What follows belongs to an exercise in optimizing a design on an open flow for small area; a production flow would make more cautious choices.
RTL that was checked went through simulation tests only; none was proved equivalent to the original.
The series may have gaps, and a smaller design here may also do less where the tests do not look.
The RTL of runs 3 to 5 and 8 was laid out without a check of its function.
Power is estimated from default activity; no workload was simulated.

**flow/design.v**
```verilog
`timescale 1ns / 1ps
module alu32_top(
    input  wire        clk,
    input  wire [31:0] a,
    input  wire [31:0] b,
    input  wire [2:0]  op_code,
    output reg  [32:0] result,
    output reg         zero_flag,
    output reg         control_flag
    );
    reg  [31:0] a_q, b_q;
    reg  [2:0]  op_q;
    wire [32:0] alu_result;
    wire        alu_zero, alu_control;
    always @(posedge clk) begin
        a_q  <= a;
        b_q  <= b;
        op_q <= op_code;
        result       <= alu_result;
        zero_flag    <= alu_zero;
        control_flag <= alu_control;
    end
    ALU_8_Bit #(.WIDTH(32)) u_alu (
        .A(a_q),
        .B(b_q),
        .op_code(op_q),
        .result(alu_result),
        .zero_flag(alu_zero),
        .control_flag(alu_control)
    );
endmodule

`timescale 1ns / 1ps
module ALU_8_Bit #(parameter WIDTH = 8) (A, B, op_code, result, zero_flag, control_flag);
    input  [WIDTH-1:0] A, B;
    input  [2:0] op_code;
    output zero_flag, control_flag;
    output [WIDTH:0] result;
    wire inv, nar, kp, kg, op_add, op_sub, op_gt, op_eq, op_lt;
    alu_decode u_dec (.op(op_code), .inv(inv), .nar(nar), .kp(kp), .kg(kg), .op_add(op_add),
        .op_sub(op_sub), .op_gt(op_gt), .op_eq(op_eq), .op_lt(op_lt));
    wire [31:0] bx, p, g, ns, nl, r;
    wire [32:0] cc;    
    alu_xor2 u_bx0 (.a(B[0]), .b(inv), .y(bx[0]));
    alu_ha u_ha0 (.a(A[0]), .b(bx[0]), .s(p[0]), .c(g[0]));
    alu_xor2 u_bx1 (.a(B[1]), .b(inv), .y(bx[1]));
    alu_ha u_ha1 (.a(A[1]), .b(bx[1]), .s(p[1]), .c(g[1]));
    alu_xor2 u_bx2 (.a(B[2]), .b(inv), .y(bx[2]));
    alu_ha u_ha2 (.a(A[2]), .b(bx[2]), .s(p[2]), .c(g[2]));
    alu_xor2 u_bx3 (.a(B[3]), .b(inv), .y(bx[3]));
    alu_ha u_ha3 (.a(A[3]), .b(bx[3]), .s(p[3]), .c(g[3]));
    alu_xor2 u_bx4 (.a(B[4]), .b(inv), .y(bx[4]));
    alu_ha u_ha4 (.a(A[4]), .b(bx[4]), .s(p[4]), .c(g[4]));
    alu_xor2 u_bx5 (.a(B[5]), .b(inv), .y(bx[5]));
    alu_ha u_ha5 (.a(A[5]), .b(bx[5]), .s(p[5]), .c(g[5]));
    alu_xor2 u_bx6 (.a(B[6]), .b(inv), .y(bx[6]));
    alu_ha u_ha6 (.a(A[6]), .b(bx[6]), .s(p[6]), .c(g[6]));
    alu_xor2 u_bx7 (.a(B[7]), .b(inv), .y(bx[7]));
    alu_ha u_ha7 (.a(A[7]), .b(bx[7]), .s(p[7]), .c(g[7]));
    alu_xor2 u_bx8 (.a(B[8]), .b(inv), .y(bx[8]));
    alu_ha u_ha8 (.a(A[8]), .b(bx[8]), .s(p[8]), .c(g[8]));
    alu_xor2 u_bx9 (.a(B[9]), .b(inv), .y(bx[9]));
    alu_ha u_ha9 (.a(A[9]), .b(bx[9]), .s(p[9]), .c(g[9]));
    alu_xor2 u_bx10 (.a(B[10]), .b(inv), .y(bx[10]));
    alu_ha u_ha10 (.a(A[10]), .b(bx[10]), .s(p[10]), .c(g[10]));
    alu_xor2 u_bx11 (.a(B[11]), .b(inv), .y(bx[11]));
    alu_ha u_ha11 (.a(A[11]), .b(bx[11]), .s(p[11]), .c(g[11]));
    alu_xor2 u_bx12 (.a(B[12]), .b(inv), .y(bx[12]));
    alu_ha u_ha12 (.a(A[12]), .b(bx[12]), .s(p[12]), .c(g[12]));
    alu_xor2 u_bx13 (.a(B[13]), .b(inv), .y(bx[13]));
    alu_ha u_ha13 (.a(A[13]), .b(bx[13]), .s(p[13]), .c(g[13]));
    alu_xor2 u_bx14 (.a(B[14]), .b(inv), .y(bx[14]));
    alu_ha u_ha14 (.a(A[14]), .b(bx[14]), .s(p[14]), .c(g[14]));
    alu_xor2 u_bx15 (.a(B[15]), .b(inv), .y(bx[15]));
    alu_ha u_ha15 (.a(A[15]), .b(bx[15]), .s(p[15]), .c(g[15]));
    alu_xor2 u_bx16 (.a(B[16]), .b(inv), .y(bx[16]));
    alu_ha u_ha16 (.a(A[16]), .b(bx[16]), .s(p[16]), .c(g[16]));
    alu_xor2 u_bx17 (.a(B[17]), .b(inv), .y(bx[17]));
    alu_ha u_ha17 (.a(A[17]), .b(bx[17]), .s(p[17]), .c(g[17]));
    alu_xor2 u_bx18 (.a(B[18]), .b(inv), .y(bx[18]));
    alu_ha u_ha18 (.a(A[18]), .b(bx[18]), .s(p[18]), .c(g[18]));
    alu_xor2 u_bx19 (.a(B[19]), .b(inv), .y(bx[19]));
    alu_ha u_ha19 (.a(A[19]), .b(bx[19]), .s(p[19]), .c(g[19]));
    alu_xor2 u_bx20 (.a(B[20]), .b(inv), .y(bx[20]));
    alu_ha u_ha20 (.a(A[20]), .b(bx[20]), .s(p[20]), .c(g[20]));
    alu_xor2 u_bx21 (.a(B[21]), .b(inv), .y(bx[21]));
    alu_ha u_ha21 (.a(A[21]), .b(bx[21]), .s(p[21]), .c(g[21]));
    alu_xor2 u_bx22 (.a(B[22]), .b(inv), .y(bx[22]));
    alu_ha u_ha22 (.a(A[22]), .b(bx[22]), .s(p[22]), .c(g[22]));
    alu_xor2 u_bx23 (.a(B[23]), .b(inv), .y(bx[23]));
    alu_ha u_ha23 (.a(A[23]), .b(bx[23]), .s(p[23]), .c(g[23]));
    alu_xor2 u_bx24 (.a(B[24]), .b(inv), .y(bx[24]));
    alu_ha u_ha24 (.a(A[24]), .b(bx[24]), .s(p[24]), .c(g[24]));
    alu_xor2 u_bx25 (.a(B[25]), .b(inv), .y(bx[25]));
    alu_ha u_ha25 (.a(A[25]), .b(bx[25]), .s(p[25]), .c(g[25]));
    alu_xor2 u_bx26 (.a(B[26]), .b(inv), .y(bx[26]));
    alu_ha u_ha26 (.a(A[26]), .b(bx[26]), .s(p[26]), .c(g[26]));
    alu_xor2 u_bx27 (.a(B[27]), .b(inv), .y(bx[27]));
    alu_ha u_ha27 (.a(A[27]), .b(bx[27]), .s(p[27]), .c(g[27]));
    alu_xor2 u_bx28 (.a(B[28]), .b(inv), .y(bx[28]));
    alu_ha u_ha28 (.a(A[28]), .b(bx[28]), .s(p[28]), .c(g[28]));
    alu_xor2 u_bx29 (.a(B[29]), .b(inv), .y(bx[29]));
    alu_ha u_ha29 (.a(A[29]), .b(bx[29]), .s(p[29]), .c(g[29]));
    alu_xor2 u_bx30 (.a(B[30]), .b(inv), .y(bx[30]));
    alu_ha u_ha30 (.a(A[30]), .b(bx[30]), .s(p[30]), .c(g[30]));
    alu_xor2 u_bx31 (.a(B[31]), .b(inv), .y(bx[31]));
    alu_ha u_ha31 (.a(A[31]), .b(bx[31]), .s(p[31]), .c(g[31]));
    assign cc[0] = inv;
    alu_a21oi u_c0 (.a1(p[0]), .a2(cc[0]), .b1(g[0]), .y(cc[1]));
    wire k1;
    alu_nor2 u_k1 (.a(p[1]), .b(g[1]), .y(k1));
    alu_a21oi u_c1 (.a1(p[1]), .a2(cc[1]), .b1(k1), .y(cc[2]));
    alu_a21oi u_c2 (.a1(p[2]), .a2(cc[2]), .b1(g[2]), .y(cc[3]));
    wire k3;
    alu_nor2 u_k3 (.a(p[3]), .b(g[3]), .y(k3));
    alu_a21oi u_c3 (.a1(p[3]), .a2(cc[3]), .b1(k3), .y(cc[4]));
    alu_a21oi u_c4 (.a1(p[4]), .a2(cc[4]), .b1(g[4]), .y(cc[5]));
    wire k5;
    alu_nor2 u_k5 (.a(p[5]), .b(g[5]), .y(k5));
    alu_a21oi u_c5 (.a1(p[5]), .a2(cc[5]), .b1(k5), .y(cc[6]));
    alu_a21oi u_c6 (.a1(p[6]), .a2(cc[6]), .b1(g[6]), .y(cc[7]));
    wire k7;
    alu_nor2 u_k7 (.a(p[7]), .b(g[7]), .y(k7));
    alu_a21oi u_c7 (.a1(p[7]), .a2(cc[7]), .b1(k7), .y(cc[8]));
    wire P8, G8;
    alu_gp #(.N(4)) u_gp8 (.p(p[11:8]), .g(g[11:8]), .P(P8), .G(G8));
    alu_a21oi u_c8 (.a1(p[8]), .a2(cc[8]), .b1(g[8]), .y(cc[9]));
    wire k9;
    alu_nor2 u_k9 (.a(p[9]), .b(g[9]), .y(k9));
    alu_a21oi u_c9 (.a1(p[9]), .a2(cc[9]), .b1(k9), .y(cc[10]));
    alu_a21oi u_c10 (.a1(p[10]), .a2(cc[10]), .b1(g[10]), .y(cc[11]));
    alu_a21oi u_bc8 (.a1(P8), .a2(cc[8]), .b1(G8), .y(cc[12]));
    wire P12, G12;
    alu_gp #(.N(4)) u_gp12 (.p(p[15:12]), .g(g[15:12]), .P(P12), .G(G12));
    wire k12;
    alu_nor2 u_k12 (.a(p[12]), .b(g[12]), .y(k12));
    alu_a21oi u_c12 (.a1(p[12]), .a2(cc[12]), .b1(k12), .y(cc[13]));
    alu_a21oi u_c13 (.a1(p[13]), .a2(cc[13]), .b1(g[13]), .y(cc[14]));
    wire k14;
    alu_nor2 u_k14 (.a(p[14]), .b(g[14]), .y(k14));
    alu_a21oi u_c14 (.a1(p[14]), .a2(cc[14]), .b1(k14), .y(cc[15]));
    wire K12;
    alu_nor2 u_K12 (.a(P12), .b(G12), .y(K12));
    alu_a21oi u_bc12 (.a1(P12), .a2(cc[12]), .b1(K12), .y(cc[16]));
    wire P16, G16;
    alu_gp #(.N(4)) u_gp16 (.p(p[19:16]), .g(g[19:16]), .P(P16), .G(G16));
    alu_a21oi u_c16 (.a1(p[16]), .a2(cc[16]), .b1(g[16]), .y(cc[17]));
    wire k17;
    alu_nor2 u_k17 (.a(p[17]), .b(g[17]), .y(k17));
    alu_a21oi u_c17 (.a1(p[17]), .a2(cc[17]), .b1(k17), .y(cc[18]));
    alu_a21oi u_c18 (.a1(p[18]), .a2(cc[18]), .b1(g[18]), .y(cc[19]));
    alu_a21oi u_bc16 (.a1(P16), .a2(cc[16]), .b1(G16), .y(cc[20]));
    wire P20, G20;
    alu_gp #(.N(4)) u_gp20 (.p(p[23:20]), .g(g[23:20]), .P(P20), .G(G20));
    wire k20;
    alu_nor2 u_k20 (.a(p[20]), .b(g[20]), .y(k20));
    alu_a21oi u_c20 (.a1(p[20]), .a2(cc[20]), .b1(k20), .y(cc[21]));
    alu_a21oi u_c21 (.a1(p[21]), .a2(cc[21]), .b1(g[21]), .y(cc[22]));
    wire k22;
    alu_nor2 u_k22 (.a(p[22]), .b(g[22]), .y(k22));
    alu_a21oi u_c22 (.a1(p[22]), .a2(cc[22]), .b1(k22), .y(cc[23]));
    wire K20;
    alu_nor2 u_K20 (.a(P20), .b(G20), .y(K20));
    alu_a21oi u_bc20 (.a1(P20), .a2(cc[20]), .b1(K20), .y(cc[24]));
    wire P24, G24;
    alu_gp #(.N(4)) u_gp24 (.p(p[27:24]), .g(g[27:24]), .P(P24), .G(G24));
    alu_a21oi u_c24 (.a1(p[24]), .a2(cc[24]), .b1(g[24]), .y(cc[25]));
    wire k25;
    alu_nor2 u_k25 (.a(p[25]), .b(g[25]), .y(k25));
    alu_a21oi u_c25 (.a1(p[25]), .a2(cc[25]), .b1(k25), .y(cc[26]));
    alu_a21oi u_c26 (.a1(p[26]), .a2(cc[26]), .b1(g[26]), .y(cc[27]));
    alu_a21oi u_bc24 (.a1(P24), .a2(cc[24]), .b1(G24), .y(cc[28]));
    wire P28, G28;
    alu_gp #(.N(4)) u_gp28 (.p(p[31:28]), .g(g[31:28]), .P(P28), .G(G28));
    wire k28;
    alu_nor2 u_k28 (.a(p[28]), .b(g[28]), .y(k28));
    alu_a21oi u_c28 (.a1(p[28]), .a2(cc[28]), .b1(k28), .y(cc[29]));
    alu_a21oi u_c29 (.a1(p[29]), .a2(cc[29]), .b1(g[29]), .y(cc[30]));
    wire k30;
    alu_nor2 u_k30 (.a(p[30]), .b(g[30]), .y(k30));
    alu_a21oi u_c30 (.a1(p[30]), .a2(cc[30]), .b1(k30), .y(cc[31]));
    wire K28;
    alu_nor2 u_K28 (.a(P28), .b(G28), .y(K28));
    alu_a21oi u_bc28 (.a1(P28), .a2(cc[28]), .b1(K28), .y(cc[32]));
    alu_xnor2 u_s0 (.a(p[0]), .b(cc[0]), .y(ns[0]));
    alu_xor2 u_s1 (.a(p[1]), .b(cc[1]), .y(ns[1]));
    alu_xnor2 u_s2 (.a(p[2]), .b(cc[2]), .y(ns[2]));
    alu_xor2 u_s3 (.a(p[3]), .b(cc[3]), .y(ns[3]));
    alu_xnor2 u_s4 (.a(p[4]), .b(cc[4]), .y(ns[4]));
    alu_xor2 u_s5 (.a(p[5]), .b(cc[5]), .y(ns[5]));
    alu_xnor2 u_s6 (.a(p[6]), .b(cc[6]), .y(ns[6]));
    alu_xor2 u_s7 (.a(p[7]), .b(cc[7]), .y(ns[7]));
    alu_xnor2 u_s8 (.a(p[8]), .b(cc[8]), .y(ns[8]));
    alu_xor2 u_s9 (.a(p[9]), .b(cc[9]), .y(ns[9]));
    alu_xnor2 u_s10 (.a(p[10]), .b(cc[10]), .y(ns[10]));
    alu_xor2 u_s11 (.a(p[11]), .b(cc[11]), .y(ns[11]));
    alu_xor2 u_s12 (.a(p[12]), .b(cc[12]), .y(ns[12]));
    alu_xnor2 u_s13 (.a(p[13]), .b(cc[13]), .y(ns[13]));
    alu_xor2 u_s14 (.a(p[14]), .b(cc[14]), .y(ns[14]));
    alu_xnor2 u_s15 (.a(p[15]), .b(cc[15]), .y(ns[15]));
    alu_xnor2 u_s16 (.a(p[16]), .b(cc[16]), .y(ns[16]));
    alu_xor2 u_s17 (.a(p[17]), .b(cc[17]), .y(ns[17]));
    alu_xnor2 u_s18 (.a(p[18]), .b(cc[18]), .y(ns[18]));
    alu_xor2 u_s19 (.a(p[19]), .b(cc[19]), .y(ns[19]));
    alu_xor2 u_s20 (.a(p[20]), .b(cc[20]), .y(ns[20]));
    alu_xnor2 u_s21 (.a(p[21]), .b(cc[21]), .y(ns[21]));
    alu_xor2 u_s22 (.a(p[22]), .b(cc[22]), .y(ns[22]));
    alu_xnor2 u_s23 (.a(p[23]), .b(cc[23]), .y(ns[23]));
    alu_xnor2 u_s24 (.a(p[24]), .b(cc[24]), .y(ns[24]));
    alu_xor2 u_s25 (.a(p[25]), .b(cc[25]), .y(ns[25]));
    alu_xnor2 u_s26 (.a(p[26]), .b(cc[26]), .y(ns[26]));
    alu_xor2 u_s27 (.a(p[27]), .b(cc[27]), .y(ns[27]));
    alu_xor2 u_s28 (.a(p[28]), .b(cc[28]), .y(ns[28]));
    alu_xnor2 u_s29 (.a(p[29]), .b(cc[29]), .y(ns[29]));
    alu_xor2 u_s30 (.a(p[30]), .b(cc[30]), .y(ns[30]));
    alu_xnor2 u_s31 (.a(p[31]), .b(cc[31]), .y(ns[31]));
    wire co = cc[32];
    wire eq;
    alu_and_tree #(.N(14)) u_eq (.a({P8, P12, P16, P20, P24, P28, p[0], p[1], p[2], p[3], p[4], p[5], p[6], p[7]}), .y(eq));
    wire hi, cmpbit;
    alu_flags u_fl (.co(co), .eq(eq), .op_add(op_add), .op_sub(op_sub), .op_gt(op_gt),
        .op_eq(op_eq), .op_lt(op_lt), .hi(hi), .cmpbit(cmpbit));
    wire ncmp;
    alu_inv u_ncmp (.a(cmpbit), .y(ncmp));
    alu_a22oi u_l0 (.a1(p[0]), .a2(kp), .b1(g[0]), .b2(kg), .y(nl[0]));
    alu_a22oi u_l1 (.a1(p[1]), .a2(kp), .b1(g[1]), .b2(kg), .y(nl[1]));
    alu_a22oi u_l2 (.a1(p[2]), .a2(kp), .b1(g[2]), .b2(kg), .y(nl[2]));
    alu_a22oi u_l3 (.a1(p[3]), .a2(kp), .b1(g[3]), .b2(kg), .y(nl[3]));
    alu_a22oi u_l4 (.a1(p[4]), .a2(kp), .b1(g[4]), .b2(kg), .y(nl[4]));
    alu_a22oi u_l5 (.a1(p[5]), .a2(kp), .b1(g[5]), .b2(kg), .y(nl[5]));
    alu_a22oi u_l6 (.a1(p[6]), .a2(kp), .b1(g[6]), .b2(kg), .y(nl[6]));
    alu_a22oi u_l7 (.a1(p[7]), .a2(kp), .b1(g[7]), .b2(kg), .y(nl[7]));
    alu_a22oi u_l8 (.a1(p[8]), .a2(kp), .b1(g[8]), .b2(kg), .y(nl[8]));
    alu_a22oi u_l9 (.a1(p[9]), .a2(kp), .b1(g[9]), .b2(kg), .y(nl[9]));
    alu_a22oi u_l10 (.a1(p[10]), .a2(kp), .b1(g[10]), .b2(kg), .y(nl[10]));
    alu_a22oi u_l11 (.a1(p[11]), .a2(kp), .b1(g[11]), .b2(kg), .y(nl[11]));
    alu_a22oi u_l12 (.a1(p[12]), .a2(kp), .b1(g[12]), .b2(kg), .y(nl[12]));
    alu_a22oi u_l13 (.a1(p[13]), .a2(kp), .b1(g[13]), .b2(kg), .y(nl[13]));
    alu_a22oi u_l14 (.a1(p[14]), .a2(kp), .b1(g[14]), .b2(kg), .y(nl[14]));
    alu_a22oi u_l15 (.a1(p[15]), .a2(kp), .b1(g[15]), .b2(kg), .y(nl[15]));
    alu_a22oi u_l16 (.a1(p[16]), .a2(kp), .b1(g[16]), .b2(kg), .y(nl[16]));
    alu_a22oi u_l17 (.a1(p[17]), .a2(kp), .b1(g[17]), .b2(kg), .y(nl[17]));
    alu_a22oi u_l18 (.a1(p[18]), .a2(kp), .b1(g[18]), .b2(kg), .y(nl[18]));
    alu_a22oi u_l19 (.a1(p[19]), .a2(kp), .b1(g[19]), .b2(kg), .y(nl[19]));
    alu_a22oi u_l20 (.a1(p[20]), .a2(kp), .b1(g[20]), .b2(kg), .y(nl[20]));
    alu_a22oi u_l21 (.a1(p[21]), .a2(kp), .b1(g[21]), .b2(kg), .y(nl[21]));
    alu_a22oi u_l22 (.a1(p[22]), .a2(kp), .b1(g[22]), .b2(kg), .y(nl[22]));
    alu_a22oi u_l23 (.a1(p[23]), .a2(kp), .b1(g[23]), .b2(kg), .y(nl[23]));
    alu_a22oi u_l24 (.a1(p[24]), .a2(kp), .b1(g[24]), .b2(kg), .y(nl[24]));
    alu_a22oi u_l25 (.a1(p[25]), .a2(kp), .b1(g[25]), .b2(kg), .y(nl[25]));
    alu_a22oi u_l26 (.a1(p[26]), .a2(kp), .b1(g[26]), .b2(kg), .y(nl[26]));
    alu_a22oi u_l27 (.a1(p[27]), .a2(kp), .b1(g[27]), .b2(kg), .y(nl[27]));
    alu_a22oi u_l28 (.a1(p[28]), .a2(kp), .b1(g[28]), .b2(kg), .y(nl[28]));
    alu_a22oi u_l29 (.a1(p[29]), .a2(kp), .b1(g[29]), .b2(kg), .y(nl[29]));
    alu_a22oi u_l30 (.a1(p[30]), .a2(kp), .b1(g[30]), .b2(kg), .y(nl[30]));
    alu_a22oi u_l31 (.a1(p[31]), .a2(kp), .b1(g[31]), .b2(kg), .y(nl[31]));
    alu_o211ai u_r0 (.a1(ns[0]), .a2(nar), .b1(nl[0]), .c1(ncmp), .y(r[0]));
    alu_o21ai u_r1 (.a1(ns[1]), .a2(nar), .b1(nl[1]), .y(r[1]));
    alu_o21ai u_r2 (.a1(ns[2]), .a2(nar), .b1(nl[2]), .y(r[2]));
    alu_o21ai u_r3 (.a1(ns[3]), .a2(nar), .b1(nl[3]), .y(r[3]));
    alu_o21ai u_r4 (.a1(ns[4]), .a2(nar), .b1(nl[4]), .y(r[4]));
    alu_o21ai u_r5 (.a1(ns[5]), .a2(nar), .b1(nl[5]), .y(r[5]));
    alu_o21ai u_r6 (.a1(ns[6]), .a2(nar), .b1(nl[6]), .y(r[6]));
    alu_o21ai u_r7 (.a1(ns[7]), .a2(nar), .b1(nl[7]), .y(r[7]));
    alu_o21ai u_r8 (.a1(ns[8]), .a2(nar), .b1(nl[8]), .y(r[8]));
    alu_o21ai u_r9 (.a1(ns[9]), .a2(nar), .b1(nl[9]), .y(r[9]));
    alu_o21ai u_r10 (.a1(ns[10]), .a2(nar), .b1(nl[10]), .y(r[10]));
    alu_o21ai u_r11 (.a1(ns[11]), .a2(nar), .b1(nl[11]), .y(r[11]));
    alu_o21ai u_r12 (.a1(ns[12]), .a2(nar), .b1(nl[12]), .y(r[12]));
    alu_o21ai u_r13 (.a1(ns[13]), .a2(nar), .b1(nl[13]), .y(r[13]));
    alu_o21ai u_r14 (.a1(ns[14]), .a2(nar), .b1(nl[14]), .y(r[14]));
    alu_o21ai u_r15 (.a1(ns[15]), .a2(nar), .b1(nl[15]), .y(r[15]));
    alu_o21ai u_r16 (.a1(ns[16]), .a2(nar), .b1(nl[16]), .y(r[16]));
    alu_o21ai u_r17 (.a1(ns[17]), .a2(nar), .b1(nl[17]), .y(r[17]));
    alu_o21ai u_r18 (.a1(ns[18]), .a2(nar), .b1(nl[18]), .y(r[18]));
    alu_o21ai u_r19 (.a1(ns[19]), .a2(nar), .b1(nl[19]), .y(r[19]));
    alu_o21ai u_r20 (.a1(ns[20]), .a2(nar), .b1(nl[20]), .y(r[20]));
    alu_o21ai u_r21 (.a1(ns[21]), .a2(nar), .b1(nl[21]), .y(r[21]));
    alu_o21ai u_r22 (.a1(ns[22]), .a2(nar), .b1(nl[22]), .y(r[22]));
    alu_o21ai u_r23 (.a1(ns[23]), .a2(nar), .b1(nl[23]), .y(r[23]));
    alu_o21ai u_r24 (.a1(ns[24]), .a2(nar), .b1(nl[24]), .y(r[24]));
    alu_o21ai u_r25 (.a1(ns[25]), .a2(nar), .b1(nl[25]), .y(r[25]));
    alu_o21ai u_r26 (.a1(ns[26]), .a2(nar), .b1(nl[26]), .y(r[26]));
    alu_o21ai u_r27 (.a1(ns[27]), .a2(nar), .b1(nl[27]), .y(r[27]));
    alu_o21ai u_r28 (.a1(ns[28]), .a2(nar), .b1(nl[28]), .y(r[28]));
    alu_o21ai u_r29 (.a1(ns[29]), .a2(nar), .b1(nl[29]), .y(r[29]));
    alu_o21ai u_r30 (.a1(ns[30]), .a2(nar), .b1(nl[30]), .y(r[30]));
    alu_o21ai u_r31 (.a1(ns[31]), .a2(nar), .b1(nl[31]), .y(r[31]));
    assign result = {hi, r};
    assign control_flag = hi;
    wire zlo;
    alu_or #(.N(24)) u_zlo (.a(r[23:0]), .y(zlo));
    alu_nor #(.N(10)) u_z (.a({hi, r[31:24], zlo}), .y(zero_flag));
endmodule
module alu_xor2 (input a, input b, output y);
    assign y = a ^ b;
endmodule
module alu_xnor2 (input a, input b, output y);
    assign y = ~(a ^ b);
endmodule
module alu_ha (input a, input b, output s, output c);
    assign s = a ^ b;
    assign c = a & b;
endmodule
module alu_nor2 (input a, input b, output y);
    assign y = ~(a | b);
endmodule
module alu_a21oi (input a1, input a2, input b1, output y);
    assign y = ~((a1 & a2) | b1);
endmodule
module alu_a22oi (input a1, input a2, input b1, input b2, output y);
    assign y = ~((a1 & a2) | (b1 & b2));
endmodule
module alu_o21ai (input a1, input a2, input b1, output y);
    assign y = ~((a1 | a2) & b1);
endmodule
module alu_o211ai (input a1, input a2, input b1, input c1, output y);
    assign y = ~((a1 | a2) & b1 & c1);
endmodule
module alu_inv (input a, output y);
    assign y = ~a;
endmodule
module alu_gp #(parameter N = 4) (input [N-1:0] p, input [N-1:0] g, output P, output G);
    integer k;
    reg gg;
    always @* begin
        gg = g[0];
        for (k = 1; k < N; k = k + 1) gg = g[k] | (p[k] & gg);
    end
    assign G = gg;
    assign P = &p;
endmodule
module alu_and_tree #(parameter N = 8) (input [N-1:0] a, output y);
    assign y = &a;
endmodule
module alu_or #(parameter N = 8) (input [N-1:0] a, output y);
    assign y = |a;
endmodule
module alu_nor #(parameter N = 8) (input [N-1:0] a, output y);
    assign y = ~|a;
endmodule
module alu_decode (input [2:0] op, output inv, output nar, output kp, output kg,
                   output op_add, output op_sub, output op_gt, output op_eq, output op_lt);
    assign op_add = (op == 3'b000);
    assign op_sub = (op == 3'b001);
    assign op_gt  = (op == 3'b010);
    assign op_eq  = (op == 3'b011);
    assign op_lt  = (op == 3'b100);
    assign inv = op_sub | op_gt | op_eq | op_lt;
    assign nar = ~(op_add | op_sub);
    assign kp  = (op == 3'b110) | (op == 3'b111);
    assign kg  = (op == 3'b101) | (op == 3'b110);
endmodule
module alu_flags (input co, input eq, input op_add, input op_sub, input op_gt, input op_eq,
                  input op_lt, output hi, output cmpbit);
    assign hi = (op_add & co) | (op_sub & ~co);
    assign cmpbit = (op_gt & co & ~eq) | (op_eq & eq) | (op_lt & ~co);
endmodule
```
**flow/flow/run.sh**
```bash
#!/bin/bash
# Standard ORFS layout, with the port buffers made from the smallest buffer cell and
# power recovery (downsizing of non-critical cells) after global routing.
set -euo pipefail
bash standard.sh BUFFER_PORTS_ARGS="-buffer_cell sky130_fd_sc_hd__buf_1" RECOVER_POWER=100 finish > make_finish.log 2>&1
```
**flow/standard.sh**
```bash
#!/bin/bash
# synth_recipe.tcl (not shown) runs the flow's synth.tcl, then flattens the netlist and writes it again
# the make line also repeats each setting of config.mk as NAME=value (left out here)
make -C /OpenROAD-flow-scripts/flow DESIGN_CONFIG=/design/flow/config.mk WORK_HOME=/design/flow/orfs CLKGATE_MAP_FILE= SYNTH_SCRIPT=/design/flow/synth_recipe.tcl "${@:-finish}"
```
**flow/config.mk**
```make
export PLATFORM = sky130hd
export DESIGN_NAME = alu32_top
export DESIGN_NICKNAME = alu32_top
export VERILOG_FILES = /design/flow/design.v
export SDC_FILE = /design/flow/constraint.sdc
export NUM_CORES = 4
export LEC_CHECK = 0
export CAP_MARGIN = 20
export CORE_MARGIN = 2
export CORE_UTILIZATION = 40
export SLEW_MARGIN = 20
export SYNTH_HIERARCHICAL = 1
export SYNTH_MINIMUM_KEEP_SIZE = 0
```
**flow/constraint.sdc**
```tcl
create_clock -name core_clock -period 5.0 [get_ports {clk}]
set_input_delay 1.0000 -clock core_clock [delete_from_list [all_inputs] [get_ports {clk}]]
set_output_delay 1.0000 -clock core_clock [all_outputs]
set_load 0.01 [all_outputs]
```
==> run notes, run 1 <==
Sw Pwr=681 µW; Synthesis Warnings=8; row count=37; Port Buffers=between 100 and 150; DR iter-0 viols=roughly 120; vias in the first global route=3136; met2 Use GR=28.4%; placed inst area=4960 µm²; ys async rst share=0%; antenna cell count=0; Commonest cells post-synth=dfxtp_1, xor2_1, o21ai_1; Placed Instances=624; vias per cell=4.95; run status=no timing/DRC/antenna violations; Post-Syn Area=4310 µm²; Slew Viols, Final=0; Hold Path Cell Cnt=3; met1 wire length=4.58 mm; Tot Pwr=2070 µW; Hold Vio Cnt, Final=0; post-synthesis sequential area ratio=between 40% and 50%; worst path arrival time=5.00 ns; Compound-Gate Fraction of Synth Area=21.9%; post-route core utilization=about half; max frequency=around 0.21 GHz; area leader, netlist=dfxtp_1; crit path max fanout=7; routed wire length on met2=4.62 mm; share of total power in combinational logic=32.9%; WL met3=between 500 and 600 µm; CTS tree=built; Worst Hold Class=reg -> reg; post-route worst setup slack=around 0.29 ns; via count=3199; comb pwr=682 µW; Finished Layout Cells=646; seq pwr=926 µW; #FFs+latches synth=102; synth top area cells=dfxtp_1, xor2_1, a22oi_2; slew at the pin closest to its max-slew limit=1.01 ns; reg2reg path depth=25; NumNets Final=between 600 and 700; TritonCTS buffer count=9; io pins=103; initial antenna violation count=0; CP Capture Type=flip-flop; post-synthesis mux area share=0.348%; xor/xnor cell area share of the yosys netlist=13.2%; power density cells=395 nW/µm²; top power group=sequential cells; Mapped Cells=~380
## run 1: layout by cell type, fill, tap and decap left out, drive strengths merged, types with 7 or more instances in the layout
| cell | Yosys | routed |
|---|---|---|
| clkbuf | 0 | 14 |
| a22oi | 32 | 32 |
| nand2 | 8 | 8 |
| ha | 32 | 32 |
| a21oi | 44 | 44 |
| dfxtp | 102 | 102 |
| xnor2 | 16 | 16 |
| nor4 | 8 | 8 |
| and4 | 7 | 7 |
| buf | 1 | 121 |
| nor2 | 18 | 18 |
| xor2 | 49 | 49 |
| o21ai | 37 | 37 |
## run 1: registers in the layout, indices dropped and copies added, names as in the netlist
| name | count |
|---|---|
| b_q | 32 |
| a_q | 32 |
| zero_flag | 1 |
| op_q | 3 |
| result | 33 |
| control_flag | 1 |
## run 1: layout make-up
class | instances | area [µm²]
Tap cell | 136 | 170
Clock inverter | 1 | 5.00
Clock buffer | 14 | 163
Inverter | 2 | 7.51
Timing Repair Buffer | 121 | 526
Fill cell | 996 | 5180
Multi-Input combinational cell | 270 | 2320
Sequential cell | 102 | 2040
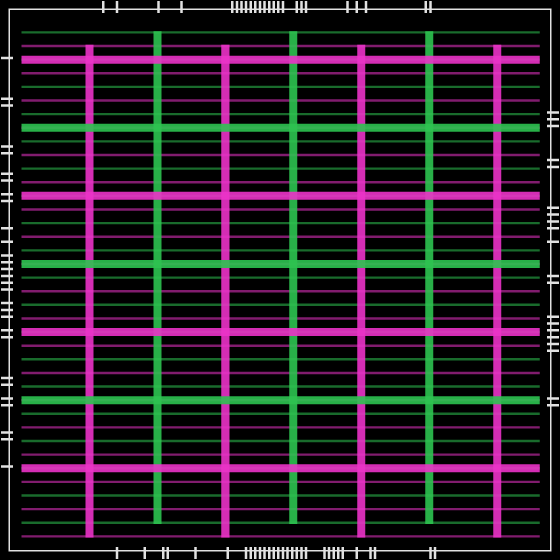
*Supply network, run 1*
Pins as bars on the die edge.
VSS -> magenta
VDD -> green
met5 straps = 7
signal pins = 103
rows = 37
met1 rails = 38
core footprint: 10400 µm²
die span in y: 108 µm
Die X: 108 µm
maximum vdd drop: 0.197 mV

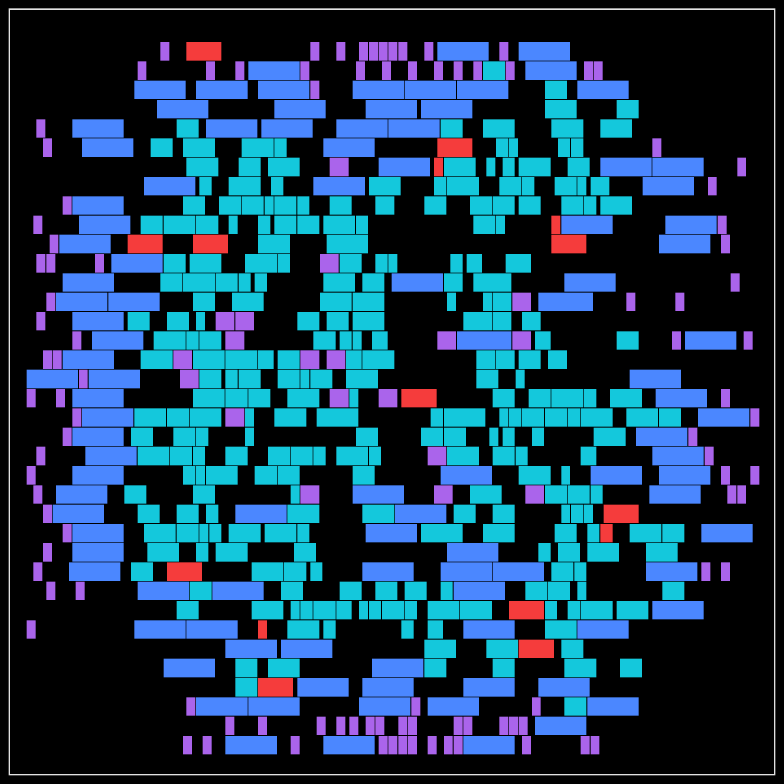
*Cells coloured by class, run 1*
registers -> blue  # cells 102
clock drivers and dummy loads -> red  # cells 15
remaining logic cells -> cyan  # cells 272
remaining buffers and delay cells -> purple  # cells 121

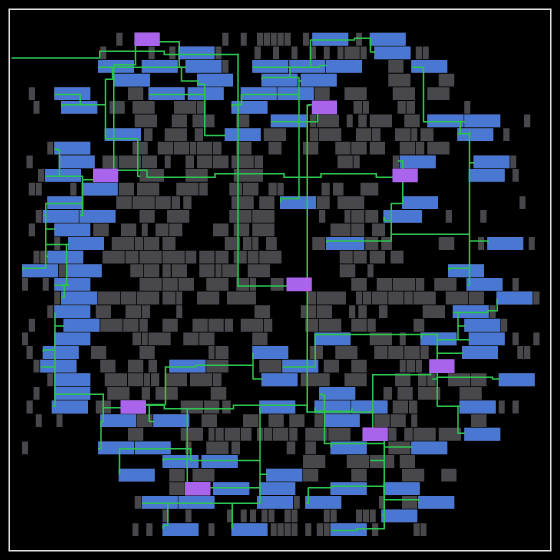
*Clock wires, drivers and flops, run 1*
clock wires -> green  # length 1180 µm
flip-flops -> blue  # count 102
clock-net drivers -> purple  # count 9
routed clock nets = 10
worst skew pair latency: 0.38 ns
clock share of power: 22.3%
clock skew: 0.0109 ns
Clock Power: 463 µW

## Run 2: what changed since run 1
--- a/flow/design.v
+++ b/flow/design.v
@@ -290,5 +290,23 @@
     assign control_flag = hi;
-    wire zlo;
-    alu_or #(.N(24)) u_zlo (.a(r[23:0]), .y(zlo));
-    alu_nor #(.N(10)) u_z (.a({hi, r[31:24], zlo}), .y(zero_flag));
+    wire ze;
+    alu_nor #(.N(20)) u_zlo (.a(r[19:0]), .y(ze));
+    wire zp0;
+    alu_nor2 u_zp0 (.a(r[20]), .b(r[21]), .y(zp0));
+    wire zp1;
+    alu_nor2 u_zp1 (.a(r[22]), .b(r[23]), .y(zp1));
+    wire zp2;
+    alu_nor2 u_zp2 (.a(r[24]), .b(r[25]), .y(zp2));
+    wire zp3;
+    alu_nor2 u_zp3 (.a(r[26]), .b(r[27]), .y(zp3));
+    wire zp4;
+    alu_nor2 u_zp4 (.a(r[28]), .b(r[29]), .y(zp4));
+    wire zp5;
+    alu_nor2 u_zp5 (.a(r[30]), .b(r[31]), .y(zp5));
+    wire zp6;
+    alu_inv u_zp6 (.a(hi), .y(zp6));
+    wire zn0;
+    alu_nand #(.N(4)) u_zn0 (.a({ze, zp0, zp1, zp2}), .y(zn0));
+    wire zn1;
+    alu_nand #(.N(4)) u_zn1 (.a({zp3, zp4, zp5, zp6}), .y(zn1));
+    alu_nor #(.N(2)) u_z (.a({zn0, zn1}), .y(zero_flag));
 endmodule
@@ -341,2 +359,5 @@
 endmodule
+module alu_nand #(parameter N = 4) (input [N-1:0] a, output y);
+    assign y = ~&a;
+endmodule
 module alu_decode (input [2:0] op, output inv, output nar, output kp, output kg,
==> flow/flow/run.sh (replaced) <==
#!/bin/bash
# Standard ORFS layout with three changes: the port buffers use the smallest buffer cell,
# every combinational cell is put at its smallest drive strength after floorplanning (the
# repair steps then size up only what timing needs), and power recovery downsizes
# non-critical cells after global routing.
set -euo pipefail
W=$(pwd)
bash standard.sh BUFFER_PORTS_ARGS="-buffer_cell sky130_fd_sc_hd__buf_1" \
  POST_FLOORPLAN_TCL="$W/flow/downsize.tcl" RECOVER_POWER=100 finish > make_finish.log 2>&1
==> flow/flow/downsize.tcl (new file) <==
# POST_FLOORPLAN hook: put every combinational cell at the smallest drive strength of its
# family; the later repair steps size up what timing needs.
set n 0
foreach inst [[ord::get_db_block] getInsts] {
  set m [$inst getMaster]
  set name [$m getName]
  if {![regexp {^(sky130_fd_sc_hd__[a-z0-9]+)_([0-9]+)$} $name -> base sz]} { continue }
  if {[string match {*df*} $base] || [string match {*clk*} $base] || [string match {*tap*} $base]
      || [string match {*conb*} $base] || [string match {*dl*} $base]} { continue }
  set best ""
  set best_a 1e9
  foreach lc [get_lib_cells ${base}_*] {
    set ln [get_name $lc]
    if {![regexp "^${base}_\[0-9\]+\$" $ln]} { continue }
    if {[get_property $lc dont_use]} { continue }
    set a [get_property $lc area]
    if {$a < $best_a} { set best_a $a; set best $ln }
  }
  if {$best ne "" && $best ne $name} {
    $inst swapMaster [[ord::get_db] findMaster $best]
    incr n
  }
}
puts "downsize: replaced $n cells"
==> run 2 against run 1 <==
  * Still clean on timing, DRC and antenna
  * Critical path depth rose by 3
  * Cell count fell by 0.46%
  * Clock power is 12% higher
  * Wire length decreased by 8.7%
  * Sequential cell count unchanged
  * Clock skew shrank 0.0040 ns
  * Worst setup slack better by 0.15 ns
  * Largest cell class is now sequential cells
  * Largest power group unchanged
==> run notes, run 2 <==
worst path arrival time=4.87 ns (-0.13 ns); Synthesis Warnings=8 (unchanged); Sw Pwr=617 µW (-9.3%); most flop-heavy register=result; Port Buffers=102 (unchanged); crit path max fanout=7 (unchanged); seq pwr=925 µW (about the same); vias per cell=4.94 (-0.16%); Finished Layout Cells=643 (-0.46%); post-route worst setup slack=0.448 ns (+0.154 ns); core footprint=10400 µm² (unchanged); vias in the first global route=3068 (-2.2%); power density cells=407 nW/µm² (+3.0%); Commonest cells post-synth=dfxtp_1, xor2_1, o21ai_1; io pins=103 (unchanged); Non-clock buffering overhead=9.10% (-0.94 points); CLK BUF=12 (-2); row count=37 (unchanged); routed wire length on met2=4.12 mm (-11%); comb pwr=557 µW (-18%); met2 Use GR=26.1% (-2.3 points); multi-input combinational cell area=2040 µm² (-12%); met1 wire length=4.08 mm (-11%); number of sequential cells=102 (unchanged); synth top area cells=dfxtp_1, xor2_1, a22oi_2; DR iter-0 viols=124 (unchanged); sequential cell area=2040 µm² (-0.12%); share of total power in combinational logic=27.8% (-5.1 points); Fillers=1022 (+2.6%); antenna cell count=0 (unchanged); slew at the pin closest to its max-slew limit=0.703 ns (-0.304 ns); Buffers excl. clock=110 (-9.1%); initial antenna violation count=0 (unchanged); Non-clk invs=3 (+1); TritonCTS buffer count=9 (unchanged); Slew Viols, Final=0 (unchanged); WL met3=562 µm (+11%); largest class=sequential cells; Mapped Cells=382 (+1.9%); via count=3179 (-0.63%); Hold Vio Cnt, Final=0 (unchanged); run status=no timing/DRC/antenna violations; ys async rst share=0% (unchanged); Placed Instances=626 (+0.32%); CTS tree=built; Worst Hold Class=reg -> reg; CP Capture Type=flip-flop; Tap Count=136 (unchanged); Layout clock area frac=4.08% (+0.88 points); most frequent cells in the layout=dfxtp_1, buf_1, xor2_1, o21ai_0; Tot Pwr=2000 µW (-3.4%); NumNets Final=602 (-0.66%); CP Buf/Inv Count=2
==> run 2: cell types whose count changed after synthesis, sizes merged <==
cell | previous run | this run
and4 | 7 | 6
nor2 | 18 | 26
or4 | 2 | 0
nor4 | 8 | 6
nand4 | 3 | 5
nand2 | 8 | 9
inv | 2 | 3
==> run 2: per-stage QoR <==
step	TNS (ns)	utilization [%]	cell area, µm²
3_3_place_gp	-0.0369	44.5	4630
3_5_place_dp	-0.298	44.5	4630
2_1_floorplan	0	-	4330
5_1_grt	-0.0285	47.1	4910
4_1_cts	0	46.6	4850
6_report	0	47.1	4910
==> run 2: cells by family after synthesis <==
logic type | share of synthesized area [%]
AOI/OAI and AO/OA | 21.9
DFF | 47.3
xor gates and xnor gates | 13.2
and+or+nand+nor | 7.62
adders and majority gates | 9.27
buffers and inverters | 0.434
muxes | 0.347
==> run 2: final timing paths <==
check | slack [ns] | to | start | cells after the start
max | 0.45 | zero_flag | op_q[2] | 28
min | 0.69 | result[31] | a_q[31] | 3
max reg2reg | 0.45 | zero_flag | op_q[2] | 28
min reg2reg | 0.69 | result[31] | a_q[31] | 3
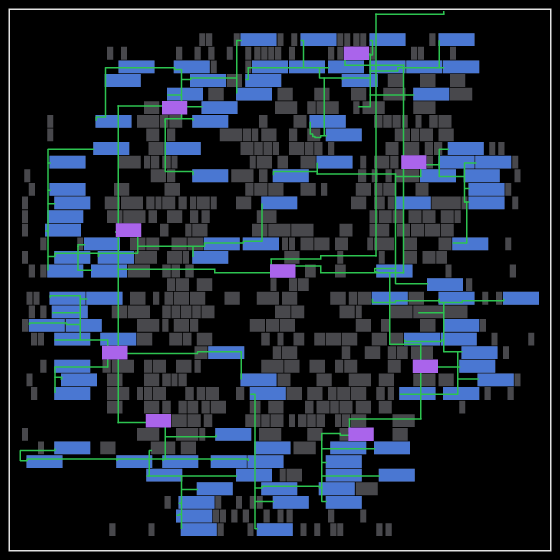
*Clock wires, drivers and flops, run 2*
flip-flops -> blue  # count 102
clock-net drivers -> purple  # count 9
clock wires -> green  # length 1140 µm
routed clock nets = 10
flops lie = all over the die
Clock Power: 519 µW
worst skew pair latency: 0.37 ns
clock skew: 0.00693 ns
clock share of power: 25.9%

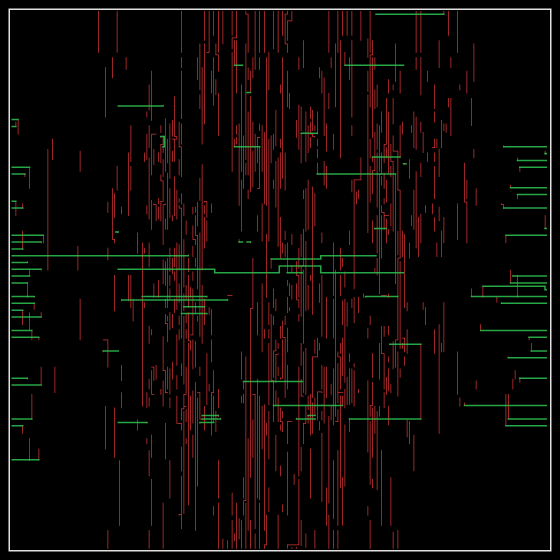
*Signal wires by layer, run 2*
Two of the layers only.
M3 -> green  # wire length 563 µm
M2 -> red  # wire length 4120 µm

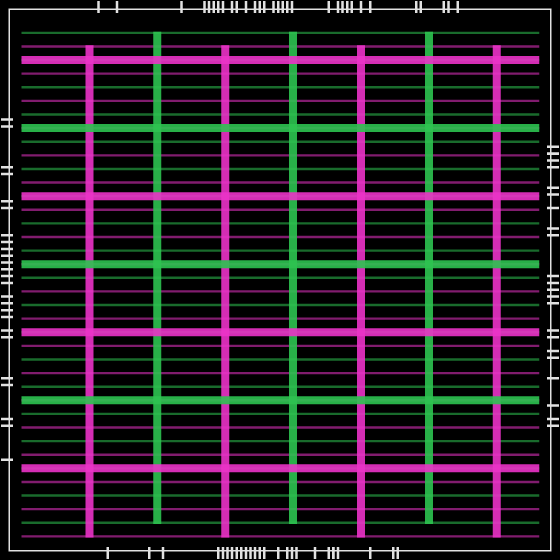
*Supply network, run 2*
Pins as bars on the die edge.
VSS -> magenta
VDD -> green
met4 straps = 7
met1 rails = 38
rows = 37
Die X: 108 µm
maximum vdd drop: 0.176 mV
die span in y: 108 µm

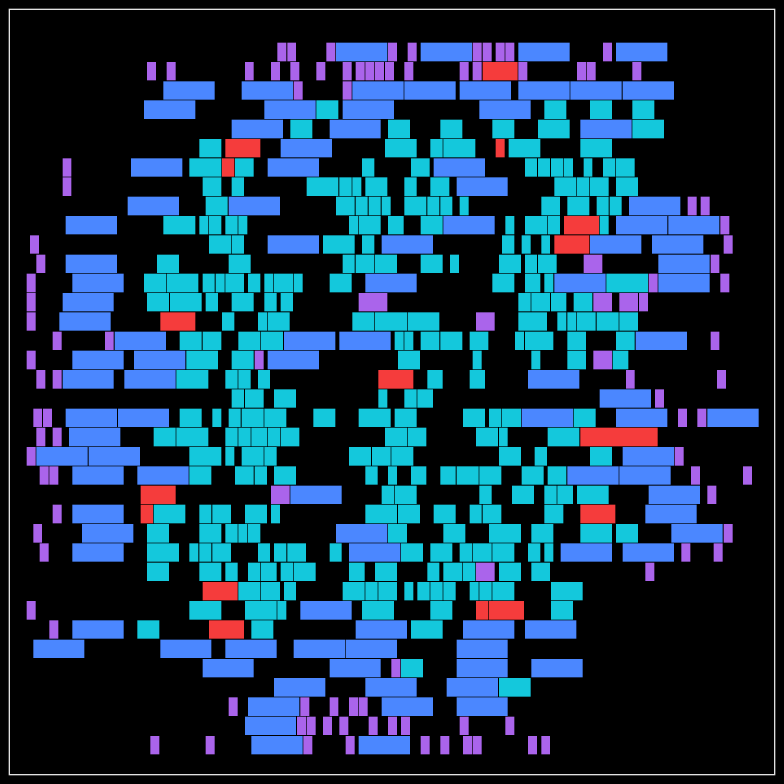
*Cells coloured by class, run 2*
registers -> blue  # cells 102
remaining logic cells -> cyan  # cells 279
clock drivers and dummy loads -> red  # cells 16
remaining buffers and delay cells -> purple  # cells 110

## Run 3: what changed since run 2
--- a/flow/design.v
+++ b/flow/design.v
@@ -124,4 +124,2 @@
     alu_a21oi u_c7 (.a1(p[7]), .a2(cc[7]), .b1(k7), .y(cc[8]));
-    wire P8, G8;
-    alu_gp #(.N(4)) u_gp8 (.p(p[11:8]), .g(g[11:8]), .P(P8), .G(G8));
     alu_a21oi u_c8 (.a1(p[8]), .a2(cc[8]), .b1(g[8]), .y(cc[9]));
@@ -131,15 +129,13 @@
     alu_a21oi u_c10 (.a1(p[10]), .a2(cc[10]), .b1(g[10]), .y(cc[11]));
-    alu_a21oi u_bc8 (.a1(P8), .a2(cc[8]), .b1(G8), .y(cc[12]));
-    wire P12, G12;
-    alu_gp #(.N(4)) u_gp12 (.p(p[15:12]), .g(g[15:12]), .P(P12), .G(G12));
-    wire k12;
-    alu_nor2 u_k12 (.a(p[12]), .b(g[12]), .y(k12));
-    alu_a21oi u_c12 (.a1(p[12]), .a2(cc[12]), .b1(k12), .y(cc[13]));
-    alu_a21oi u_c13 (.a1(p[13]), .a2(cc[13]), .b1(g[13]), .y(cc[14]));
-    wire k14;
-    alu_nor2 u_k14 (.a(p[14]), .b(g[14]), .y(k14));
-    alu_a21oi u_c14 (.a1(p[14]), .a2(cc[14]), .b1(k14), .y(cc[15]));
-    wire K12;
-    alu_nor2 u_K12 (.a(P12), .b(G12), .y(K12));
-    alu_a21oi u_bc12 (.a1(P12), .a2(cc[12]), .b1(K12), .y(cc[16]));
+    wire k11;
+    alu_nor2 u_k11 (.a(p[11]), .b(g[11]), .y(k11));
+    alu_a21oi u_c11 (.a1(p[11]), .a2(cc[11]), .b1(k11), .y(cc[12]));
+    alu_a21oi u_c12 (.a1(p[12]), .a2(cc[12]), .b1(g[12]), .y(cc[13]));
+    wire k13;
+    alu_nor2 u_k13 (.a(p[13]), .b(g[13]), .y(k13));
+    alu_a21oi u_c13 (.a1(p[13]), .a2(cc[13]), .b1(k13), .y(cc[14]));
+    alu_a21oi u_c14 (.a1(p[14]), .a2(cc[14]), .b1(g[14]), .y(cc[15]));
+    wire k15;
+    alu_nor2 u_k15 (.a(p[15]), .b(g[15]), .y(k15));
+    alu_a21oi u_c15 (.a1(p[15]), .a2(cc[15]), .b1(k15), .y(cc[16]));
     wire P16, G16;
@@ -196,6 +192,6 @@
     alu_xor2 u_s11 (.a(p[11]), .b(cc[11]), .y(ns[11]));
-    alu_xor2 u_s12 (.a(p[12]), .b(cc[12]), .y(ns[12]));
-    alu_xnor2 u_s13 (.a(p[13]), .b(cc[13]), .y(ns[13]));
-    alu_xor2 u_s14 (.a(p[14]), .b(cc[14]), .y(ns[14]));
-    alu_xnor2 u_s15 (.a(p[15]), .b(cc[15]), .y(ns[15]));
+    alu_xnor2 u_s12 (.a(p[12]), .b(cc[12]), .y(ns[12]));
+    alu_xor2 u_s13 (.a(p[13]), .b(cc[13]), .y(ns[13]));
+    alu_xnor2 u_s14 (.a(p[14]), .b(cc[14]), .y(ns[14]));
+    alu_xor2 u_s15 (.a(p[15]), .b(cc[15]), .y(ns[15]));
     alu_xnor2 u_s16 (.a(p[16]), .b(cc[16]), .y(ns[16]));
@@ -218,8 +214,6 @@
     wire eq;
-    alu_and_tree #(.N(14)) u_eq (.a({P8, P12, P16, P20, P24, P28, p[0], p[1], p[2], p[3], p[4], p[5], p[6], p[7]}), .y(eq));
-    wire hi, cmpbit;
+    alu_and_tree #(.N(20)) u_eq (.a({P16, P20, P24, P28, p[0], p[1], p[2], p[3], p[4], p[5], p[6], p[7], p[8], p[9], p[10], p[11], p[12], p[13], p[14], p[15]}), .y(eq));
+    wire hi, ncmp;
     alu_flags u_fl (.co(co), .eq(eq), .op_add(op_add), .op_sub(op_sub), .op_gt(op_gt),
-        .op_eq(op_eq), .op_lt(op_lt), .hi(hi), .cmpbit(cmpbit));
-    wire ncmp;
-    alu_inv u_ncmp (.a(cmpbit), .y(ncmp));
+        .op_eq(op_eq), .op_lt(op_lt), .hi(hi), .ncmp(ncmp));
     alu_a22oi u_l0 (.a1(p[0]), .a2(kp), .b1(g[0]), .b2(kg), .y(nl[0]));
@@ -291,3 +285,3 @@
     wire ze;
-    alu_nor #(.N(20)) u_zlo (.a(r[19:0]), .y(ze));
+    alu_nor #(.N(19)) u_zlo (.a(r[19:1]), .y(ze));
     wire zp0;
@@ -305,3 +299,3 @@
     wire zp6;
-    alu_inv u_zp6 (.a(hi), .y(zp6));
+    alu_nor2 u_zp6 (.a(hi), .b(r[0]), .y(zp6));
     wire zn0;
@@ -375,5 +369,5 @@
 module alu_flags (input co, input eq, input op_add, input op_sub, input op_gt, input op_eq,
-                  input op_lt, output hi, output cmpbit);
+                  input op_lt, output hi, output ncmp);
     assign hi = (op_add & co) | (op_sub & ~co);
-    assign cmpbit = (op_gt & co & ~eq) | (op_eq & eq) | (op_lt & ~co);
+    assign ncmp = ~((op_gt & co & ~eq) | (op_eq & eq) | (op_lt & ~co));
 endmodule
==> flow/flow/run.sh (replaced) <==
#!/bin/bash
# Standard ORFS layout with these changes: the port buffers use the smallest buffer cell;
# every combinational cell is put at its smallest drive strength after floorplanning (the
# repair steps then size up only what timing needs); clock tree synthesis adds no dummy
# loads; power recovery downsizes non-critical cells after global routing.
set -euo pipefail
W=$(pwd)
bash standard.sh BUFFER_PORTS_ARGS="-buffer_cell sky130_fd_sc_hd__buf_1" \
  POST_FLOORPLAN_TCL="$W/flow/downsize.tcl" \
  CTS_ARGS="-sink_clustering_enable -repair_clock_nets -dont_use_dummy_load" \
  RECOVER_POWER=100 finish > make_finish.log 2>&1
--- a/flow/config.mk
+++ b/flow/config.mk
@@ -10,2 +10,3 @@
 export CORE_UTILIZATION = 40
+export GPL_TIMING_DRIVEN = 0
 export SLEW_MARGIN = 20
==> run 3 against run 2 <==
  * Now fails the layout checks on negative setup slack
  * Worst setup slack got worse by 0.48 ns
  * Register-to-register slack got worse by 0.48 ns
  * Count of clock-buffer cells in the layout is 3 lower
  * Critical path type unchanged
==> run notes, run 3 <==
setup TNS=-0.0313 ns (-0.0313 ns); CP Buf/Inv Count=2 (unchanged); vias in the first global route=3091 (+0.75%); Reg2Reg Setup Slack=-0.03 ns (-0.48 ns); post-synthesis simple-gate area fraction=7.31% (-0.31 points); most frequent cells in the layout=buf_1, dfxtp_1, xor2_1, buf_4; Hold Vio Cnt, Final=0 (unchanged); CP Capture Type=flip-flop; CTS tree=built; DR iter-0 viols=85 (-31%); sequential cell area=2050 µm² (+0.43%); Synthesis Warnings=8 (unchanged); Tap Count=136 (unchanged); Finished Layout Cells=659 (+2.5%); antenna cell count=0 (unchanged); Fillers=1006 (-1.6%); Non-clock buffering overhead=14.2% (+5.1 points); WL met3=400 µm (-29%); Failed Checks=negative setup slack; io pins=103 (unchanged); Slew Viols, Final=0 (unchanged); synth top area cells=dfxtp_1, xor2_1, a22oi_2; TritonCTS buffer count=9 (unchanged); Mapped Cells=370 (-3.1%); met2 Use GR=26.6% (+0.48 points); xor/xnor cell area share of the yosys netlist=13.3% (+0.12 points); post-synthesis mux area share=0.263% (-0.085 points); endpoints failing setup=1; initial antenna violation count=0 (unchanged); Non-clk invs=2 (-1); slew at the pin closest to its max-slew limit=0.740 ns (+0.0371 ns); run status=complete, but fails checks; adder-cell share of the synthesized area=9.35% (+0.084 points); multi-input combinational cell area=2100 µm² (+2.8%); Commonest cells post-synth=dfxtp_1, xor2_1, o21ai_1; worst skew pair latency=0.37 ns (about the same); Tot Pwr=2010 µW (+0.26%); Buffers excl. clock=145 (+32%); post-route worst setup slack=-0.0313 ns (-0.480 ns); vias per cell=4.91 (-0.62%); power density cells=387 nW/µm² (-5.0%); largest class=multi-input gates; ys async rst share=0% (unchanged)
-- run 3: changes by cell type after synthesis, sizes merged, moves of 2 or more --
cell and change:
nand2 -5, a21oi -4, nand4 +3, and4 -2, nand3 -2, o21ai -2
-- run 3: power breakdown --
group          total (µW)  switching (µW)  internal, µW  leakage (µW)
Sequential            927            30.5           896      0.000858
Combinational         674             360           313       0.00111
Clock                 405             243           162     0.0000647
-- run 3: modules after synthesis (local to each module, per instance), excerpt --
module      area (µm²)  cells inside  times used
alu32_top         2040           102           1
alu_xnor2         8.76             1          16
alu_a22oi         12.5             1          32
alu_xor2          8.76             1          48
alu_ha            12.5             1          32
alu_decode        73.8            12           1
alu_a21oi         8.76             1          32
alu_flags         38.8             4           1
alu_o21ai         5.00             1          31
-- run 3: kinds of logic after synthesis --
group           Yosys count
compound gates          110
xor+xnor                 65
fa+ha+maj                32
buf+inv                   3
flops                   102
mux                       1
simple gates             57
-- run 3: worst paths after layout --
path / start / endpoint / depth (start not counted)
worst max register to register: op_q[0] / zero_flag / 32
worst max-delay path: op_q[0] / zero_flag / 32
worst min register to register: a_q[22] / result[22] / 3
worst min-delay path: a_q[22] / result[22] / 3
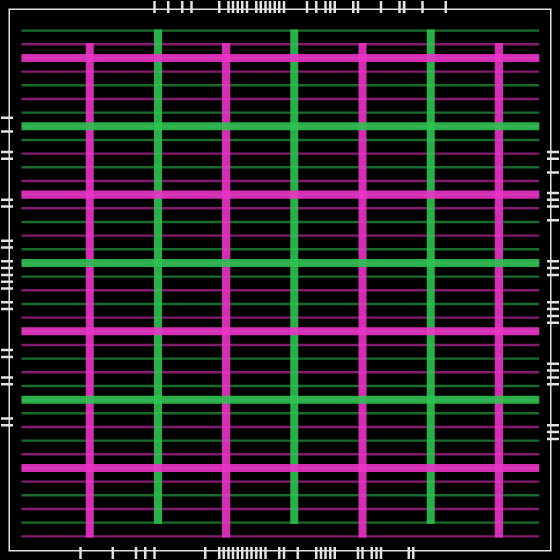
*Supply network, run 3*
Pins as bars on the die edge.
core footprint: 10400 µm²
maximum vdd drop: 0.141 mV
Die X: 107 µm
die span in y: 107 µm

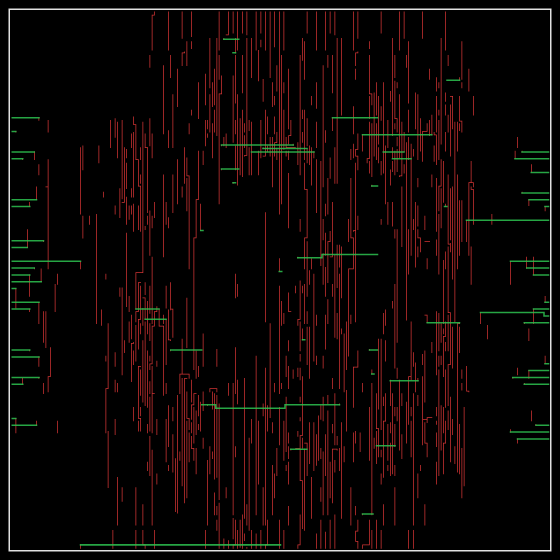
*Signal wires by layer, run 3*
Two of the layers only.
gr usage total: 16.3%
final WL: 9.36 mm
via count: 3238
DR WL/cell: 14.2 µm

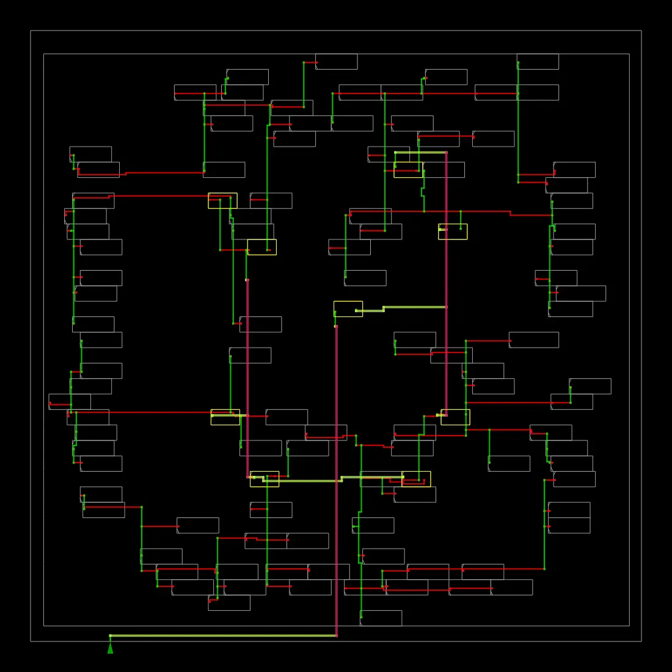
*Clock nets, run 3*
Clock Power: 405 µW
clock sink count: 102
number of sequential cells: 102
CLK BUF: 9
clock skew: 0.0261 ns

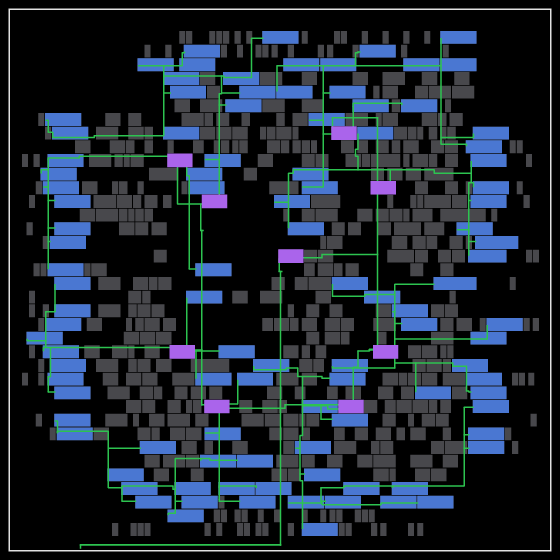
*Clock wires, drivers and flops, run 3*
clock wires -> green  # length 1150 µm
flip-flops -> blue  # count 102
clock-net drivers -> purple  # count 9
flops lie = all over the die
routed clock nets = 10
clock share of power: 20.2%

## Run 4: what changed since run 3
--- a/flow/design.v
+++ b/flow/design.v
@@ -132,2 +132,4 @@
     alu_a21oi u_c11 (.a1(p[11]), .a2(cc[11]), .b1(k11), .y(cc[12]));
+    wire P12, G12;
+    alu_gp #(.N(4)) u_gp12 (.p(p[15:12]), .g(g[15:12]), .P(P12), .G(G12));
     alu_a21oi u_c12 (.a1(p[12]), .a2(cc[12]), .b1(g[12]), .y(cc[13]));
@@ -137,45 +139,43 @@
     alu_a21oi u_c14 (.a1(p[14]), .a2(cc[14]), .b1(g[14]), .y(cc[15]));
-    wire k15;
-    alu_nor2 u_k15 (.a(p[15]), .b(g[15]), .y(k15));
-    alu_a21oi u_c15 (.a1(p[15]), .a2(cc[15]), .b1(k15), .y(cc[16]));
+    alu_a21oi u_bc12 (.a1(P12), .a2(cc[12]), .b1(G12), .y(cc[16]));
     wire P16, G16;
     alu_gp #(.N(4)) u_gp16 (.p(p[19:16]), .g(g[19:16]), .P(P16), .G(G16));
-    alu_a21oi u_c16 (.a1(p[16]), .a2(cc[16]), .b1(g[16]), .y(cc[17]));
-    wire k17;
-    alu_nor2 u_k17 (.a(p[17]), .b(g[17]), .y(k17));
-    alu_a21oi u_c17 (.a1(p[17]), .a2(cc[17]), .b1(k17), .y(cc[18]));
-    alu_a21oi u_c18 (.a1(p[18]), .a2(cc[18]), .b1(g[18]), .y(cc[19]));
-    alu_a21oi u_bc16 (.a1(P16), .a2(cc[16]), .b1(G16), .y(cc[20]));
+    wire k16;
+    alu_nor2 u_k16 (.a(p[16]), .b(g[16]), .y(k16));
+    alu_a21oi u_c16 (.a1(p[16]), .a2(cc[16]), .b1(k16), .y(cc[17]));
+    alu_a21oi u_c17 (.a1(p[17]), .a2(cc[17]), .b1(g[17]), .y(cc[18]));
+    wire k18;
+    alu_nor2 u_k18 (.a(p[18]), .b(g[18]), .y(k18));
+    alu_a21oi u_c18 (.a1(p[18]), .a2(cc[18]), .b1(k18), .y(cc[19]));
+    wire K16;
+    alu_nor2 u_K16 (.a(P16), .b(G16), .y(K16));
+    alu_a21oi u_bc16 (.a1(P16), .a2(cc[16]), .b1(K16), .y(cc[20]));
     wire P20, G20;
     alu_gp #(.N(4)) u_gp20 (.p(p[23:20]), .g(g[23:20]), .P(P20), .G(G20));
-    wire k20;
-    alu_nor2 u_k20 (.a(p[20]), .b(g[20]), .y(k20));
-    alu_a21oi u_c20 (.a1(p[20]), .a2(cc[20]), .b1(k20), .y(cc[21]));
-    alu_a21oi u_c21 (.a1(p[21]), .a2(cc[21]), .b1(g[21]), .y(cc[22]));
-    wire k22;
-    alu_nor2 u_k22 (.a(p[22]), .b(g[22]), .y(k22));
-    alu_a21oi u_c22 (.a1(p[22]), .a2(cc[22]), .b1(k22), .y(cc[23]));
-    wire K20;
-    alu_nor2 u_K20 (.a(P20), .b(G20), .y(K20));
-    alu_a21oi u_bc20 (.a1(P20), .a2(cc[20]), .b1(K20), .y(cc[24]));
+    alu_a21oi u_c20 (.a1(p[20]), .a2(cc[20]), .b1(g[20]), .y(cc[21]));
+    wire k21;
+    alu_nor2 u_k21 (.a(p[21]), .b(g[21]), .y(k21));
+    alu_a21oi u_c21 (.a1(p[21]), .a2(cc[21]), .b1(k21), .y(cc[22]));
+    alu_a21oi u_c22 (.a1(p[22]), .a2(cc[22]), .b1(g[22]), .y(cc[23]));
+    alu_a21oi u_bc20 (.a1(P20), .a2(cc[20]), .b1(G20), .y(cc[24]));
     wire P24, G24;
     alu_gp #(.N(4)) u_gp24 (.p(p[27:24]), .g(g[27:24]), .P(P24), .G(G24));
-    alu_a21oi u_c24 (.a1(p[24]), .a2(cc[24]), .b1(g[24]), .y(cc[25]));
-    wire k25;
-    alu_nor2 u_k25 (.a(p[25]), .b(g[25]), .y(k25));
-    alu_a21oi u_c25 (.a1(p[25]), .a2(cc[25]), .b1(k25), .y(cc[26]));
-    alu_a21oi u_c26 (.a1(p[26]), .a2(cc[26]), .b1(g[26]), .y(cc[27]));
-    alu_a21oi u_bc24 (.a1(P24), .a2(cc[24]), .b1(G24), .y(cc[28]));
+    wire k24;
+    alu_nor2 u_k24 (.a(p[24]), .b(g[24]), .y(k24));
+    alu_a21oi u_c24 (.a1(p[24]), .a2(cc[24]), .b1(k24), .y(cc[25]));
+    alu_a21oi u_c25 (.a1(p[25]), .a2(cc[25]), .b1(g[25]), .y(cc[26]));
+    wire k26;
+    alu_nor2 u_k26 (.a(p[26]), .b(g[26]), .y(k26));
+    alu_a21oi u_c26 (.a1(p[26]), .a2(cc[26]), .b1(k26), .y(cc[27]));
+    wire K24;
+    alu_nor2 u_K24 (.a(P24), .b(G24), .y(K24));
+    alu_a21oi u_bc24 (.a1(P24), .a2(cc[24]), .b1(K24), .y(cc[28]));
     wire P28, G28;
     alu_gp #(.N(4)) u_gp28 (.p(p[31:28]), .g(g[31:28]), .P(P28), .G(G28));
-    wire k28;
-    alu_nor2 u_k28 (.a(p[28]), .b(g[28]), .y(k28));
-    alu_a21oi u_c28 (.a1(p[28]), .a2(cc[28]), .b1(k28), .y(cc[29]));
-    alu_a21oi u_c29 (.a1(p[29]), .a2(cc[29]), .b1(g[29]), .y(cc[30]));
-    wire k30;
-    alu_nor2 u_k30 (.a(p[30]), .b(g[30]), .y(k30));
-    alu_a21oi u_c30 (.a1(p[30]), .a2(cc[30]), .b1(k30), .y(cc[31]));
-    wire K28;
-    alu_nor2 u_K28 (.a(P28), .b(G28), .y(K28));
-    alu_a21oi u_bc28 (.a1(P28), .a2(cc[28]), .b1(K28), .y(cc[32]));
+    alu_a21oi u_c28 (.a1(p[28]), .a2(cc[28]), .b1(g[28]), .y(cc[29]));
+    wire k29;
+    alu_nor2 u_k29 (.a(p[29]), .b(g[29]), .y(k29));
+    alu_a21oi u_c29 (.a1(p[29]), .a2(cc[29]), .b1(k29), .y(cc[30]));
+    alu_a21oi u_c30 (.a1(p[30]), .a2(cc[30]), .b1(g[30]), .y(cc[31]));
+    alu_a21oi u_bc28 (.a1(P28), .a2(cc[28]), .b1(G28), .y(cc[32]));
     alu_xnor2 u_s0 (.a(p[0]), .b(cc[0]), .y(ns[0]));
@@ -196,21 +196,21 @@
     alu_xor2 u_s15 (.a(p[15]), .b(cc[15]), .y(ns[15]));
-    alu_xnor2 u_s16 (.a(p[16]), .b(cc[16]), .y(ns[16]));
-    alu_xor2 u_s17 (.a(p[17]), .b(cc[17]), .y(ns[17]));
-    alu_xnor2 u_s18 (.a(p[18]), .b(cc[18]), .y(ns[18]));
-    alu_xor2 u_s19 (.a(p[19]), .b(cc[19]), .y(ns[19]));
-    alu_xor2 u_s20 (.a(p[20]), .b(cc[20]), .y(ns[20]));
-    alu_xnor2 u_s21 (.a(p[21]), .b(cc[21]), .y(ns[21]));
-    alu_xor2 u_s22 (.a(p[22]), .b(cc[22]), .y(ns[22]));
-    alu_xnor2 u_s23 (.a(p[23]), .b(cc[23]), .y(ns[23]));
-    alu_xnor2 u_s24 (.a(p[24]), .b(cc[24]), .y(ns[24]));
-    alu_xor2 u_s25 (.a(p[25]), .b(cc[25]), .y(ns[25]));
-    alu_xnor2 u_s26 (.a(p[26]), .b(cc[26]), .y(ns[26]));
-    alu_xor2 u_s27 (.a(p[27]), .b(cc[27]), .y(ns[27]));
-    alu_xor2 u_s28 (.a(p[28]), .b(cc[28]), .y(ns[28]));
-    alu_xnor2 u_s29 (.a(p[29]), .b(cc[29]), .y(ns[29]));
-    alu_xor2 u_s30 (.a(p[30]), .b(cc[30]), .y(ns[30]));
-    alu_xnor2 u_s31 (.a(p[31]), .b(cc[31]), .y(ns[31]));
-    wire co = cc[32];
+    alu_xor2 u_s16 (.a(p[16]), .b(cc[16]), .y(ns[16]));
+    alu_xnor2 u_s17 (.a(p[17]), .b(cc[17]), .y(ns[17]));
+    alu_xor2 u_s18 (.a(p[18]), .b(cc[18]), .y(ns[18]));
+    alu_xnor2 u_s19 (.a(p[19]), .b(cc[19]), .y(ns[19]));
+    alu_xnor2 u_s20 (.a(p[20]), .b(cc[20]), .y(ns[20]));
+    alu_xor2 u_s21 (.a(p[21]), .b(cc[21]), .y(ns[21]));
+    alu_xnor2 u_s22 (.a(p[22]), .b(cc[22]), .y(ns[22]));
+    alu_xor2 u_s23 (.a(p[23]), .b(cc[23]), .y(ns[23]));
+    alu_xor2 u_s24 (.a(p[24]), .b(cc[24]), .y(ns[24]));
+    alu_xnor2 u_s25 (.a(p[25]), .b(cc[25]), .y(ns[25]));
+    alu_xor2 u_s26 (.a(p[26]), .b(cc[26]), .y(ns[26]));
+    alu_xnor2 u_s27 (.a(p[27]), .b(cc[27]), .y(ns[27]));
+    alu_xnor2 u_s28 (.a(p[28]), .b(cc[28]), .y(ns[28]));
+    alu_xor2 u_s29 (.a(p[29]), .b(cc[29]), .y(ns[29]));
+    alu_xnor2 u_s30 (.a(p[30]), .b(cc[30]), .y(ns[30]));
+    alu_xor2 u_s31 (.a(p[31]), .b(cc[31]), .y(ns[31]));
+    wire co = ~cc[32];
     wire eq;
-    alu_and_tree #(.N(20)) u_eq (.a({P16, P20, P24, P28, p[0], p[1], p[2], p[3], p[4], p[5], p[6], p[7], p[8], p[9], p[10], p[11], p[12], p[13], p[14], p[15]}), .y(eq));
+    alu_and_tree #(.N(17)) u_eq (.a({P12, P16, P20, P24, P28, p[0], p[1], p[2], p[3], p[4], p[5], p[6], p[7], p[8], p[9], p[10], p[11]}), .y(eq));
     wire hi, ncmp;
==> flow/flow/run.sh (replaced) <==
#!/bin/bash
# Standard ORFS layout with three changes: the port buffers use the smallest buffer cell,
# every combinational cell is put at its smallest drive strength after floorplanning (the
# repair steps then size up only what timing needs), and power recovery downsizes
# non-critical cells after global routing.
set -euo pipefail
W=$(pwd)
bash standard.sh BUFFER_PORTS_ARGS="-buffer_cell sky130_fd_sc_hd__buf_1" \
  POST_FLOORPLAN_TCL="$W/flow/downsize.tcl" RECOVER_POWER=100 finish > make_finish.log 2>&1
--- a/flow/config.mk
+++ b/flow/config.mk
@@ -10,3 +10,2 @@
 export CORE_UTILIZATION = 40
-export GPL_TIMING_DRIVEN = 0
 export SLEW_MARGIN = 20
==> run 4 against run 3 <==
  * Now clean on timing, DRC and antenna
  * Global-route usage increased by 0.17 points
  * Synthesized cell count increased by 1.1%
  * Clock skew decreased by 0.020 ns
  * Critical path type unchanged
  * Sequential cell count unchanged
  * Critical endpoint unchanged
  * Cell area increased by 0.68%
  * Worst hold slack improved by 0.0054 ns
  * Synthesized area increased by 0.56%
  * Cell count increased by 1.7%
  * Sequential power about the same
  * Critical path depth decreased by 2
==> run notes, run 4 <==
run status=no timing/DRC/antenna violations; CP peak stage delay=around 0.35 ns; ys async rst share=0% (unchanged); Critical Path Source=op_q[1]; top power group=sequential cells; setup TNS=0 ns (+0.0313 ns); power density cells=394 nW/µm² (+1.9%); Reg-to-Reg Start=op_q[1]; Mapped Cells=374 (+1.1%); Commonest cells post-synth=dfxtp_1, xor2_1, o21ai_1; share of total power in combinational logic=32.3% (-1.3 points); seq pwr=927 µW (about the same); Non-clock buffering overhead=14.1% (-0.12 points); xor/xnor cell area share of the yosys netlist=13.2% (-0.073 points); post-route worst setup slack=0.337 ns (+0.369 ns); final worst-path cycle share=between 90% and 100%; CP Capture Type=flip-flop; Tap Count=136 (unchanged); post-synthesis simple-gate area fraction=7.38% (+0.076 points); Hold Vio Cnt, Final=0 (unchanged); adder-cell share of the synthesized area=9.30% (-0.052 points); clock share of power=22.6% (+2.4 points); Buffers excl. clock=146 (+0.69%); Sw Share=32.1% (+0.50 points); CP Depth=30 (-6.3%); most frequent cells in the layout=buf_1, dfxtp_1, xor2_1, buf_4, o21ai_0; slew at the pin closest to its max-slew limit=0.816 ns (+0.0760 ns); largest class=multi-input gates; met2 Use GR=27.4% (+0.87 points); number of sequential cells=102 (unchanged); Seq pwr share=45.0% (-1.2 points); vias in the first global route=3110 (+0.61%); FF-to-FF End=zero_flag; Hold Startpoint=a_q[27]; Internal Pwr Total=1400 µW (+1.9%); DR iter-0 viols=110 (+29%); reg2reg path depth=30 (-6.3%); CP endpoint=zero_flag; antenna cell count=0 (unchanged); io pins=103 (unchanged); post-synth top area share=47.4%; max frequency=0.214 GHz; WL met3=448 µm (+12%); Slew Viols, Final=0 (unchanged); clock sink count=102 (unchanged); CLK BUF=10 (+1); post-synthesis mux area share=0.262% (-0.0015 points); Startpoint Class=flip-flop; worst skew pair latency=0.37 ns (about the same); Sw Pwr=660 µW (+4.2%); WHS Endpoint=result[27]; CTS tree=built; multi-input combinational cell area=2080 µm² (-0.54%); Reg clk slew, reported paths=~0.090 ns; CP Buf/Inv Count=3 (+1); vias per cell=4.87 (-0.97%); Reg2Reg Setup Slack=0.34 ns (+0.37 ns); Post-CTS Setup Bufs=0; Non-clk invs=3 (+1)
run 4: cell count changes in the layout (fill, tap and decap cells not counted), sizes merged, moves of 2 or more:
| cell | before | now |
|---|---|---|
| a21oi | 40 | 42 |
| and4 | 4 | 6 |
| buf | 144 | 146 |
| clkinv | 0 | 2 |
| clkinvlp | 0 | 3 |
| nand3 | 0 | 2 |
| nand4 | 8 | 5 |
run 4: per-module statistics from Yosys (local to each module, per instance), excerpt:
module | cells inside | copies in the design | flip-flops and latches | cell area [µm²]
alu_xor2 | 1 | 48 | 0 | 8.76
alu_o21ai | 1 | 31 | 0 | 5.00
alu_nor2 | 1 | 22 | 0 | 3.75
alu_a22oi | 1 | 32 | 0 | 12.5
alu_ha | 1 | 32 | 0 | 12.5
alu32_top | 102 | 1 | 102 | 2040
alu_o211ai | 1 | 1 | 0 | 12.5
alu_flags | 4 | 1 | 0 | 38.8
alu_a21oi | 1 | 32 | 0 | 8.76
alu_xnor2 | 1 | 16 | 0 | 8.76
alu_decode | 12 | 1 | 0 | 73.8
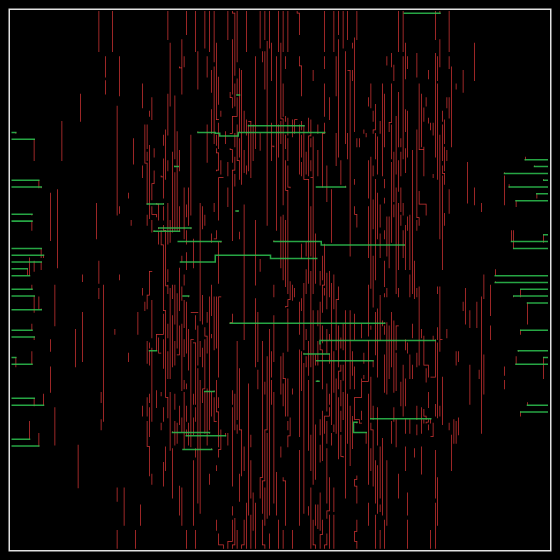
*Signal wires by layer, run 4*
Two of the layers only.
gr usage total: 16.5%
via count: 3260
final WL: 9.38 mm
DR WL/cell: 14.0 µm

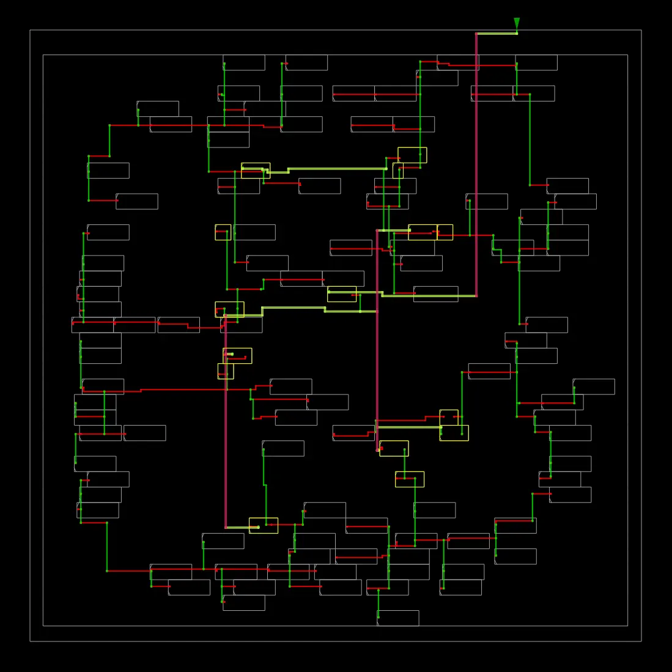
*Clock nets, run 4*
clock skew: 0.00614 ns
TritonCTS buffer count: 9

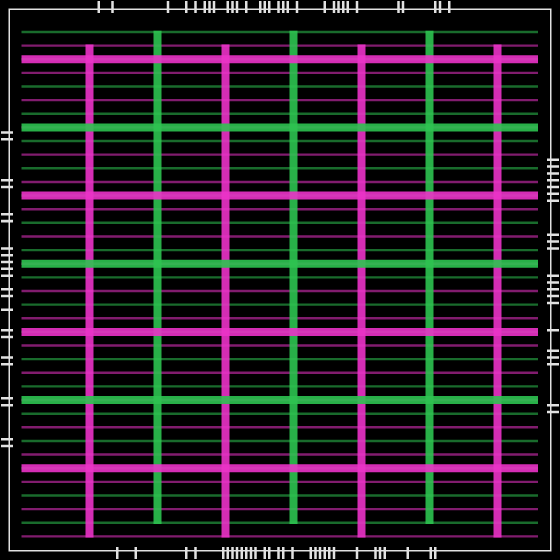
*Supply network, run 4*
Pins as bars on the die edge.
die span in y: 108 µm
Die X: 108 µm
maximum vdd drop: 0.133 mV

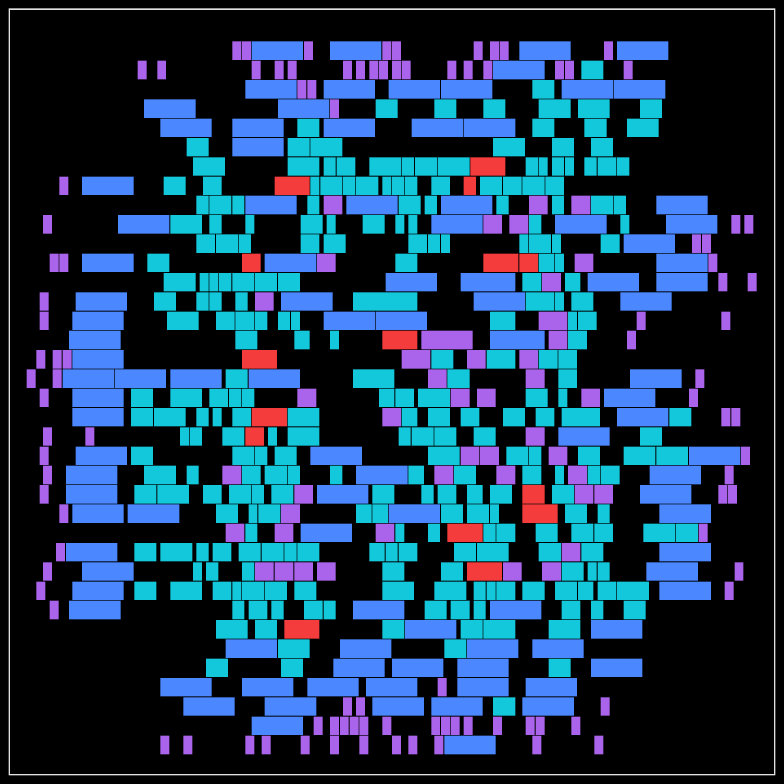
*Cells coloured by class, run 4*
clock drivers and dummy loads -> red  # cells 15
remaining buffers and delay cells -> purple  # cells 146
registers -> blue  # cells 102
remaining logic cells -> cyan  # cells 271
post-route core utilization: 50.3%
post-route design area: 5220 µm²

## Run 5: what changed since run 4
==> flow/flow/run.sh (replaced) <==
#!/bin/bash
# Standard ORFS layout with these changes: the port buffers use the smallest buffer cell;
# every combinational cell is put at its smallest drive strength after floorplanning (the
# repair steps then size up only what timing needs); clock tree synthesis adds no dummy
# loads; power recovery downsizes non-critical cells after global routing.
set -euo pipefail
W=$(pwd)
bash standard.sh BUFFER_PORTS_ARGS="-buffer_cell sky130_fd_sc_hd__buf_1" \
  POST_FLOORPLAN_TCL="$W/flow/downsize.tcl" \
  CTS_ARGS="-sink_clustering_enable -repair_clock_nets -dont_use_dummy_load" \
  RECOVER_POWER=100 finish > make_finish.log 2>&1
--- a/flow/config.mk
+++ b/flow/config.mk
@@ -10,2 +10,3 @@
 export CORE_UTILIZATION = 40
+export GPL_TIMING_DRIVEN = 0
 export SLEW_MARGIN = 20
==> run 5 against run 4 <==
  * Still clean
  * Count of clock-buffer cells in the layout decreased by 1
  * Global-route usage is 0.34 points lower
  * Register-to-register slack got worse by 0.19 ns
  * Die area is the same
  * Cell area is 1.1% lower
  * Maximum frequency fell by 4.0%
  * Via count decreased by 0.77%
  * Sequential share of layout area is 0.55 points higher
  * Worst setup slack worse by 0.19 ns
  * Synthesized cell count unchanged
  * Worst hold slack gained 0.0058 ns
  * Critical path type unchanged
  * Largest cell class unchanged
  * Largest power group unchanged
==> run notes, run 5 <==
clock sink count=102 (unchanged); Reg clk slew, reported paths=0.09 ns (about the same); CP Buf/Inv Count=3 (unchanged); vias per cell=4.95 (+1.7%); CP Capture Type=flip-flop; power density cells=386 nW/µm² (-2.2%); Commonest cells post-synth=dfxtp_1, xor2_1, o21ai_1; run status=no timing/DRC/antenna violations; gr usage total=16.1% (-0.34 points); largest class=multi-input gates; slew at the pin closest to its max-slew limit=0.738 ns (-0.0785 ns); ys async rst share=0% (unchanged); antenna cell count=0 (unchanged); max frequency=0.206 GHz (-4.0%); post-route worst setup slack=0.143 ns (-0.194 ns); Reg-to-Reg Start=op_q[0]; share of total power in combinational logic=33.3% (+1.0 points); adder-cell share of the synthesized area=9.30% (unchanged); vias in the first global route=3063 (-1.5%); FF-to-FF End=zero_flag; clock share of power=20.2% (-2.4 points); Internal Pwr Total=1360 µW (-2.8%); seq pwr=925 µW (about the same); CTS tree=built; final worst-path cycle share=97.1% (+3.9 points); CP peak stage delay=0.38 ns (+0.03 ns); post-synthesis mux area share=0.262% (unchanged); top power group=sequential cells; setup TNS=0 ns (unchanged); WHS Endpoint=result[21]; Buffers excl. clock=136 (-6.8%); TritonCTS buffer count=9 (unchanged); post-synth top area share=47.4% (unchanged); multi-input combinational cell area=2110 µm² (+1.4%); Die X=108 µm (unchanged); most frequent cells in the layout=buf_1, dfxtp_1, xor2_1; Hold Vio Cnt, Final=0 (unchanged); io pins=103 (unchanged); Tap Count=136 (unchanged); Hold Startpoint=a_q[21]; Slew Viols, Final=0 (unchanged); Mapped Cells=374 (unchanged); post-synthesis simple-gate area fraction=7.38% (unchanged); Seq pwr share=46.4% (+1.4 points); DR WL/cell=14.2 µm (+1.6%)
-- run 5: cell counts after synthesis --
No cell type changed its count.
-- run 5: worst min-delay path: cells and delay by family, from the launching register on --
kind,cells,cell delay (ns)
adders and majority gates,1,0.18
AOI/OAI and AO/OA,2,0.17
DFF,1,0.32
-- run 5: worst max-delay path by stage --
stage                        from  cells past startpoint         to
after global placement    op_q[1]                     28  zero_flag
after global routing      op_q[0]                     26  zero_flag
after floorplan           op_q[1]                     28  zero_flag
final                     op_q[0]                     30  zero_flag
after detailed placement  op_q[1]                     29  zero_flag
after CTS                 op_q[1]                     29  zero_flag
-- run 5: through the flow --
| step | power (µW) | util, % | cell area [µm²] |
|---|---|---|---|
| global route | 2110 | 49.8 | 5160 |
| CTS | 1950 | 47.9 | 4970 |
| global placement | 1440 | 43.8 | 4540 |
| detailed placement | 1470 | 44.6 | 4620 |
| finish | 1990 | 49.8 | 5160 |
| floorplan | 1410 | - | 4310 |
-- run 5: metal layers --
metal	vias to the layer above	GRT usage, %	routed length [µm]
met4	0	9.16	245
met5	-	0	0
met3	16	4.00	440
li1	1638	-	-
met1	1501	18.5	4060
met2	80	27.3	4550
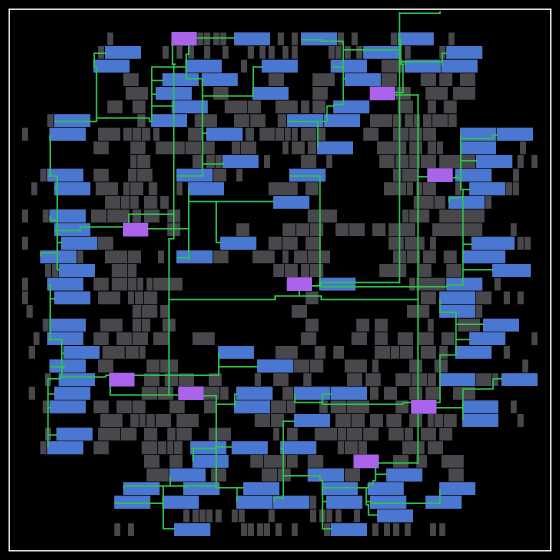
*Clock wires, drivers and flops, run 5*
clock wires -> green  # length 1140 µm
flip-flops -> blue  # count 102
clock-net drivers -> purple  # count 9
flops lie = all over the die
worst skew pair latency: 0.38 ns
Clock Power: 403 µW

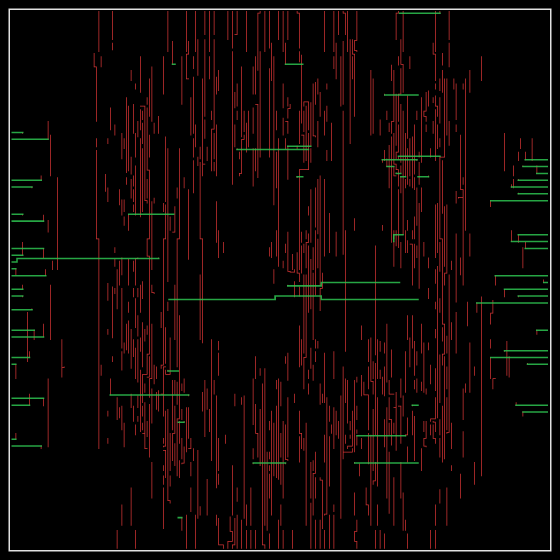
*Signal wires by layer, run 5*
Two of the layers only.
via count: 3235
final WL: 9.30 mm

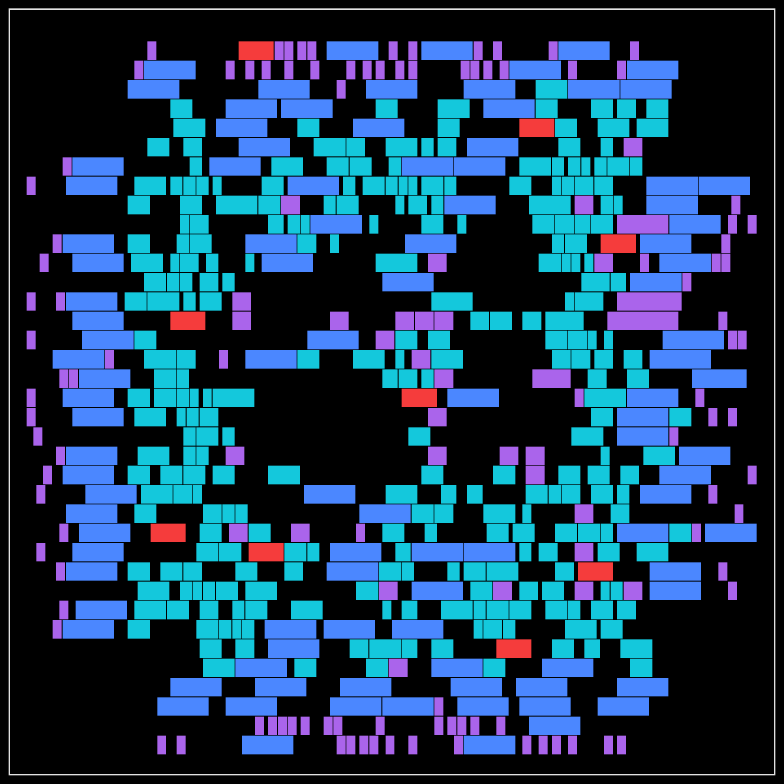
*Cells coloured by class, run 5*
row count: 37
Seq area share: 39.7%

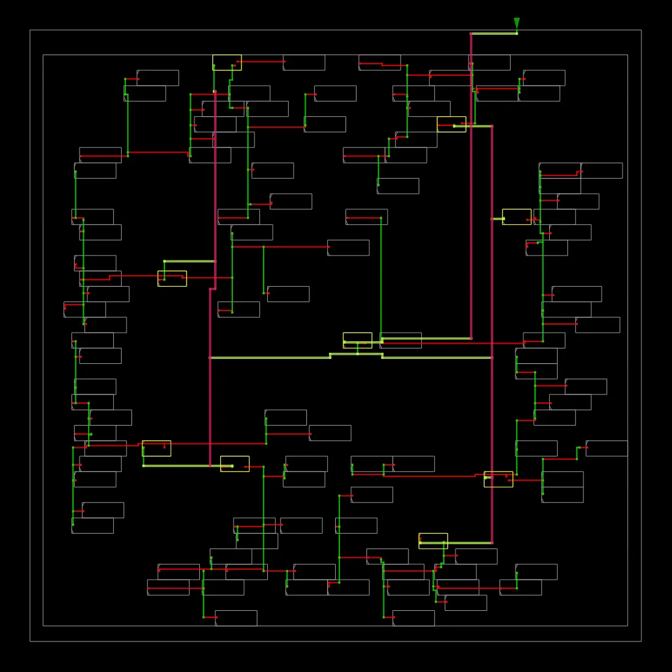
*Clock nets, run 5*
clock skew: 0.0143 ns

==> run 6: too many edits to list; what changed since run 5 <==
flow/design.v: 373 -> 385 lines; modules unchanged: 12
  ALU_8_Bit: edited, 273 -> 267 lines
  alu_nand2: new, 3 lines
  alu_a21o: new, 3 lines
  alu_o22ai: new, 3 lines
  alu_a211o: new, 3 lines
  alu_gp: edited, 10 -> 13 lines
  alu_and: new, 3 lines
  alu_decode: edited, 12 -> 16 lines
  alu_flags: edited, 5 -> 7 lines
  removed: alu_and_tree, alu_or
==> module alu_flags as of run 6 <==
module alu_flags #(parameter CINV = 0) (input ci, input eq, input op_add, input op_sub, input op_gt, input op_eq,
                  input op_lt, output hi, output cmp, output ncmp);
    wire co = ci ^ CINV;
    assign hi = (op_add & co) | (op_sub & ~co);
    assign cmp = (op_gt & co & ~eq) | (op_eq & eq) | (op_lt & ~co);
    assign ncmp = ~cmp;
endmodule
==> module alu_o22ai as of run 6 <==
module alu_o22ai (input a1, input a2, input b1, input b2, output y);
    assign y = ~((a1 | a2) & (b1 | b2));
endmodule
==> module alu_and as of run 6 <==
module alu_and #(parameter N = 8, parameter [N-1:0] INV = 0) (input [N-1:0] a, output y);
    assign y = &(a ^ INV);
endmodule
==> module alu_gp as of run 6 <==
module alu_gp #(parameter N = 4, parameter [N-1:0] INV = 0, parameter OINV = 0)
               (input [N-1:0] pi, input [N-1:0] gi, output P, output G);
    wire [N-1:0] p = pi ^ INV;
    wire [N-1:0] g = gi ^ INV;
    integer k;
    reg gg;
    always @* begin
        gg = g[0];
        for (k = 1; k < N; k = k + 1) gg = g[k] | (p[k] & gg);
    end
    assign G = gg ^ OINV;
    assign P = (&p) ^ OINV;
endmodule
==> module alu_a21o as of run 6 <==
module alu_a21o (input a1, input a2, input b1, output y);
    assign y = (a1 & a2) | b1;
endmodule
==> module alu_a211o as of run 6 <==
module alu_a211o (input a1, input a2, input b1, input c1, output y);
    assign y = (a1 & a2) | b1 | c1;
endmodule
==> module alu_decode as of run 6 <==
module alu_decode (input [2:0] op, output inv, output ar, output nar, output kp, output kg,
                   output nkp, output nkg, output op_add, output op_sub, output op_gt,
                   output op_eq, output op_lt);
    assign op_add = (op == 3'b000);
    assign op_sub = (op == 3'b001);
    assign op_gt  = (op == 3'b010);
    assign op_eq  = (op == 3'b011);
    assign op_lt  = (op == 3'b100);
    assign inv = op_sub | op_gt | op_eq | op_lt;
    assign ar  = op_add | op_sub;
    assign nar = ~ar;
    assign kp  = (op == 3'b110) | (op == 3'b111);
    assign kg  = (op == 3'b101) | (op == 3'b110);
    assign nkp = ~kp;
    assign nkg = ~kg;
endmodule
==> module alu_nand2 as of run 6 <==
module alu_nand2 (input a, input b, output y);
    assign y = ~(a & b);
endmodule
==> flow/flow/run.sh (replaced) <==
#!/bin/bash
set -euo pipefail
W=$(pwd)
bash standard.sh BUFFER_PORTS_ARGS="-buffer_cell sky130_fd_sc_hd__buf_1" \
  POST_FLOORPLAN_TCL="$W/flow/downsize.tcl" \
  CTS_ARGS="-sink_clustering_enable -repair_clock_nets -dont_use_dummy_load -sink_clustering_size 20 -sink_clustering_max_diameter 60 -buf_list sky130_fd_sc_hd__clkbuf_8" \
  RECOVER_POWER=100 finish > make_finish.log 2>&1
--- a/flow/config.mk
+++ b/flow/config.mk
@@ -9,5 +9,4 @@
 export CORE_MARGIN = 2
 export CORE_UTILIZATION = 40
-export GPL_TIMING_DRIVEN = 0
 export SLEW_MARGIN = 20
 export SYNTH_HIERARCHICAL = 1
==> run 6 against run 5 <==
  * Largest power group unchanged
  * Cell area fell by 6.1%
  * Count of clock-buffer cells in the layout is the same
  * Sequential share of layout area up 2.4 points
  * Clock power is essentially flat
  * Sequential power about the same
  * Core utilization fell by 3.0 points
  * Via count increased by 0.71%
  * Still clean on timing, DRC and antenna
==> run notes, run 6 <==
power density cells=383 nW/µm² (-0.63%); max frequency=0.220 GHz (+6.7%); share of total power in combinational logic=28.6% (-4.7 points); CP Depth=22 (-27%); Reg-to-Reg Start=op_q[2]; vias in the first global route=3134 (+2.3%); worst skew pair latency=0.36 ns (-0.02 ns); clk buf depth=2; Critical Path Source=op_q[2]; Hold Startpoint=a_q[23]; Internal Pwr Total=1280 µW (-6.1%); Mapped Cells=398 (+6.4%); CP peak stage delay=0.40 ns (+0.02 ns); row count=37 (unchanged); CP endpoint=zero_flag; vias per cell=5.01 (+1.3%); Slew Viols, Final=0 (unchanged); setup TNS=0 ns (unchanged); antenna cell count=0 (unchanged); CP Capture Type=flip-flop; final worst-path cycle share=91.0% (-6.1 points); final WL=9.54 mm (+2.6%); H-tree levels=3; CTS tree=built; run status=no timing/DRC/antenna violations; WHS Endpoint=result[23]; clock sink count=102 (unchanged); TritonCTS buffer count=9 (unchanged); Hold Vio Cnt, Final=0 (unchanged); Die X=108 µm (-0.13%); io pins=103 (unchanged); slew at the pin closest to its max-slew limit=1.09 ns (+0.356 ns); clock skew=0.0254 ns (+0.0111 ns); most frequent cells in the layout=dfxtp_1, buf_1, xor2_1, o21ai_0, xnor2_1; clock share of power=21.6% (+1.4 points); gr usage total=16.9% (+0.79 points)
-- run 6: final cells by class --
cell class              count  area (µm²)
clock buffers               9         124
fillers                  1025        5520
inverters                  23        86.3
multi-input cells         271        1990
flip-flops and latches    102        2040
well taps                 136         170
repair buffers            109         432
-- run 6: routing by layer --
layer	vias up	global-route usage, %	share of wire [%]
li1	1629	-	-
met2	115	27.8	47
met4	0	5.49	1.4
met5	-	0	0
met3	10	3.33	6.4
met1	1504	22.3	45
-- run 6: stage by stage --
step | area, µm² | total power, µW | setup slack (ns) | instances | utilization, %
after floorplan | 4300 | 1370 | 0.200 | 398 | -
after global routing | 4850 | 1970 | 0.0254 | 650 | 46.7
after global placement | 4710 | 1460 | 0.306 | 641 | 45.4
after CTS | 4830 | 1870 | 0.0419 | 650 | 46.6
final | 4850 | 1860 | 0.448 | 650 | 46.7
after detailed placement | 4710 | 1470 | 0.117 | 641 | 45.4
-- run 6: power by group through the flow --
stage	logic (µW)	registers, µW	clock network [µW]
floorplan	403	967	0
global placement	519	942	0
detailed placement	522	944	0
CTS	527	926	415
global route	588	934	447
finish	531	925	402
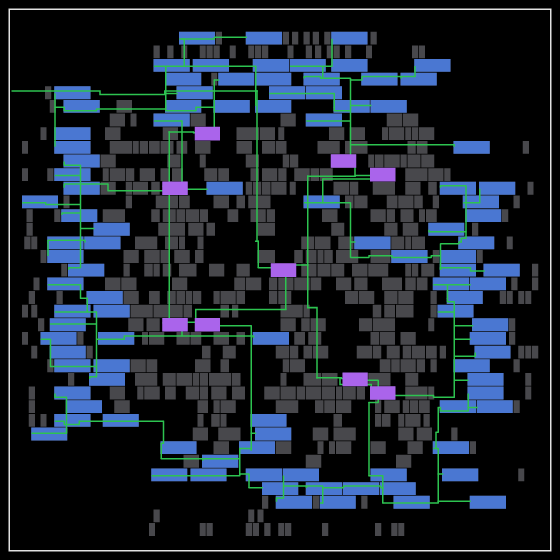
*Clock wires, drivers and flops, run 6*
flip-flops -> blue  # count 102
clock wires -> green  # length 1100 µm
clock-net drivers -> purple  # count 9
routed clock nets = 10

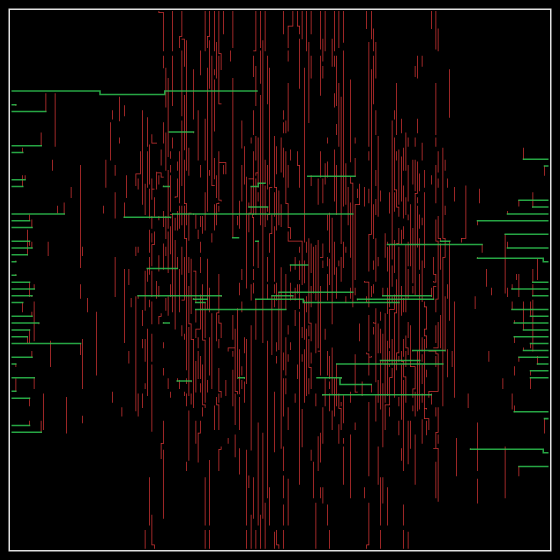
*Signal wires by layer, run 6*
Two of the layers only.
DR WL/cell: 14.7 µm
via count: 3258

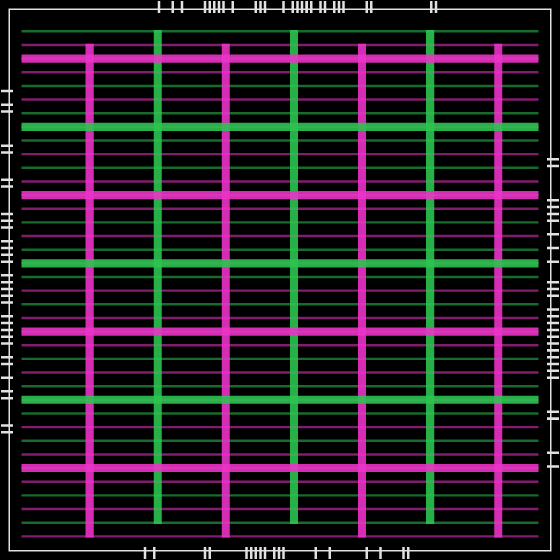
*Supply network, run 6*
Pins as bars on the die edge.
VSS -> magenta
VDD -> green
met4 straps = 7
signal pins = 103
rows = 37
met1 rails = 38

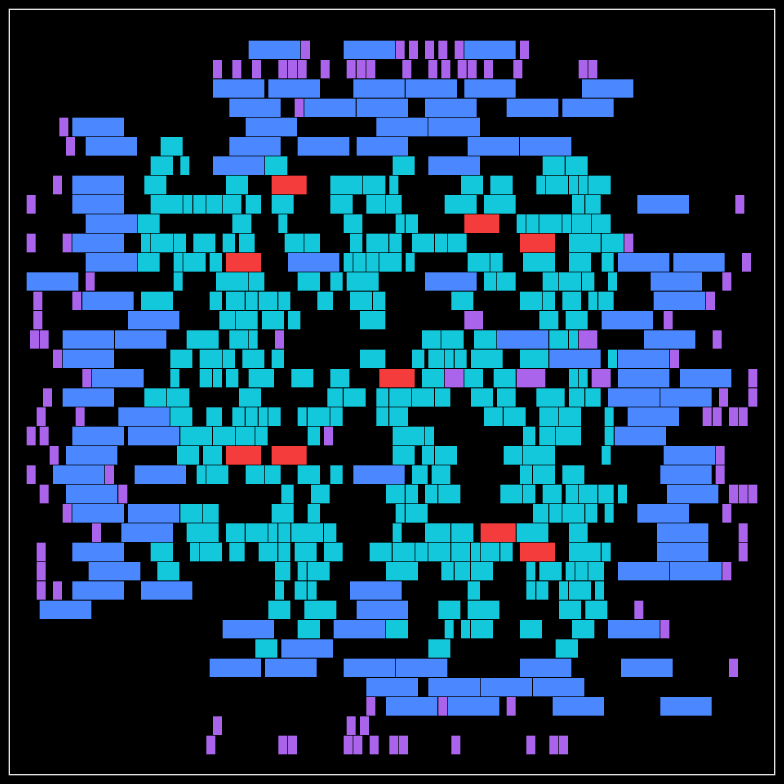
*Cells coloured by class, run 6*
remaining logic cells -> cyan  # cells 294
clock-net drivers -> red  # cells 9
registers -> blue  # cells 102
remaining buffers and delay cells -> purple  # cells 109

## Run 7: what changed since run 6
==> flow/flow/run.sh (replaced) <==
#!/bin/bash
# Standard ORFS layout with these changes: the port buffers use the smallest buffer cell;
# every combinational cell is put at its smallest drive strength after floorplanning (the
# repair steps then size up only what timing needs); clock tree synthesis adds no dummy
# loads; power recovery downsizes non-critical cells after global routing.
set -euo pipefail
W=$(pwd)
bash standard.sh BUFFER_PORTS_ARGS="-buffer_cell sky130_fd_sc_hd__buf_1" \
  POST_FLOORPLAN_TCL="$W/flow/downsize.tcl" \
  CTS_ARGS="-sink_clustering_enable -repair_clock_nets -dont_use_dummy_load" \
  RECOVER_POWER=100 finish > make_finish.log 2>&1
==> run 7 against run 6 <==
  * Core utilization did not move
  * Register-to-register slack about the same
  * Critical path type unchanged
  * Worst hold slack is the same
==> run notes, run 7 <==
run status=no timing/DRC/antenna violations; io pins=103 (unchanged); worst slack, placed=0.117 ns (unchanged); gr busiest metal=met2; vias per cell=5.01 (unchanged); Tot Pwr=1860 µW (unchanged); met2 Use GR=27.8% (unchanged); most frequent cells in the layout=dfxtp_1, buf_1, xor2_1, o21ai_0, xnor2_1; post-route worst setup slack=0.448 ns (unchanged); number of sequential cells=102 (unchanged); placed inst area=4710 µm² (unchanged); met1 wire length=4.33 mm (unchanged); Die X=108 µm (unchanged); multi-input combinational cell area=1990 µm² (unchanged); largest class=sequential cells; sequential cell area=2040 µm² (unchanged); Non-clk invs=23 (unchanged); met3 usage=3.33% (unchanged); Layout clock area frac=2.56% (unchanged); CP peak stage delay=0.40 ns (about the same); Finished Layout Cells=650 (unchanged); setup TNS=0 ns (unchanged); Buffers excl. clock=109 (unchanged); gr usage total=16.9% (unchanged); antenna cell count=0 (unchanged); multi-input combinational area share=41.1% (unchanged); comb_multi_in=271 (unchanged); share of total power in combinational logic=28.6% (about the same); clock sink count=102 (unchanged); Mapped Cells=398 (unchanged); routed wire length on met2=4.46 mm (unchanged); post-route core utilization=46.7% (unchanged); Seq area share=42.1% (unchanged); clock share of power=21.6% (about the same); WL met3=611 µm (unchanged); via count=3258 (unchanged); Non-clock buffering overhead=8.91% (unchanged); Placed Instances=641 (unchanged); Internal Pwr Total=1280 µW (unchanged); final WL=9.54 mm (unchanged); slew at the pin closest to its max-slew limit=1.09 ns (unchanged); max frequency=0.220 GHz (unchanged); Tap Count=136 (unchanged); CTS tree=built; TritonCTS buffer count=9 (unchanged); DR WL/cell=14.7 µm (unchanged); CLK BUF=9 (unchanged); power density cells=383 nW/µm² (unchanged); final worst-path cycle share=91.0% (unchanged); Top Metal Used=met4; CP Capture Type=flip-flop
## run 7: worst register-to-register path: cells and delay by family, from the launching register on
family | cells | cell delay (ns)
AO/OA/AOI/OAI | 14 | 2.81
AND/OR/NAND/NOR | 5 | 0.69
flip-flops | 1 | 0.40
adder cells (fa/ha/maj) | 1 | 0.33
XOR/XNOR | 2 | 0.26
## run 7: final timing paths
check / startpoint / to / slack [ns] / depth (start not counted)
max reg2reg: op_q[2] / zero_flag / 0.45 / 22
min: a_q[23] / result[23] / 0.67 / 3
max: op_q[2] / zero_flag / 0.45 / 22
min reg2reg: a_q[23] / result[23] / 0.67 / 3
## run 7: what timing repair did
action	in CTS	in global routing
gates resized for setup	0	7
setup endpoints to repair	0	4
hold buffers	0	0
## run 7: power by group through the flow
stage | Sequential (µW) | Combinational (µW) | Clock (µW)
after detailed placement | 944 | 522 | 0
after global placement | 942 | 519 | 0
after CTS | 926 | 527 | 415
final | 925 | 531 | 402
after floorplan | 967 | 403 | 0
after global routing | 934 | 588 | 447
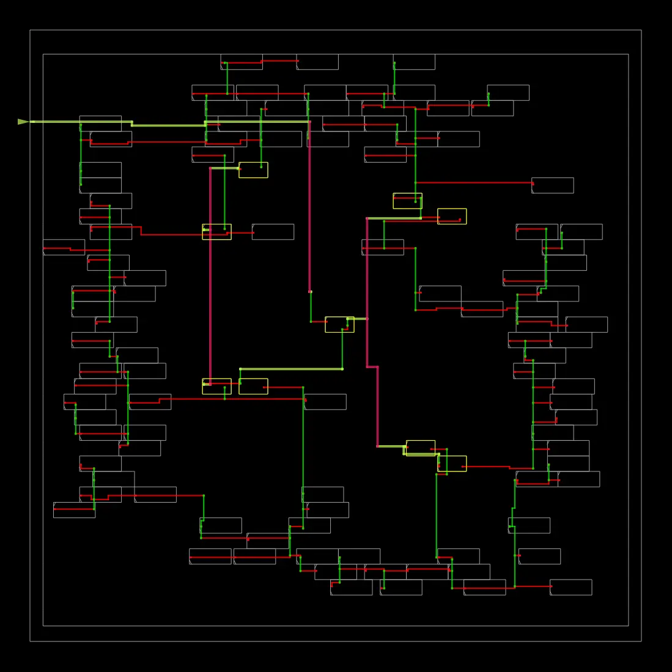
*Clock nets, run 7*
clock skew: 0.0254 ns
worst skew pair latency: 0.36 ns
Clock Power: 402 µW

## Run 8: what changed since run 7
--- a/flow/design.v
+++ b/flow/design.v
@@ -74,4 +74,9 @@
     alu_nand2 u_ng7 (.a(A[7]), .b(bx[7]), .y(gg[7]));
-    wire P4, G4;
-    alu_gp #(.N(4), .INV(4'b1010), .OINV(0)) u_gp4 (.pi(pp[7:4]), .gi(gg[7:4]), .P(P4), .G(G4));
+    wire P4, G4, x4a, x4b, x4c, q4;
+    alu_inv u_x4a (.a(gg[4]), .y(x4a));
+    alu_o21ai u_x4b (.a1(pp[5]), .a2(x4a), .b1(gg[5]), .y(x4b));
+    alu_a21oi u_x4c (.a1(pp[6]), .a2(x4b), .b1(gg[6]), .y(x4c));
+    alu_o21ai u_G4 (.a1(pp[7]), .a2(x4c), .b1(gg[7]), .y(G4));
+    alu_nand2 u_q4 (.a(pp[4]), .b(pp[6]), .y(q4));
+    alu_nor3 u_P4 (.a(q4), .b(pp[5]), .c(pp[7]), .y(P4));
     alu_a21oi u_c4 (.a1(pp[4]), .a2(cc[4]), .b1(gg[4]), .y(cc[5]));
@@ -90,4 +95,9 @@
     alu_ha u_ha11 (.a(A[11]), .b(bx[11]), .s(pp[11]), .c(gg[11]));
-    wire P8, G8;
-    alu_gp #(.N(4), .INV(4'b0101), .OINV(1)) u_gp8 (.pi(pp[11:8]), .gi(gg[11:8]), .P(P8), .G(G8));
+    wire P8, G8, x8a, x8b, x8c, q8;
+    alu_inv u_x8a (.a(gg[8]), .y(x8a));
+    alu_a21oi u_x8b (.a1(pp[9]), .a2(x8a), .b1(gg[9]), .y(x8b));
+    alu_o21ai u_x8c (.a1(pp[10]), .a2(x8b), .b1(gg[10]), .y(x8c));
+    alu_a21oi u_G8 (.a1(pp[11]), .a2(x8c), .b1(gg[11]), .y(G8));
+    alu_nor2 u_q8 (.a(pp[8]), .b(pp[10]), .y(q8));
+    alu_nand3 u_P8 (.a(q8), .b(pp[9]), .c(pp[11]), .y(P8));
     alu_o21ai u_c8 (.a1(pp[8]), .a2(cc[8]), .b1(gg[8]), .y(cc[9]));
@@ -106,4 +116,9 @@
     alu_nand2 u_ng15 (.a(A[15]), .b(bx[15]), .y(gg[15]));
-    wire P12, G12;
-    alu_gp #(.N(4), .INV(4'b1010), .OINV(0)) u_gp12 (.pi(pp[15:12]), .gi(gg[15:12]), .P(P12), .G(G12));
+    wire P12, G12, x12a, x12b, x12c, q12;
+    alu_inv u_x12a (.a(gg[12]), .y(x12a));
+    alu_o21ai u_x12b (.a1(pp[13]), .a2(x12a), .b1(gg[13]), .y(x12b));
+    alu_a21oi u_x12c (.a1(pp[14]), .a2(x12b), .b1(gg[14]), .y(x12c));
+    alu_o21ai u_G12 (.a1(pp[15]), .a2(x12c), .b1(gg[15]), .y(G12));
+    alu_nand2 u_q12 (.a(pp[12]), .b(pp[14]), .y(q12));
+    alu_nor3 u_P12 (.a(q12), .b(pp[13]), .c(pp[15]), .y(P12));
     alu_a21oi u_c12 (.a1(pp[12]), .a2(cc[12]), .b1(gg[12]), .y(cc[13]));
@@ -122,4 +137,9 @@
     alu_ha u_ha19 (.a(A[19]), .b(bx[19]), .s(pp[19]), .c(gg[19]));
-    wire P16, G16;
-    alu_gp #(.N(4), .INV(4'b0101), .OINV(1)) u_gp16 (.pi(pp[19:16]), .gi(gg[19:16]), .P(P16), .G(G16));
+    wire P16, G16, x16a, x16b, x16c, q16;
+    alu_inv u_x16a (.a(gg[16]), .y(x16a));
+    alu_a21oi u_x16b (.a1(pp[17]), .a2(x16a), .b1(gg[17]), .y(x16b));
+    alu_o21ai u_x16c (.a1(pp[18]), .a2(x16b), .b1(gg[18]), .y(x16c));
+    alu_a21oi u_G16 (.a1(pp[19]), .a2(x16c), .b1(gg[19]), .y(G16));
+    alu_nor2 u_q16 (.a(pp[16]), .b(pp[18]), .y(q16));
+    alu_nand3 u_P16 (.a(q16), .b(pp[17]), .c(pp[19]), .y(P16));
     alu_o21ai u_c16 (.a1(pp[16]), .a2(cc[16]), .b1(gg[16]), .y(cc[17]));
@@ -138,4 +158,9 @@
     alu_nand2 u_ng23 (.a(A[23]), .b(bx[23]), .y(gg[23]));
-    wire P20, G20;
-    alu_gp #(.N(4), .INV(4'b1010), .OINV(0)) u_gp20 (.pi(pp[23:20]), .gi(gg[23:20]), .P(P20), .G(G20));
+    wire P20, G20, x20a, x20b, x20c, q20;
+    alu_inv u_x20a (.a(gg[20]), .y(x20a));
+    alu_o21ai u_x20b (.a1(pp[21]), .a2(x20a), .b1(gg[21]), .y(x20b));
+    alu_a21oi u_x20c (.a1(pp[22]), .a2(x20b), .b1(gg[22]), .y(x20c));
+    alu_o21ai u_G20 (.a1(pp[23]), .a2(x20c), .b1(gg[23]), .y(G20));
+    alu_nand2 u_q20 (.a(pp[20]), .b(pp[22]), .y(q20));
+    alu_nor3 u_P20 (.a(q20), .b(pp[21]), .c(pp[23]), .y(P20));
     alu_a21oi u_c20 (.a1(pp[20]), .a2(cc[20]), .b1(gg[20]), .y(cc[21]));
@@ -154,4 +179,9 @@
     alu_ha u_ha27 (.a(A[27]), .b(bx[27]), .s(pp[27]), .c(gg[27]));
-    wire P24, G24;
-    alu_gp #(.N(4), .INV(4'b0101), .OINV(1)) u_gp24 (.pi(pp[27:24]), .gi(gg[27:24]), .P(P24), .G(G24));
+    wire P24, G24, x24a, x24b, x24c, q24;
+    alu_inv u_x24a (.a(gg[24]), .y(x24a));
+    alu_a21oi u_x24b (.a1(pp[25]), .a2(x24a), .b1(gg[25]), .y(x24b));
+    alu_o21ai u_x24c (.a1(pp[26]), .a2(x24b), .b1(gg[26]), .y(x24c));
+    alu_a21oi u_G24 (.a1(pp[27]), .a2(x24c), .b1(gg[27]), .y(G24));
+    alu_nor2 u_q24 (.a(pp[24]), .b(pp[26]), .y(q24));
+    alu_nand3 u_P24 (.a(q24), .b(pp[25]), .c(pp[27]), .y(P24));
     alu_o21ai u_c24 (.a1(pp[24]), .a2(cc[24]), .b1(gg[24]), .y(cc[25]));
@@ -170,4 +200,9 @@
     alu_nand2 u_ng31 (.a(A[31]), .b(bx[31]), .y(gg[31]));
-    wire P28, G28;
-    alu_gp #(.N(4), .INV(4'b1010), .OINV(0)) u_gp28 (.pi(pp[31:28]), .gi(gg[31:28]), .P(P28), .G(G28));
+    wire P28, G28, x28a, x28b, x28c, q28;
+    alu_inv u_x28a (.a(gg[28]), .y(x28a));
+    alu_o21ai u_x28b (.a1(pp[29]), .a2(x28a), .b1(gg[29]), .y(x28b));
+    alu_a21oi u_x28c (.a1(pp[30]), .a2(x28b), .b1(gg[30]), .y(x28c));
+    alu_o21ai u_G28 (.a1(pp[31]), .a2(x28c), .b1(gg[31]), .y(G28));
+    alu_nand2 u_q28 (.a(pp[28]), .b(pp[30]), .y(q28));
+    alu_nor3 u_P28 (.a(q28), .b(pp[29]), .c(pp[31]), .y(P28));
     alu_a21oi u_c28 (.a1(pp[28]), .a2(cc[28]), .b1(gg[28]), .y(cc[29]));
@@ -316,2 +351,8 @@
 endmodule
+module alu_nor3 (input a, input b, input c, output y);
+    assign y = ~(a | b | c);
+endmodule
+module alu_nand3 (input a, input b, input c, output y);
+    assign y = ~(a & b & c);
+endmodule
 module alu_inv (input a, output y);
@@ -340,15 +381,2 @@
 endmodule
-module alu_gp #(parameter N = 4, parameter [N-1:0] INV = 0, parameter OINV = 0)
-               (input [N-1:0] pi, input [N-1:0] gi, output P, output G);
-    wire [N-1:0] p = pi ^ INV;
-    wire [N-1:0] g = gi ^ INV;
-    integer k;
-    reg gg;
-    always @* begin
-        gg = g[0];
-        for (k = 1; k < N; k = k + 1) gg = g[k] | (p[k] & gg);
-    end
-    assign G = gg ^ OINV;
-    assign P = (&p) ^ OINV;
-endmodule
 module alu_and #(parameter N = 8, parameter [N-1:0] INV = 0) (input [N-1:0] a, output y);
==> run 8 against run 7 <==
  * Still clean on timing, DRC and antenna
  * Core utilization shrank 0.74 points
  * Cell area shrank 2.0%
  * Sequential share of layout area grew 0.87 points
  * Via count shrank 2.4%
  * Cell count shrank 0.92%
  * Critical path depth shrank 1
  * Register-to-register slack lost 0.03 ns
  * Worst setup slack lost 0.032 ns
  * First-iteration DRC count shrank 11%
  * Total power shrank 1.4%
  * Clock power shrank 2%
  * Highest routed layer unchanged
==> run notes, run 8 <==
slew at the pin closest to its max-slew limit=1.07 ns (-0.0281 ns); clock sink count=102 (unchanged); Min Hold Slack=0.683 ns; DR WL/cell=14.4 µm (-2.2%); WHS Endpoint=result[31]; gr usage total=16.3% (-0.59 points); TritonCTS buffer count=9 (unchanged); most frequent cells in the layout=dfxtp_1, buf_1, xor2_1, o21ai_0, xnor2_1; Root Driver=clkbuf_8; Die X=107 µm (-0.49%); post-route worst setup slack=0.415 ns (-0.0322 ns); max frequency=0.218 GHz (-0.70%); CTS tree=built; Mapped Cells=391 (-1.8%); worst slack, placed=0.129 ns (+0.0119 ns); seq pwr=926 µW (about the same); final worst-path cycle share=91.7% (+0.64 points); setup TNS=0 ns (unchanged); Reg-to-Reg Start=op_q[2]; Reg2Reg Setup Slack=0.42 ns (-0.03 ns); FF-to-FF End=zero_flag; power density cells=386 nW/µm² (+0.60%); run status=no timing/DRC/antenna violations; Hold Startpoint=a_q[31]; Hold Buf Count CTS=0 (unchanged); vias in the first global route=3025; top power group=sequential cells; io pins=103 (unchanged); CP endpoint=zero_flag; CP peak stage delay=0.38 ns (-0.02 ns); vias per cell=4.94 (-1.5%); Finished Layout Cells=644 (-0.92%); reg2reg path depth=21 (-4.5%); initial antenna violation count=0; Placed Instances=635 (-0.94%); share of total power in combinational logic=27.9% (-0.7 points); Hold Path Cell Cnt=3 (unchanged); via count=3180 (-2.4%); Internal Pwr Total=1270 µW (-0.79%); placed inst area=4620 µm² (-1.9%); final WL=9.25 mm (-3.1%); comb pwr=511 µW (-3.8%)
## run 8: what timing repair did
item                                    CTS  global route
endpoints found under the hold margin     0             0
gates resized for setup                   0             5
setup buffers                             0             0
endpoints found under the setup margin    0             3
## run 8: routing by layer
metal | routed length, µm | vias up | global-route usage (%) | share of wire, %
met3 | 628 | 13 | 4.80 | 6.8
met1 | 4240 | 1454 | 20.9 | 46
met2 | 4250 | 100 | 26.0 | 46
met5 | 0 | - | 0 | 0
li1 | - | 1613 | - | -
met4 | 138 | 0 | 6.03 | 1.5
## run 8: cell type report
cell class / instances / area (µm²)
fill: 994 / 5570
sequential: 102 / 2040
multi-input combinational: 278 / 1940
timing repair buffer: 110 / 435
tap: 136 / 170
clock buffer: 9 / 124
inverter: 9 / 33.8
## run 8: worst max-delay path, delay by kind of cell (launching register included)
family	cells	cell delay, ns
AOI/OAI and AO/OA	10	1.93
DFF	1	0.38
and+or+nand+nor	7	1.36
buffers and inverters	1	0.18
adders and majority gates	1	0.35
xor gates and xnor gates	2	0.34
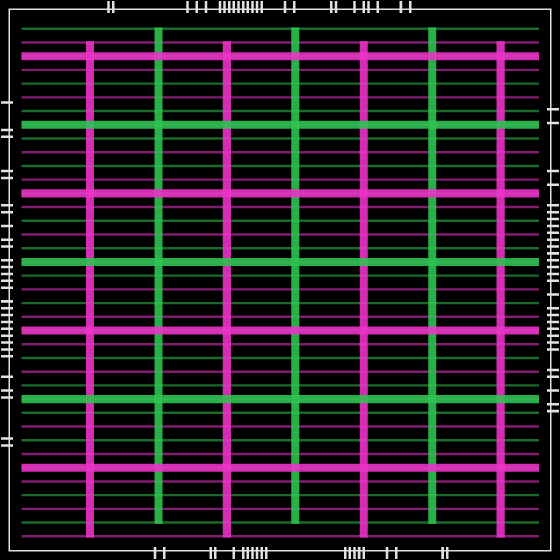
*Supply network, run 8*
Pins as bars on the die edge.
VDD -> green
VSS -> magenta
signal pins = 103
met1 rails = 38

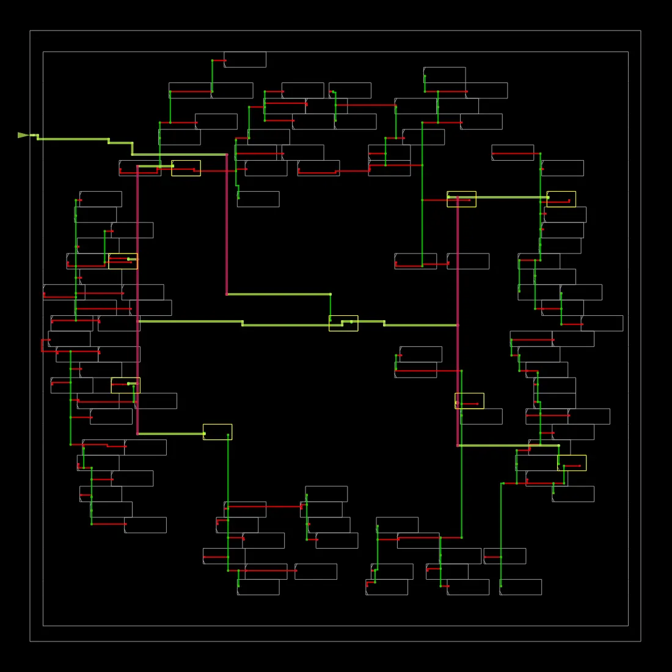
*Clock nets, run 8*
worst skew pair latency: 0.37 ns
Clock Power: 394 µW

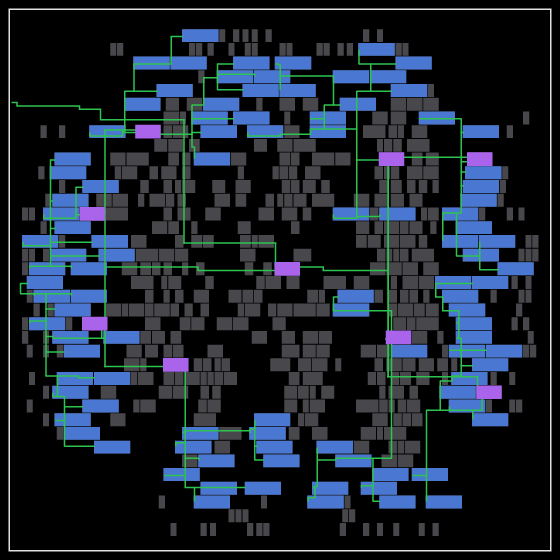
*Clock wires, drivers and flops, run 8*
clock wires -> green  # length 1020 µm
clock-net drivers -> purple  # count 9
flip-flops -> blue  # count 102
flops lie = all over the die
routed clock nets = 10
clock share of power: 21.5%
clock skew: 0.0170 ns

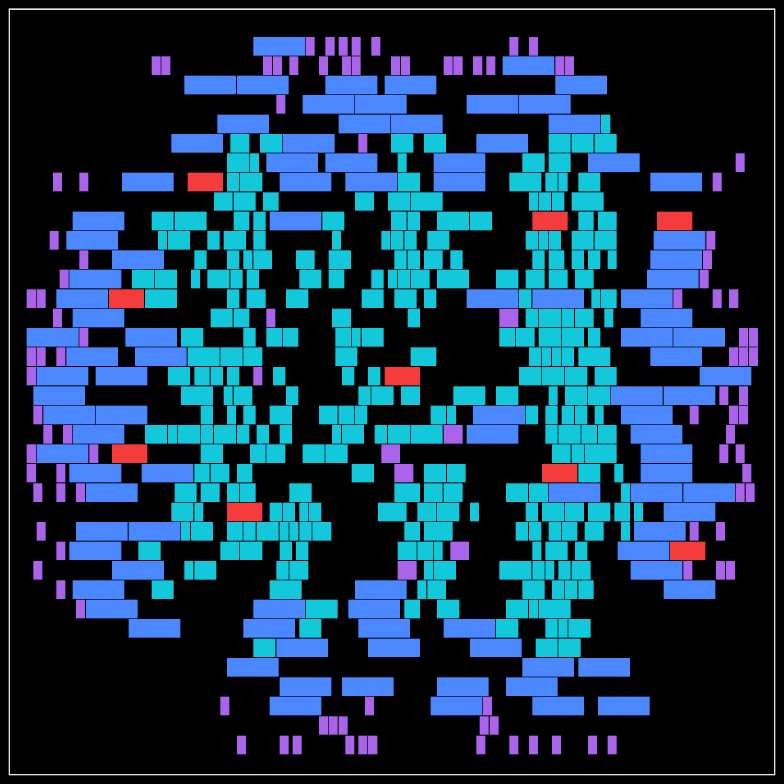
*Cells coloured by class, run 8*
remaining buffers and delay cells -> purple  # cells 110
clock-net drivers -> red  # cells 9
remaining logic cells -> cyan  # cells 287
registers -> blue  # cells 102
post-route core utilization: 46.0%
core footprint: 10300 µm²
post-route design area: 4750 µm²

==> port drivers added, routing unchanged <==
How much do the figures lean on ideal ports? The routed layouts below were timed once more, with nothing changed but the port constraints.
Step 1 (the two cells are an assumption about what drives the block):
set clk [get_ports {clk}]
set_driving_cell -lib_cell sky130_fd_sc_hd__clkbuf_16 $clk
set_driving_cell -lib_cell sky130_fd_sc_hd__buf_2 [delete_from_list [all_inputs] $clk]
Step 2 moves the port delays by t, midway between the first and last clock arrival at a register: inputs arrive t later, outputs are due t later. That takes back most of the time a late clock gives input paths.
Slacks: ideal ports / drivers / drivers and shift; pairs: ideal ports / drivers.
run | t, ns | slack for setup (ns) | clock arrival spread, ns | cell pins on the clock port's net
run 1 | 0.405 | 0.295 / 0.295 / 0.295 | 0.012 / 0.011 | 1
run 2 | 0.403 | 0.448 / 0.448 / 0.448 | 0.007 / 0.007 | 1
run 3 | 0.386 | -0.031 / -0.031 / -0.031 | 0.026 / 0.027 | 1
run 4 | 0.395 | 0.337 / 0.337 / 0.337 | 0.006 / 0.006 | 1
run 5 | 0.402 | 0.143 / 0.143 / 0.143 | 0.015 / 0.015 | 1
run 6 | 0.378 | 0.448 / 0.448 / 0.448 | 0.025 / 0.025 | 1
run 7 | 0.378 | 0.448 / 0.448 / 0.448 | 0.025 / 0.025 | 1
run 8 | 0.392 | 0.415 / 0.415 / 0.415 | 0.017 / 0.017 | 1
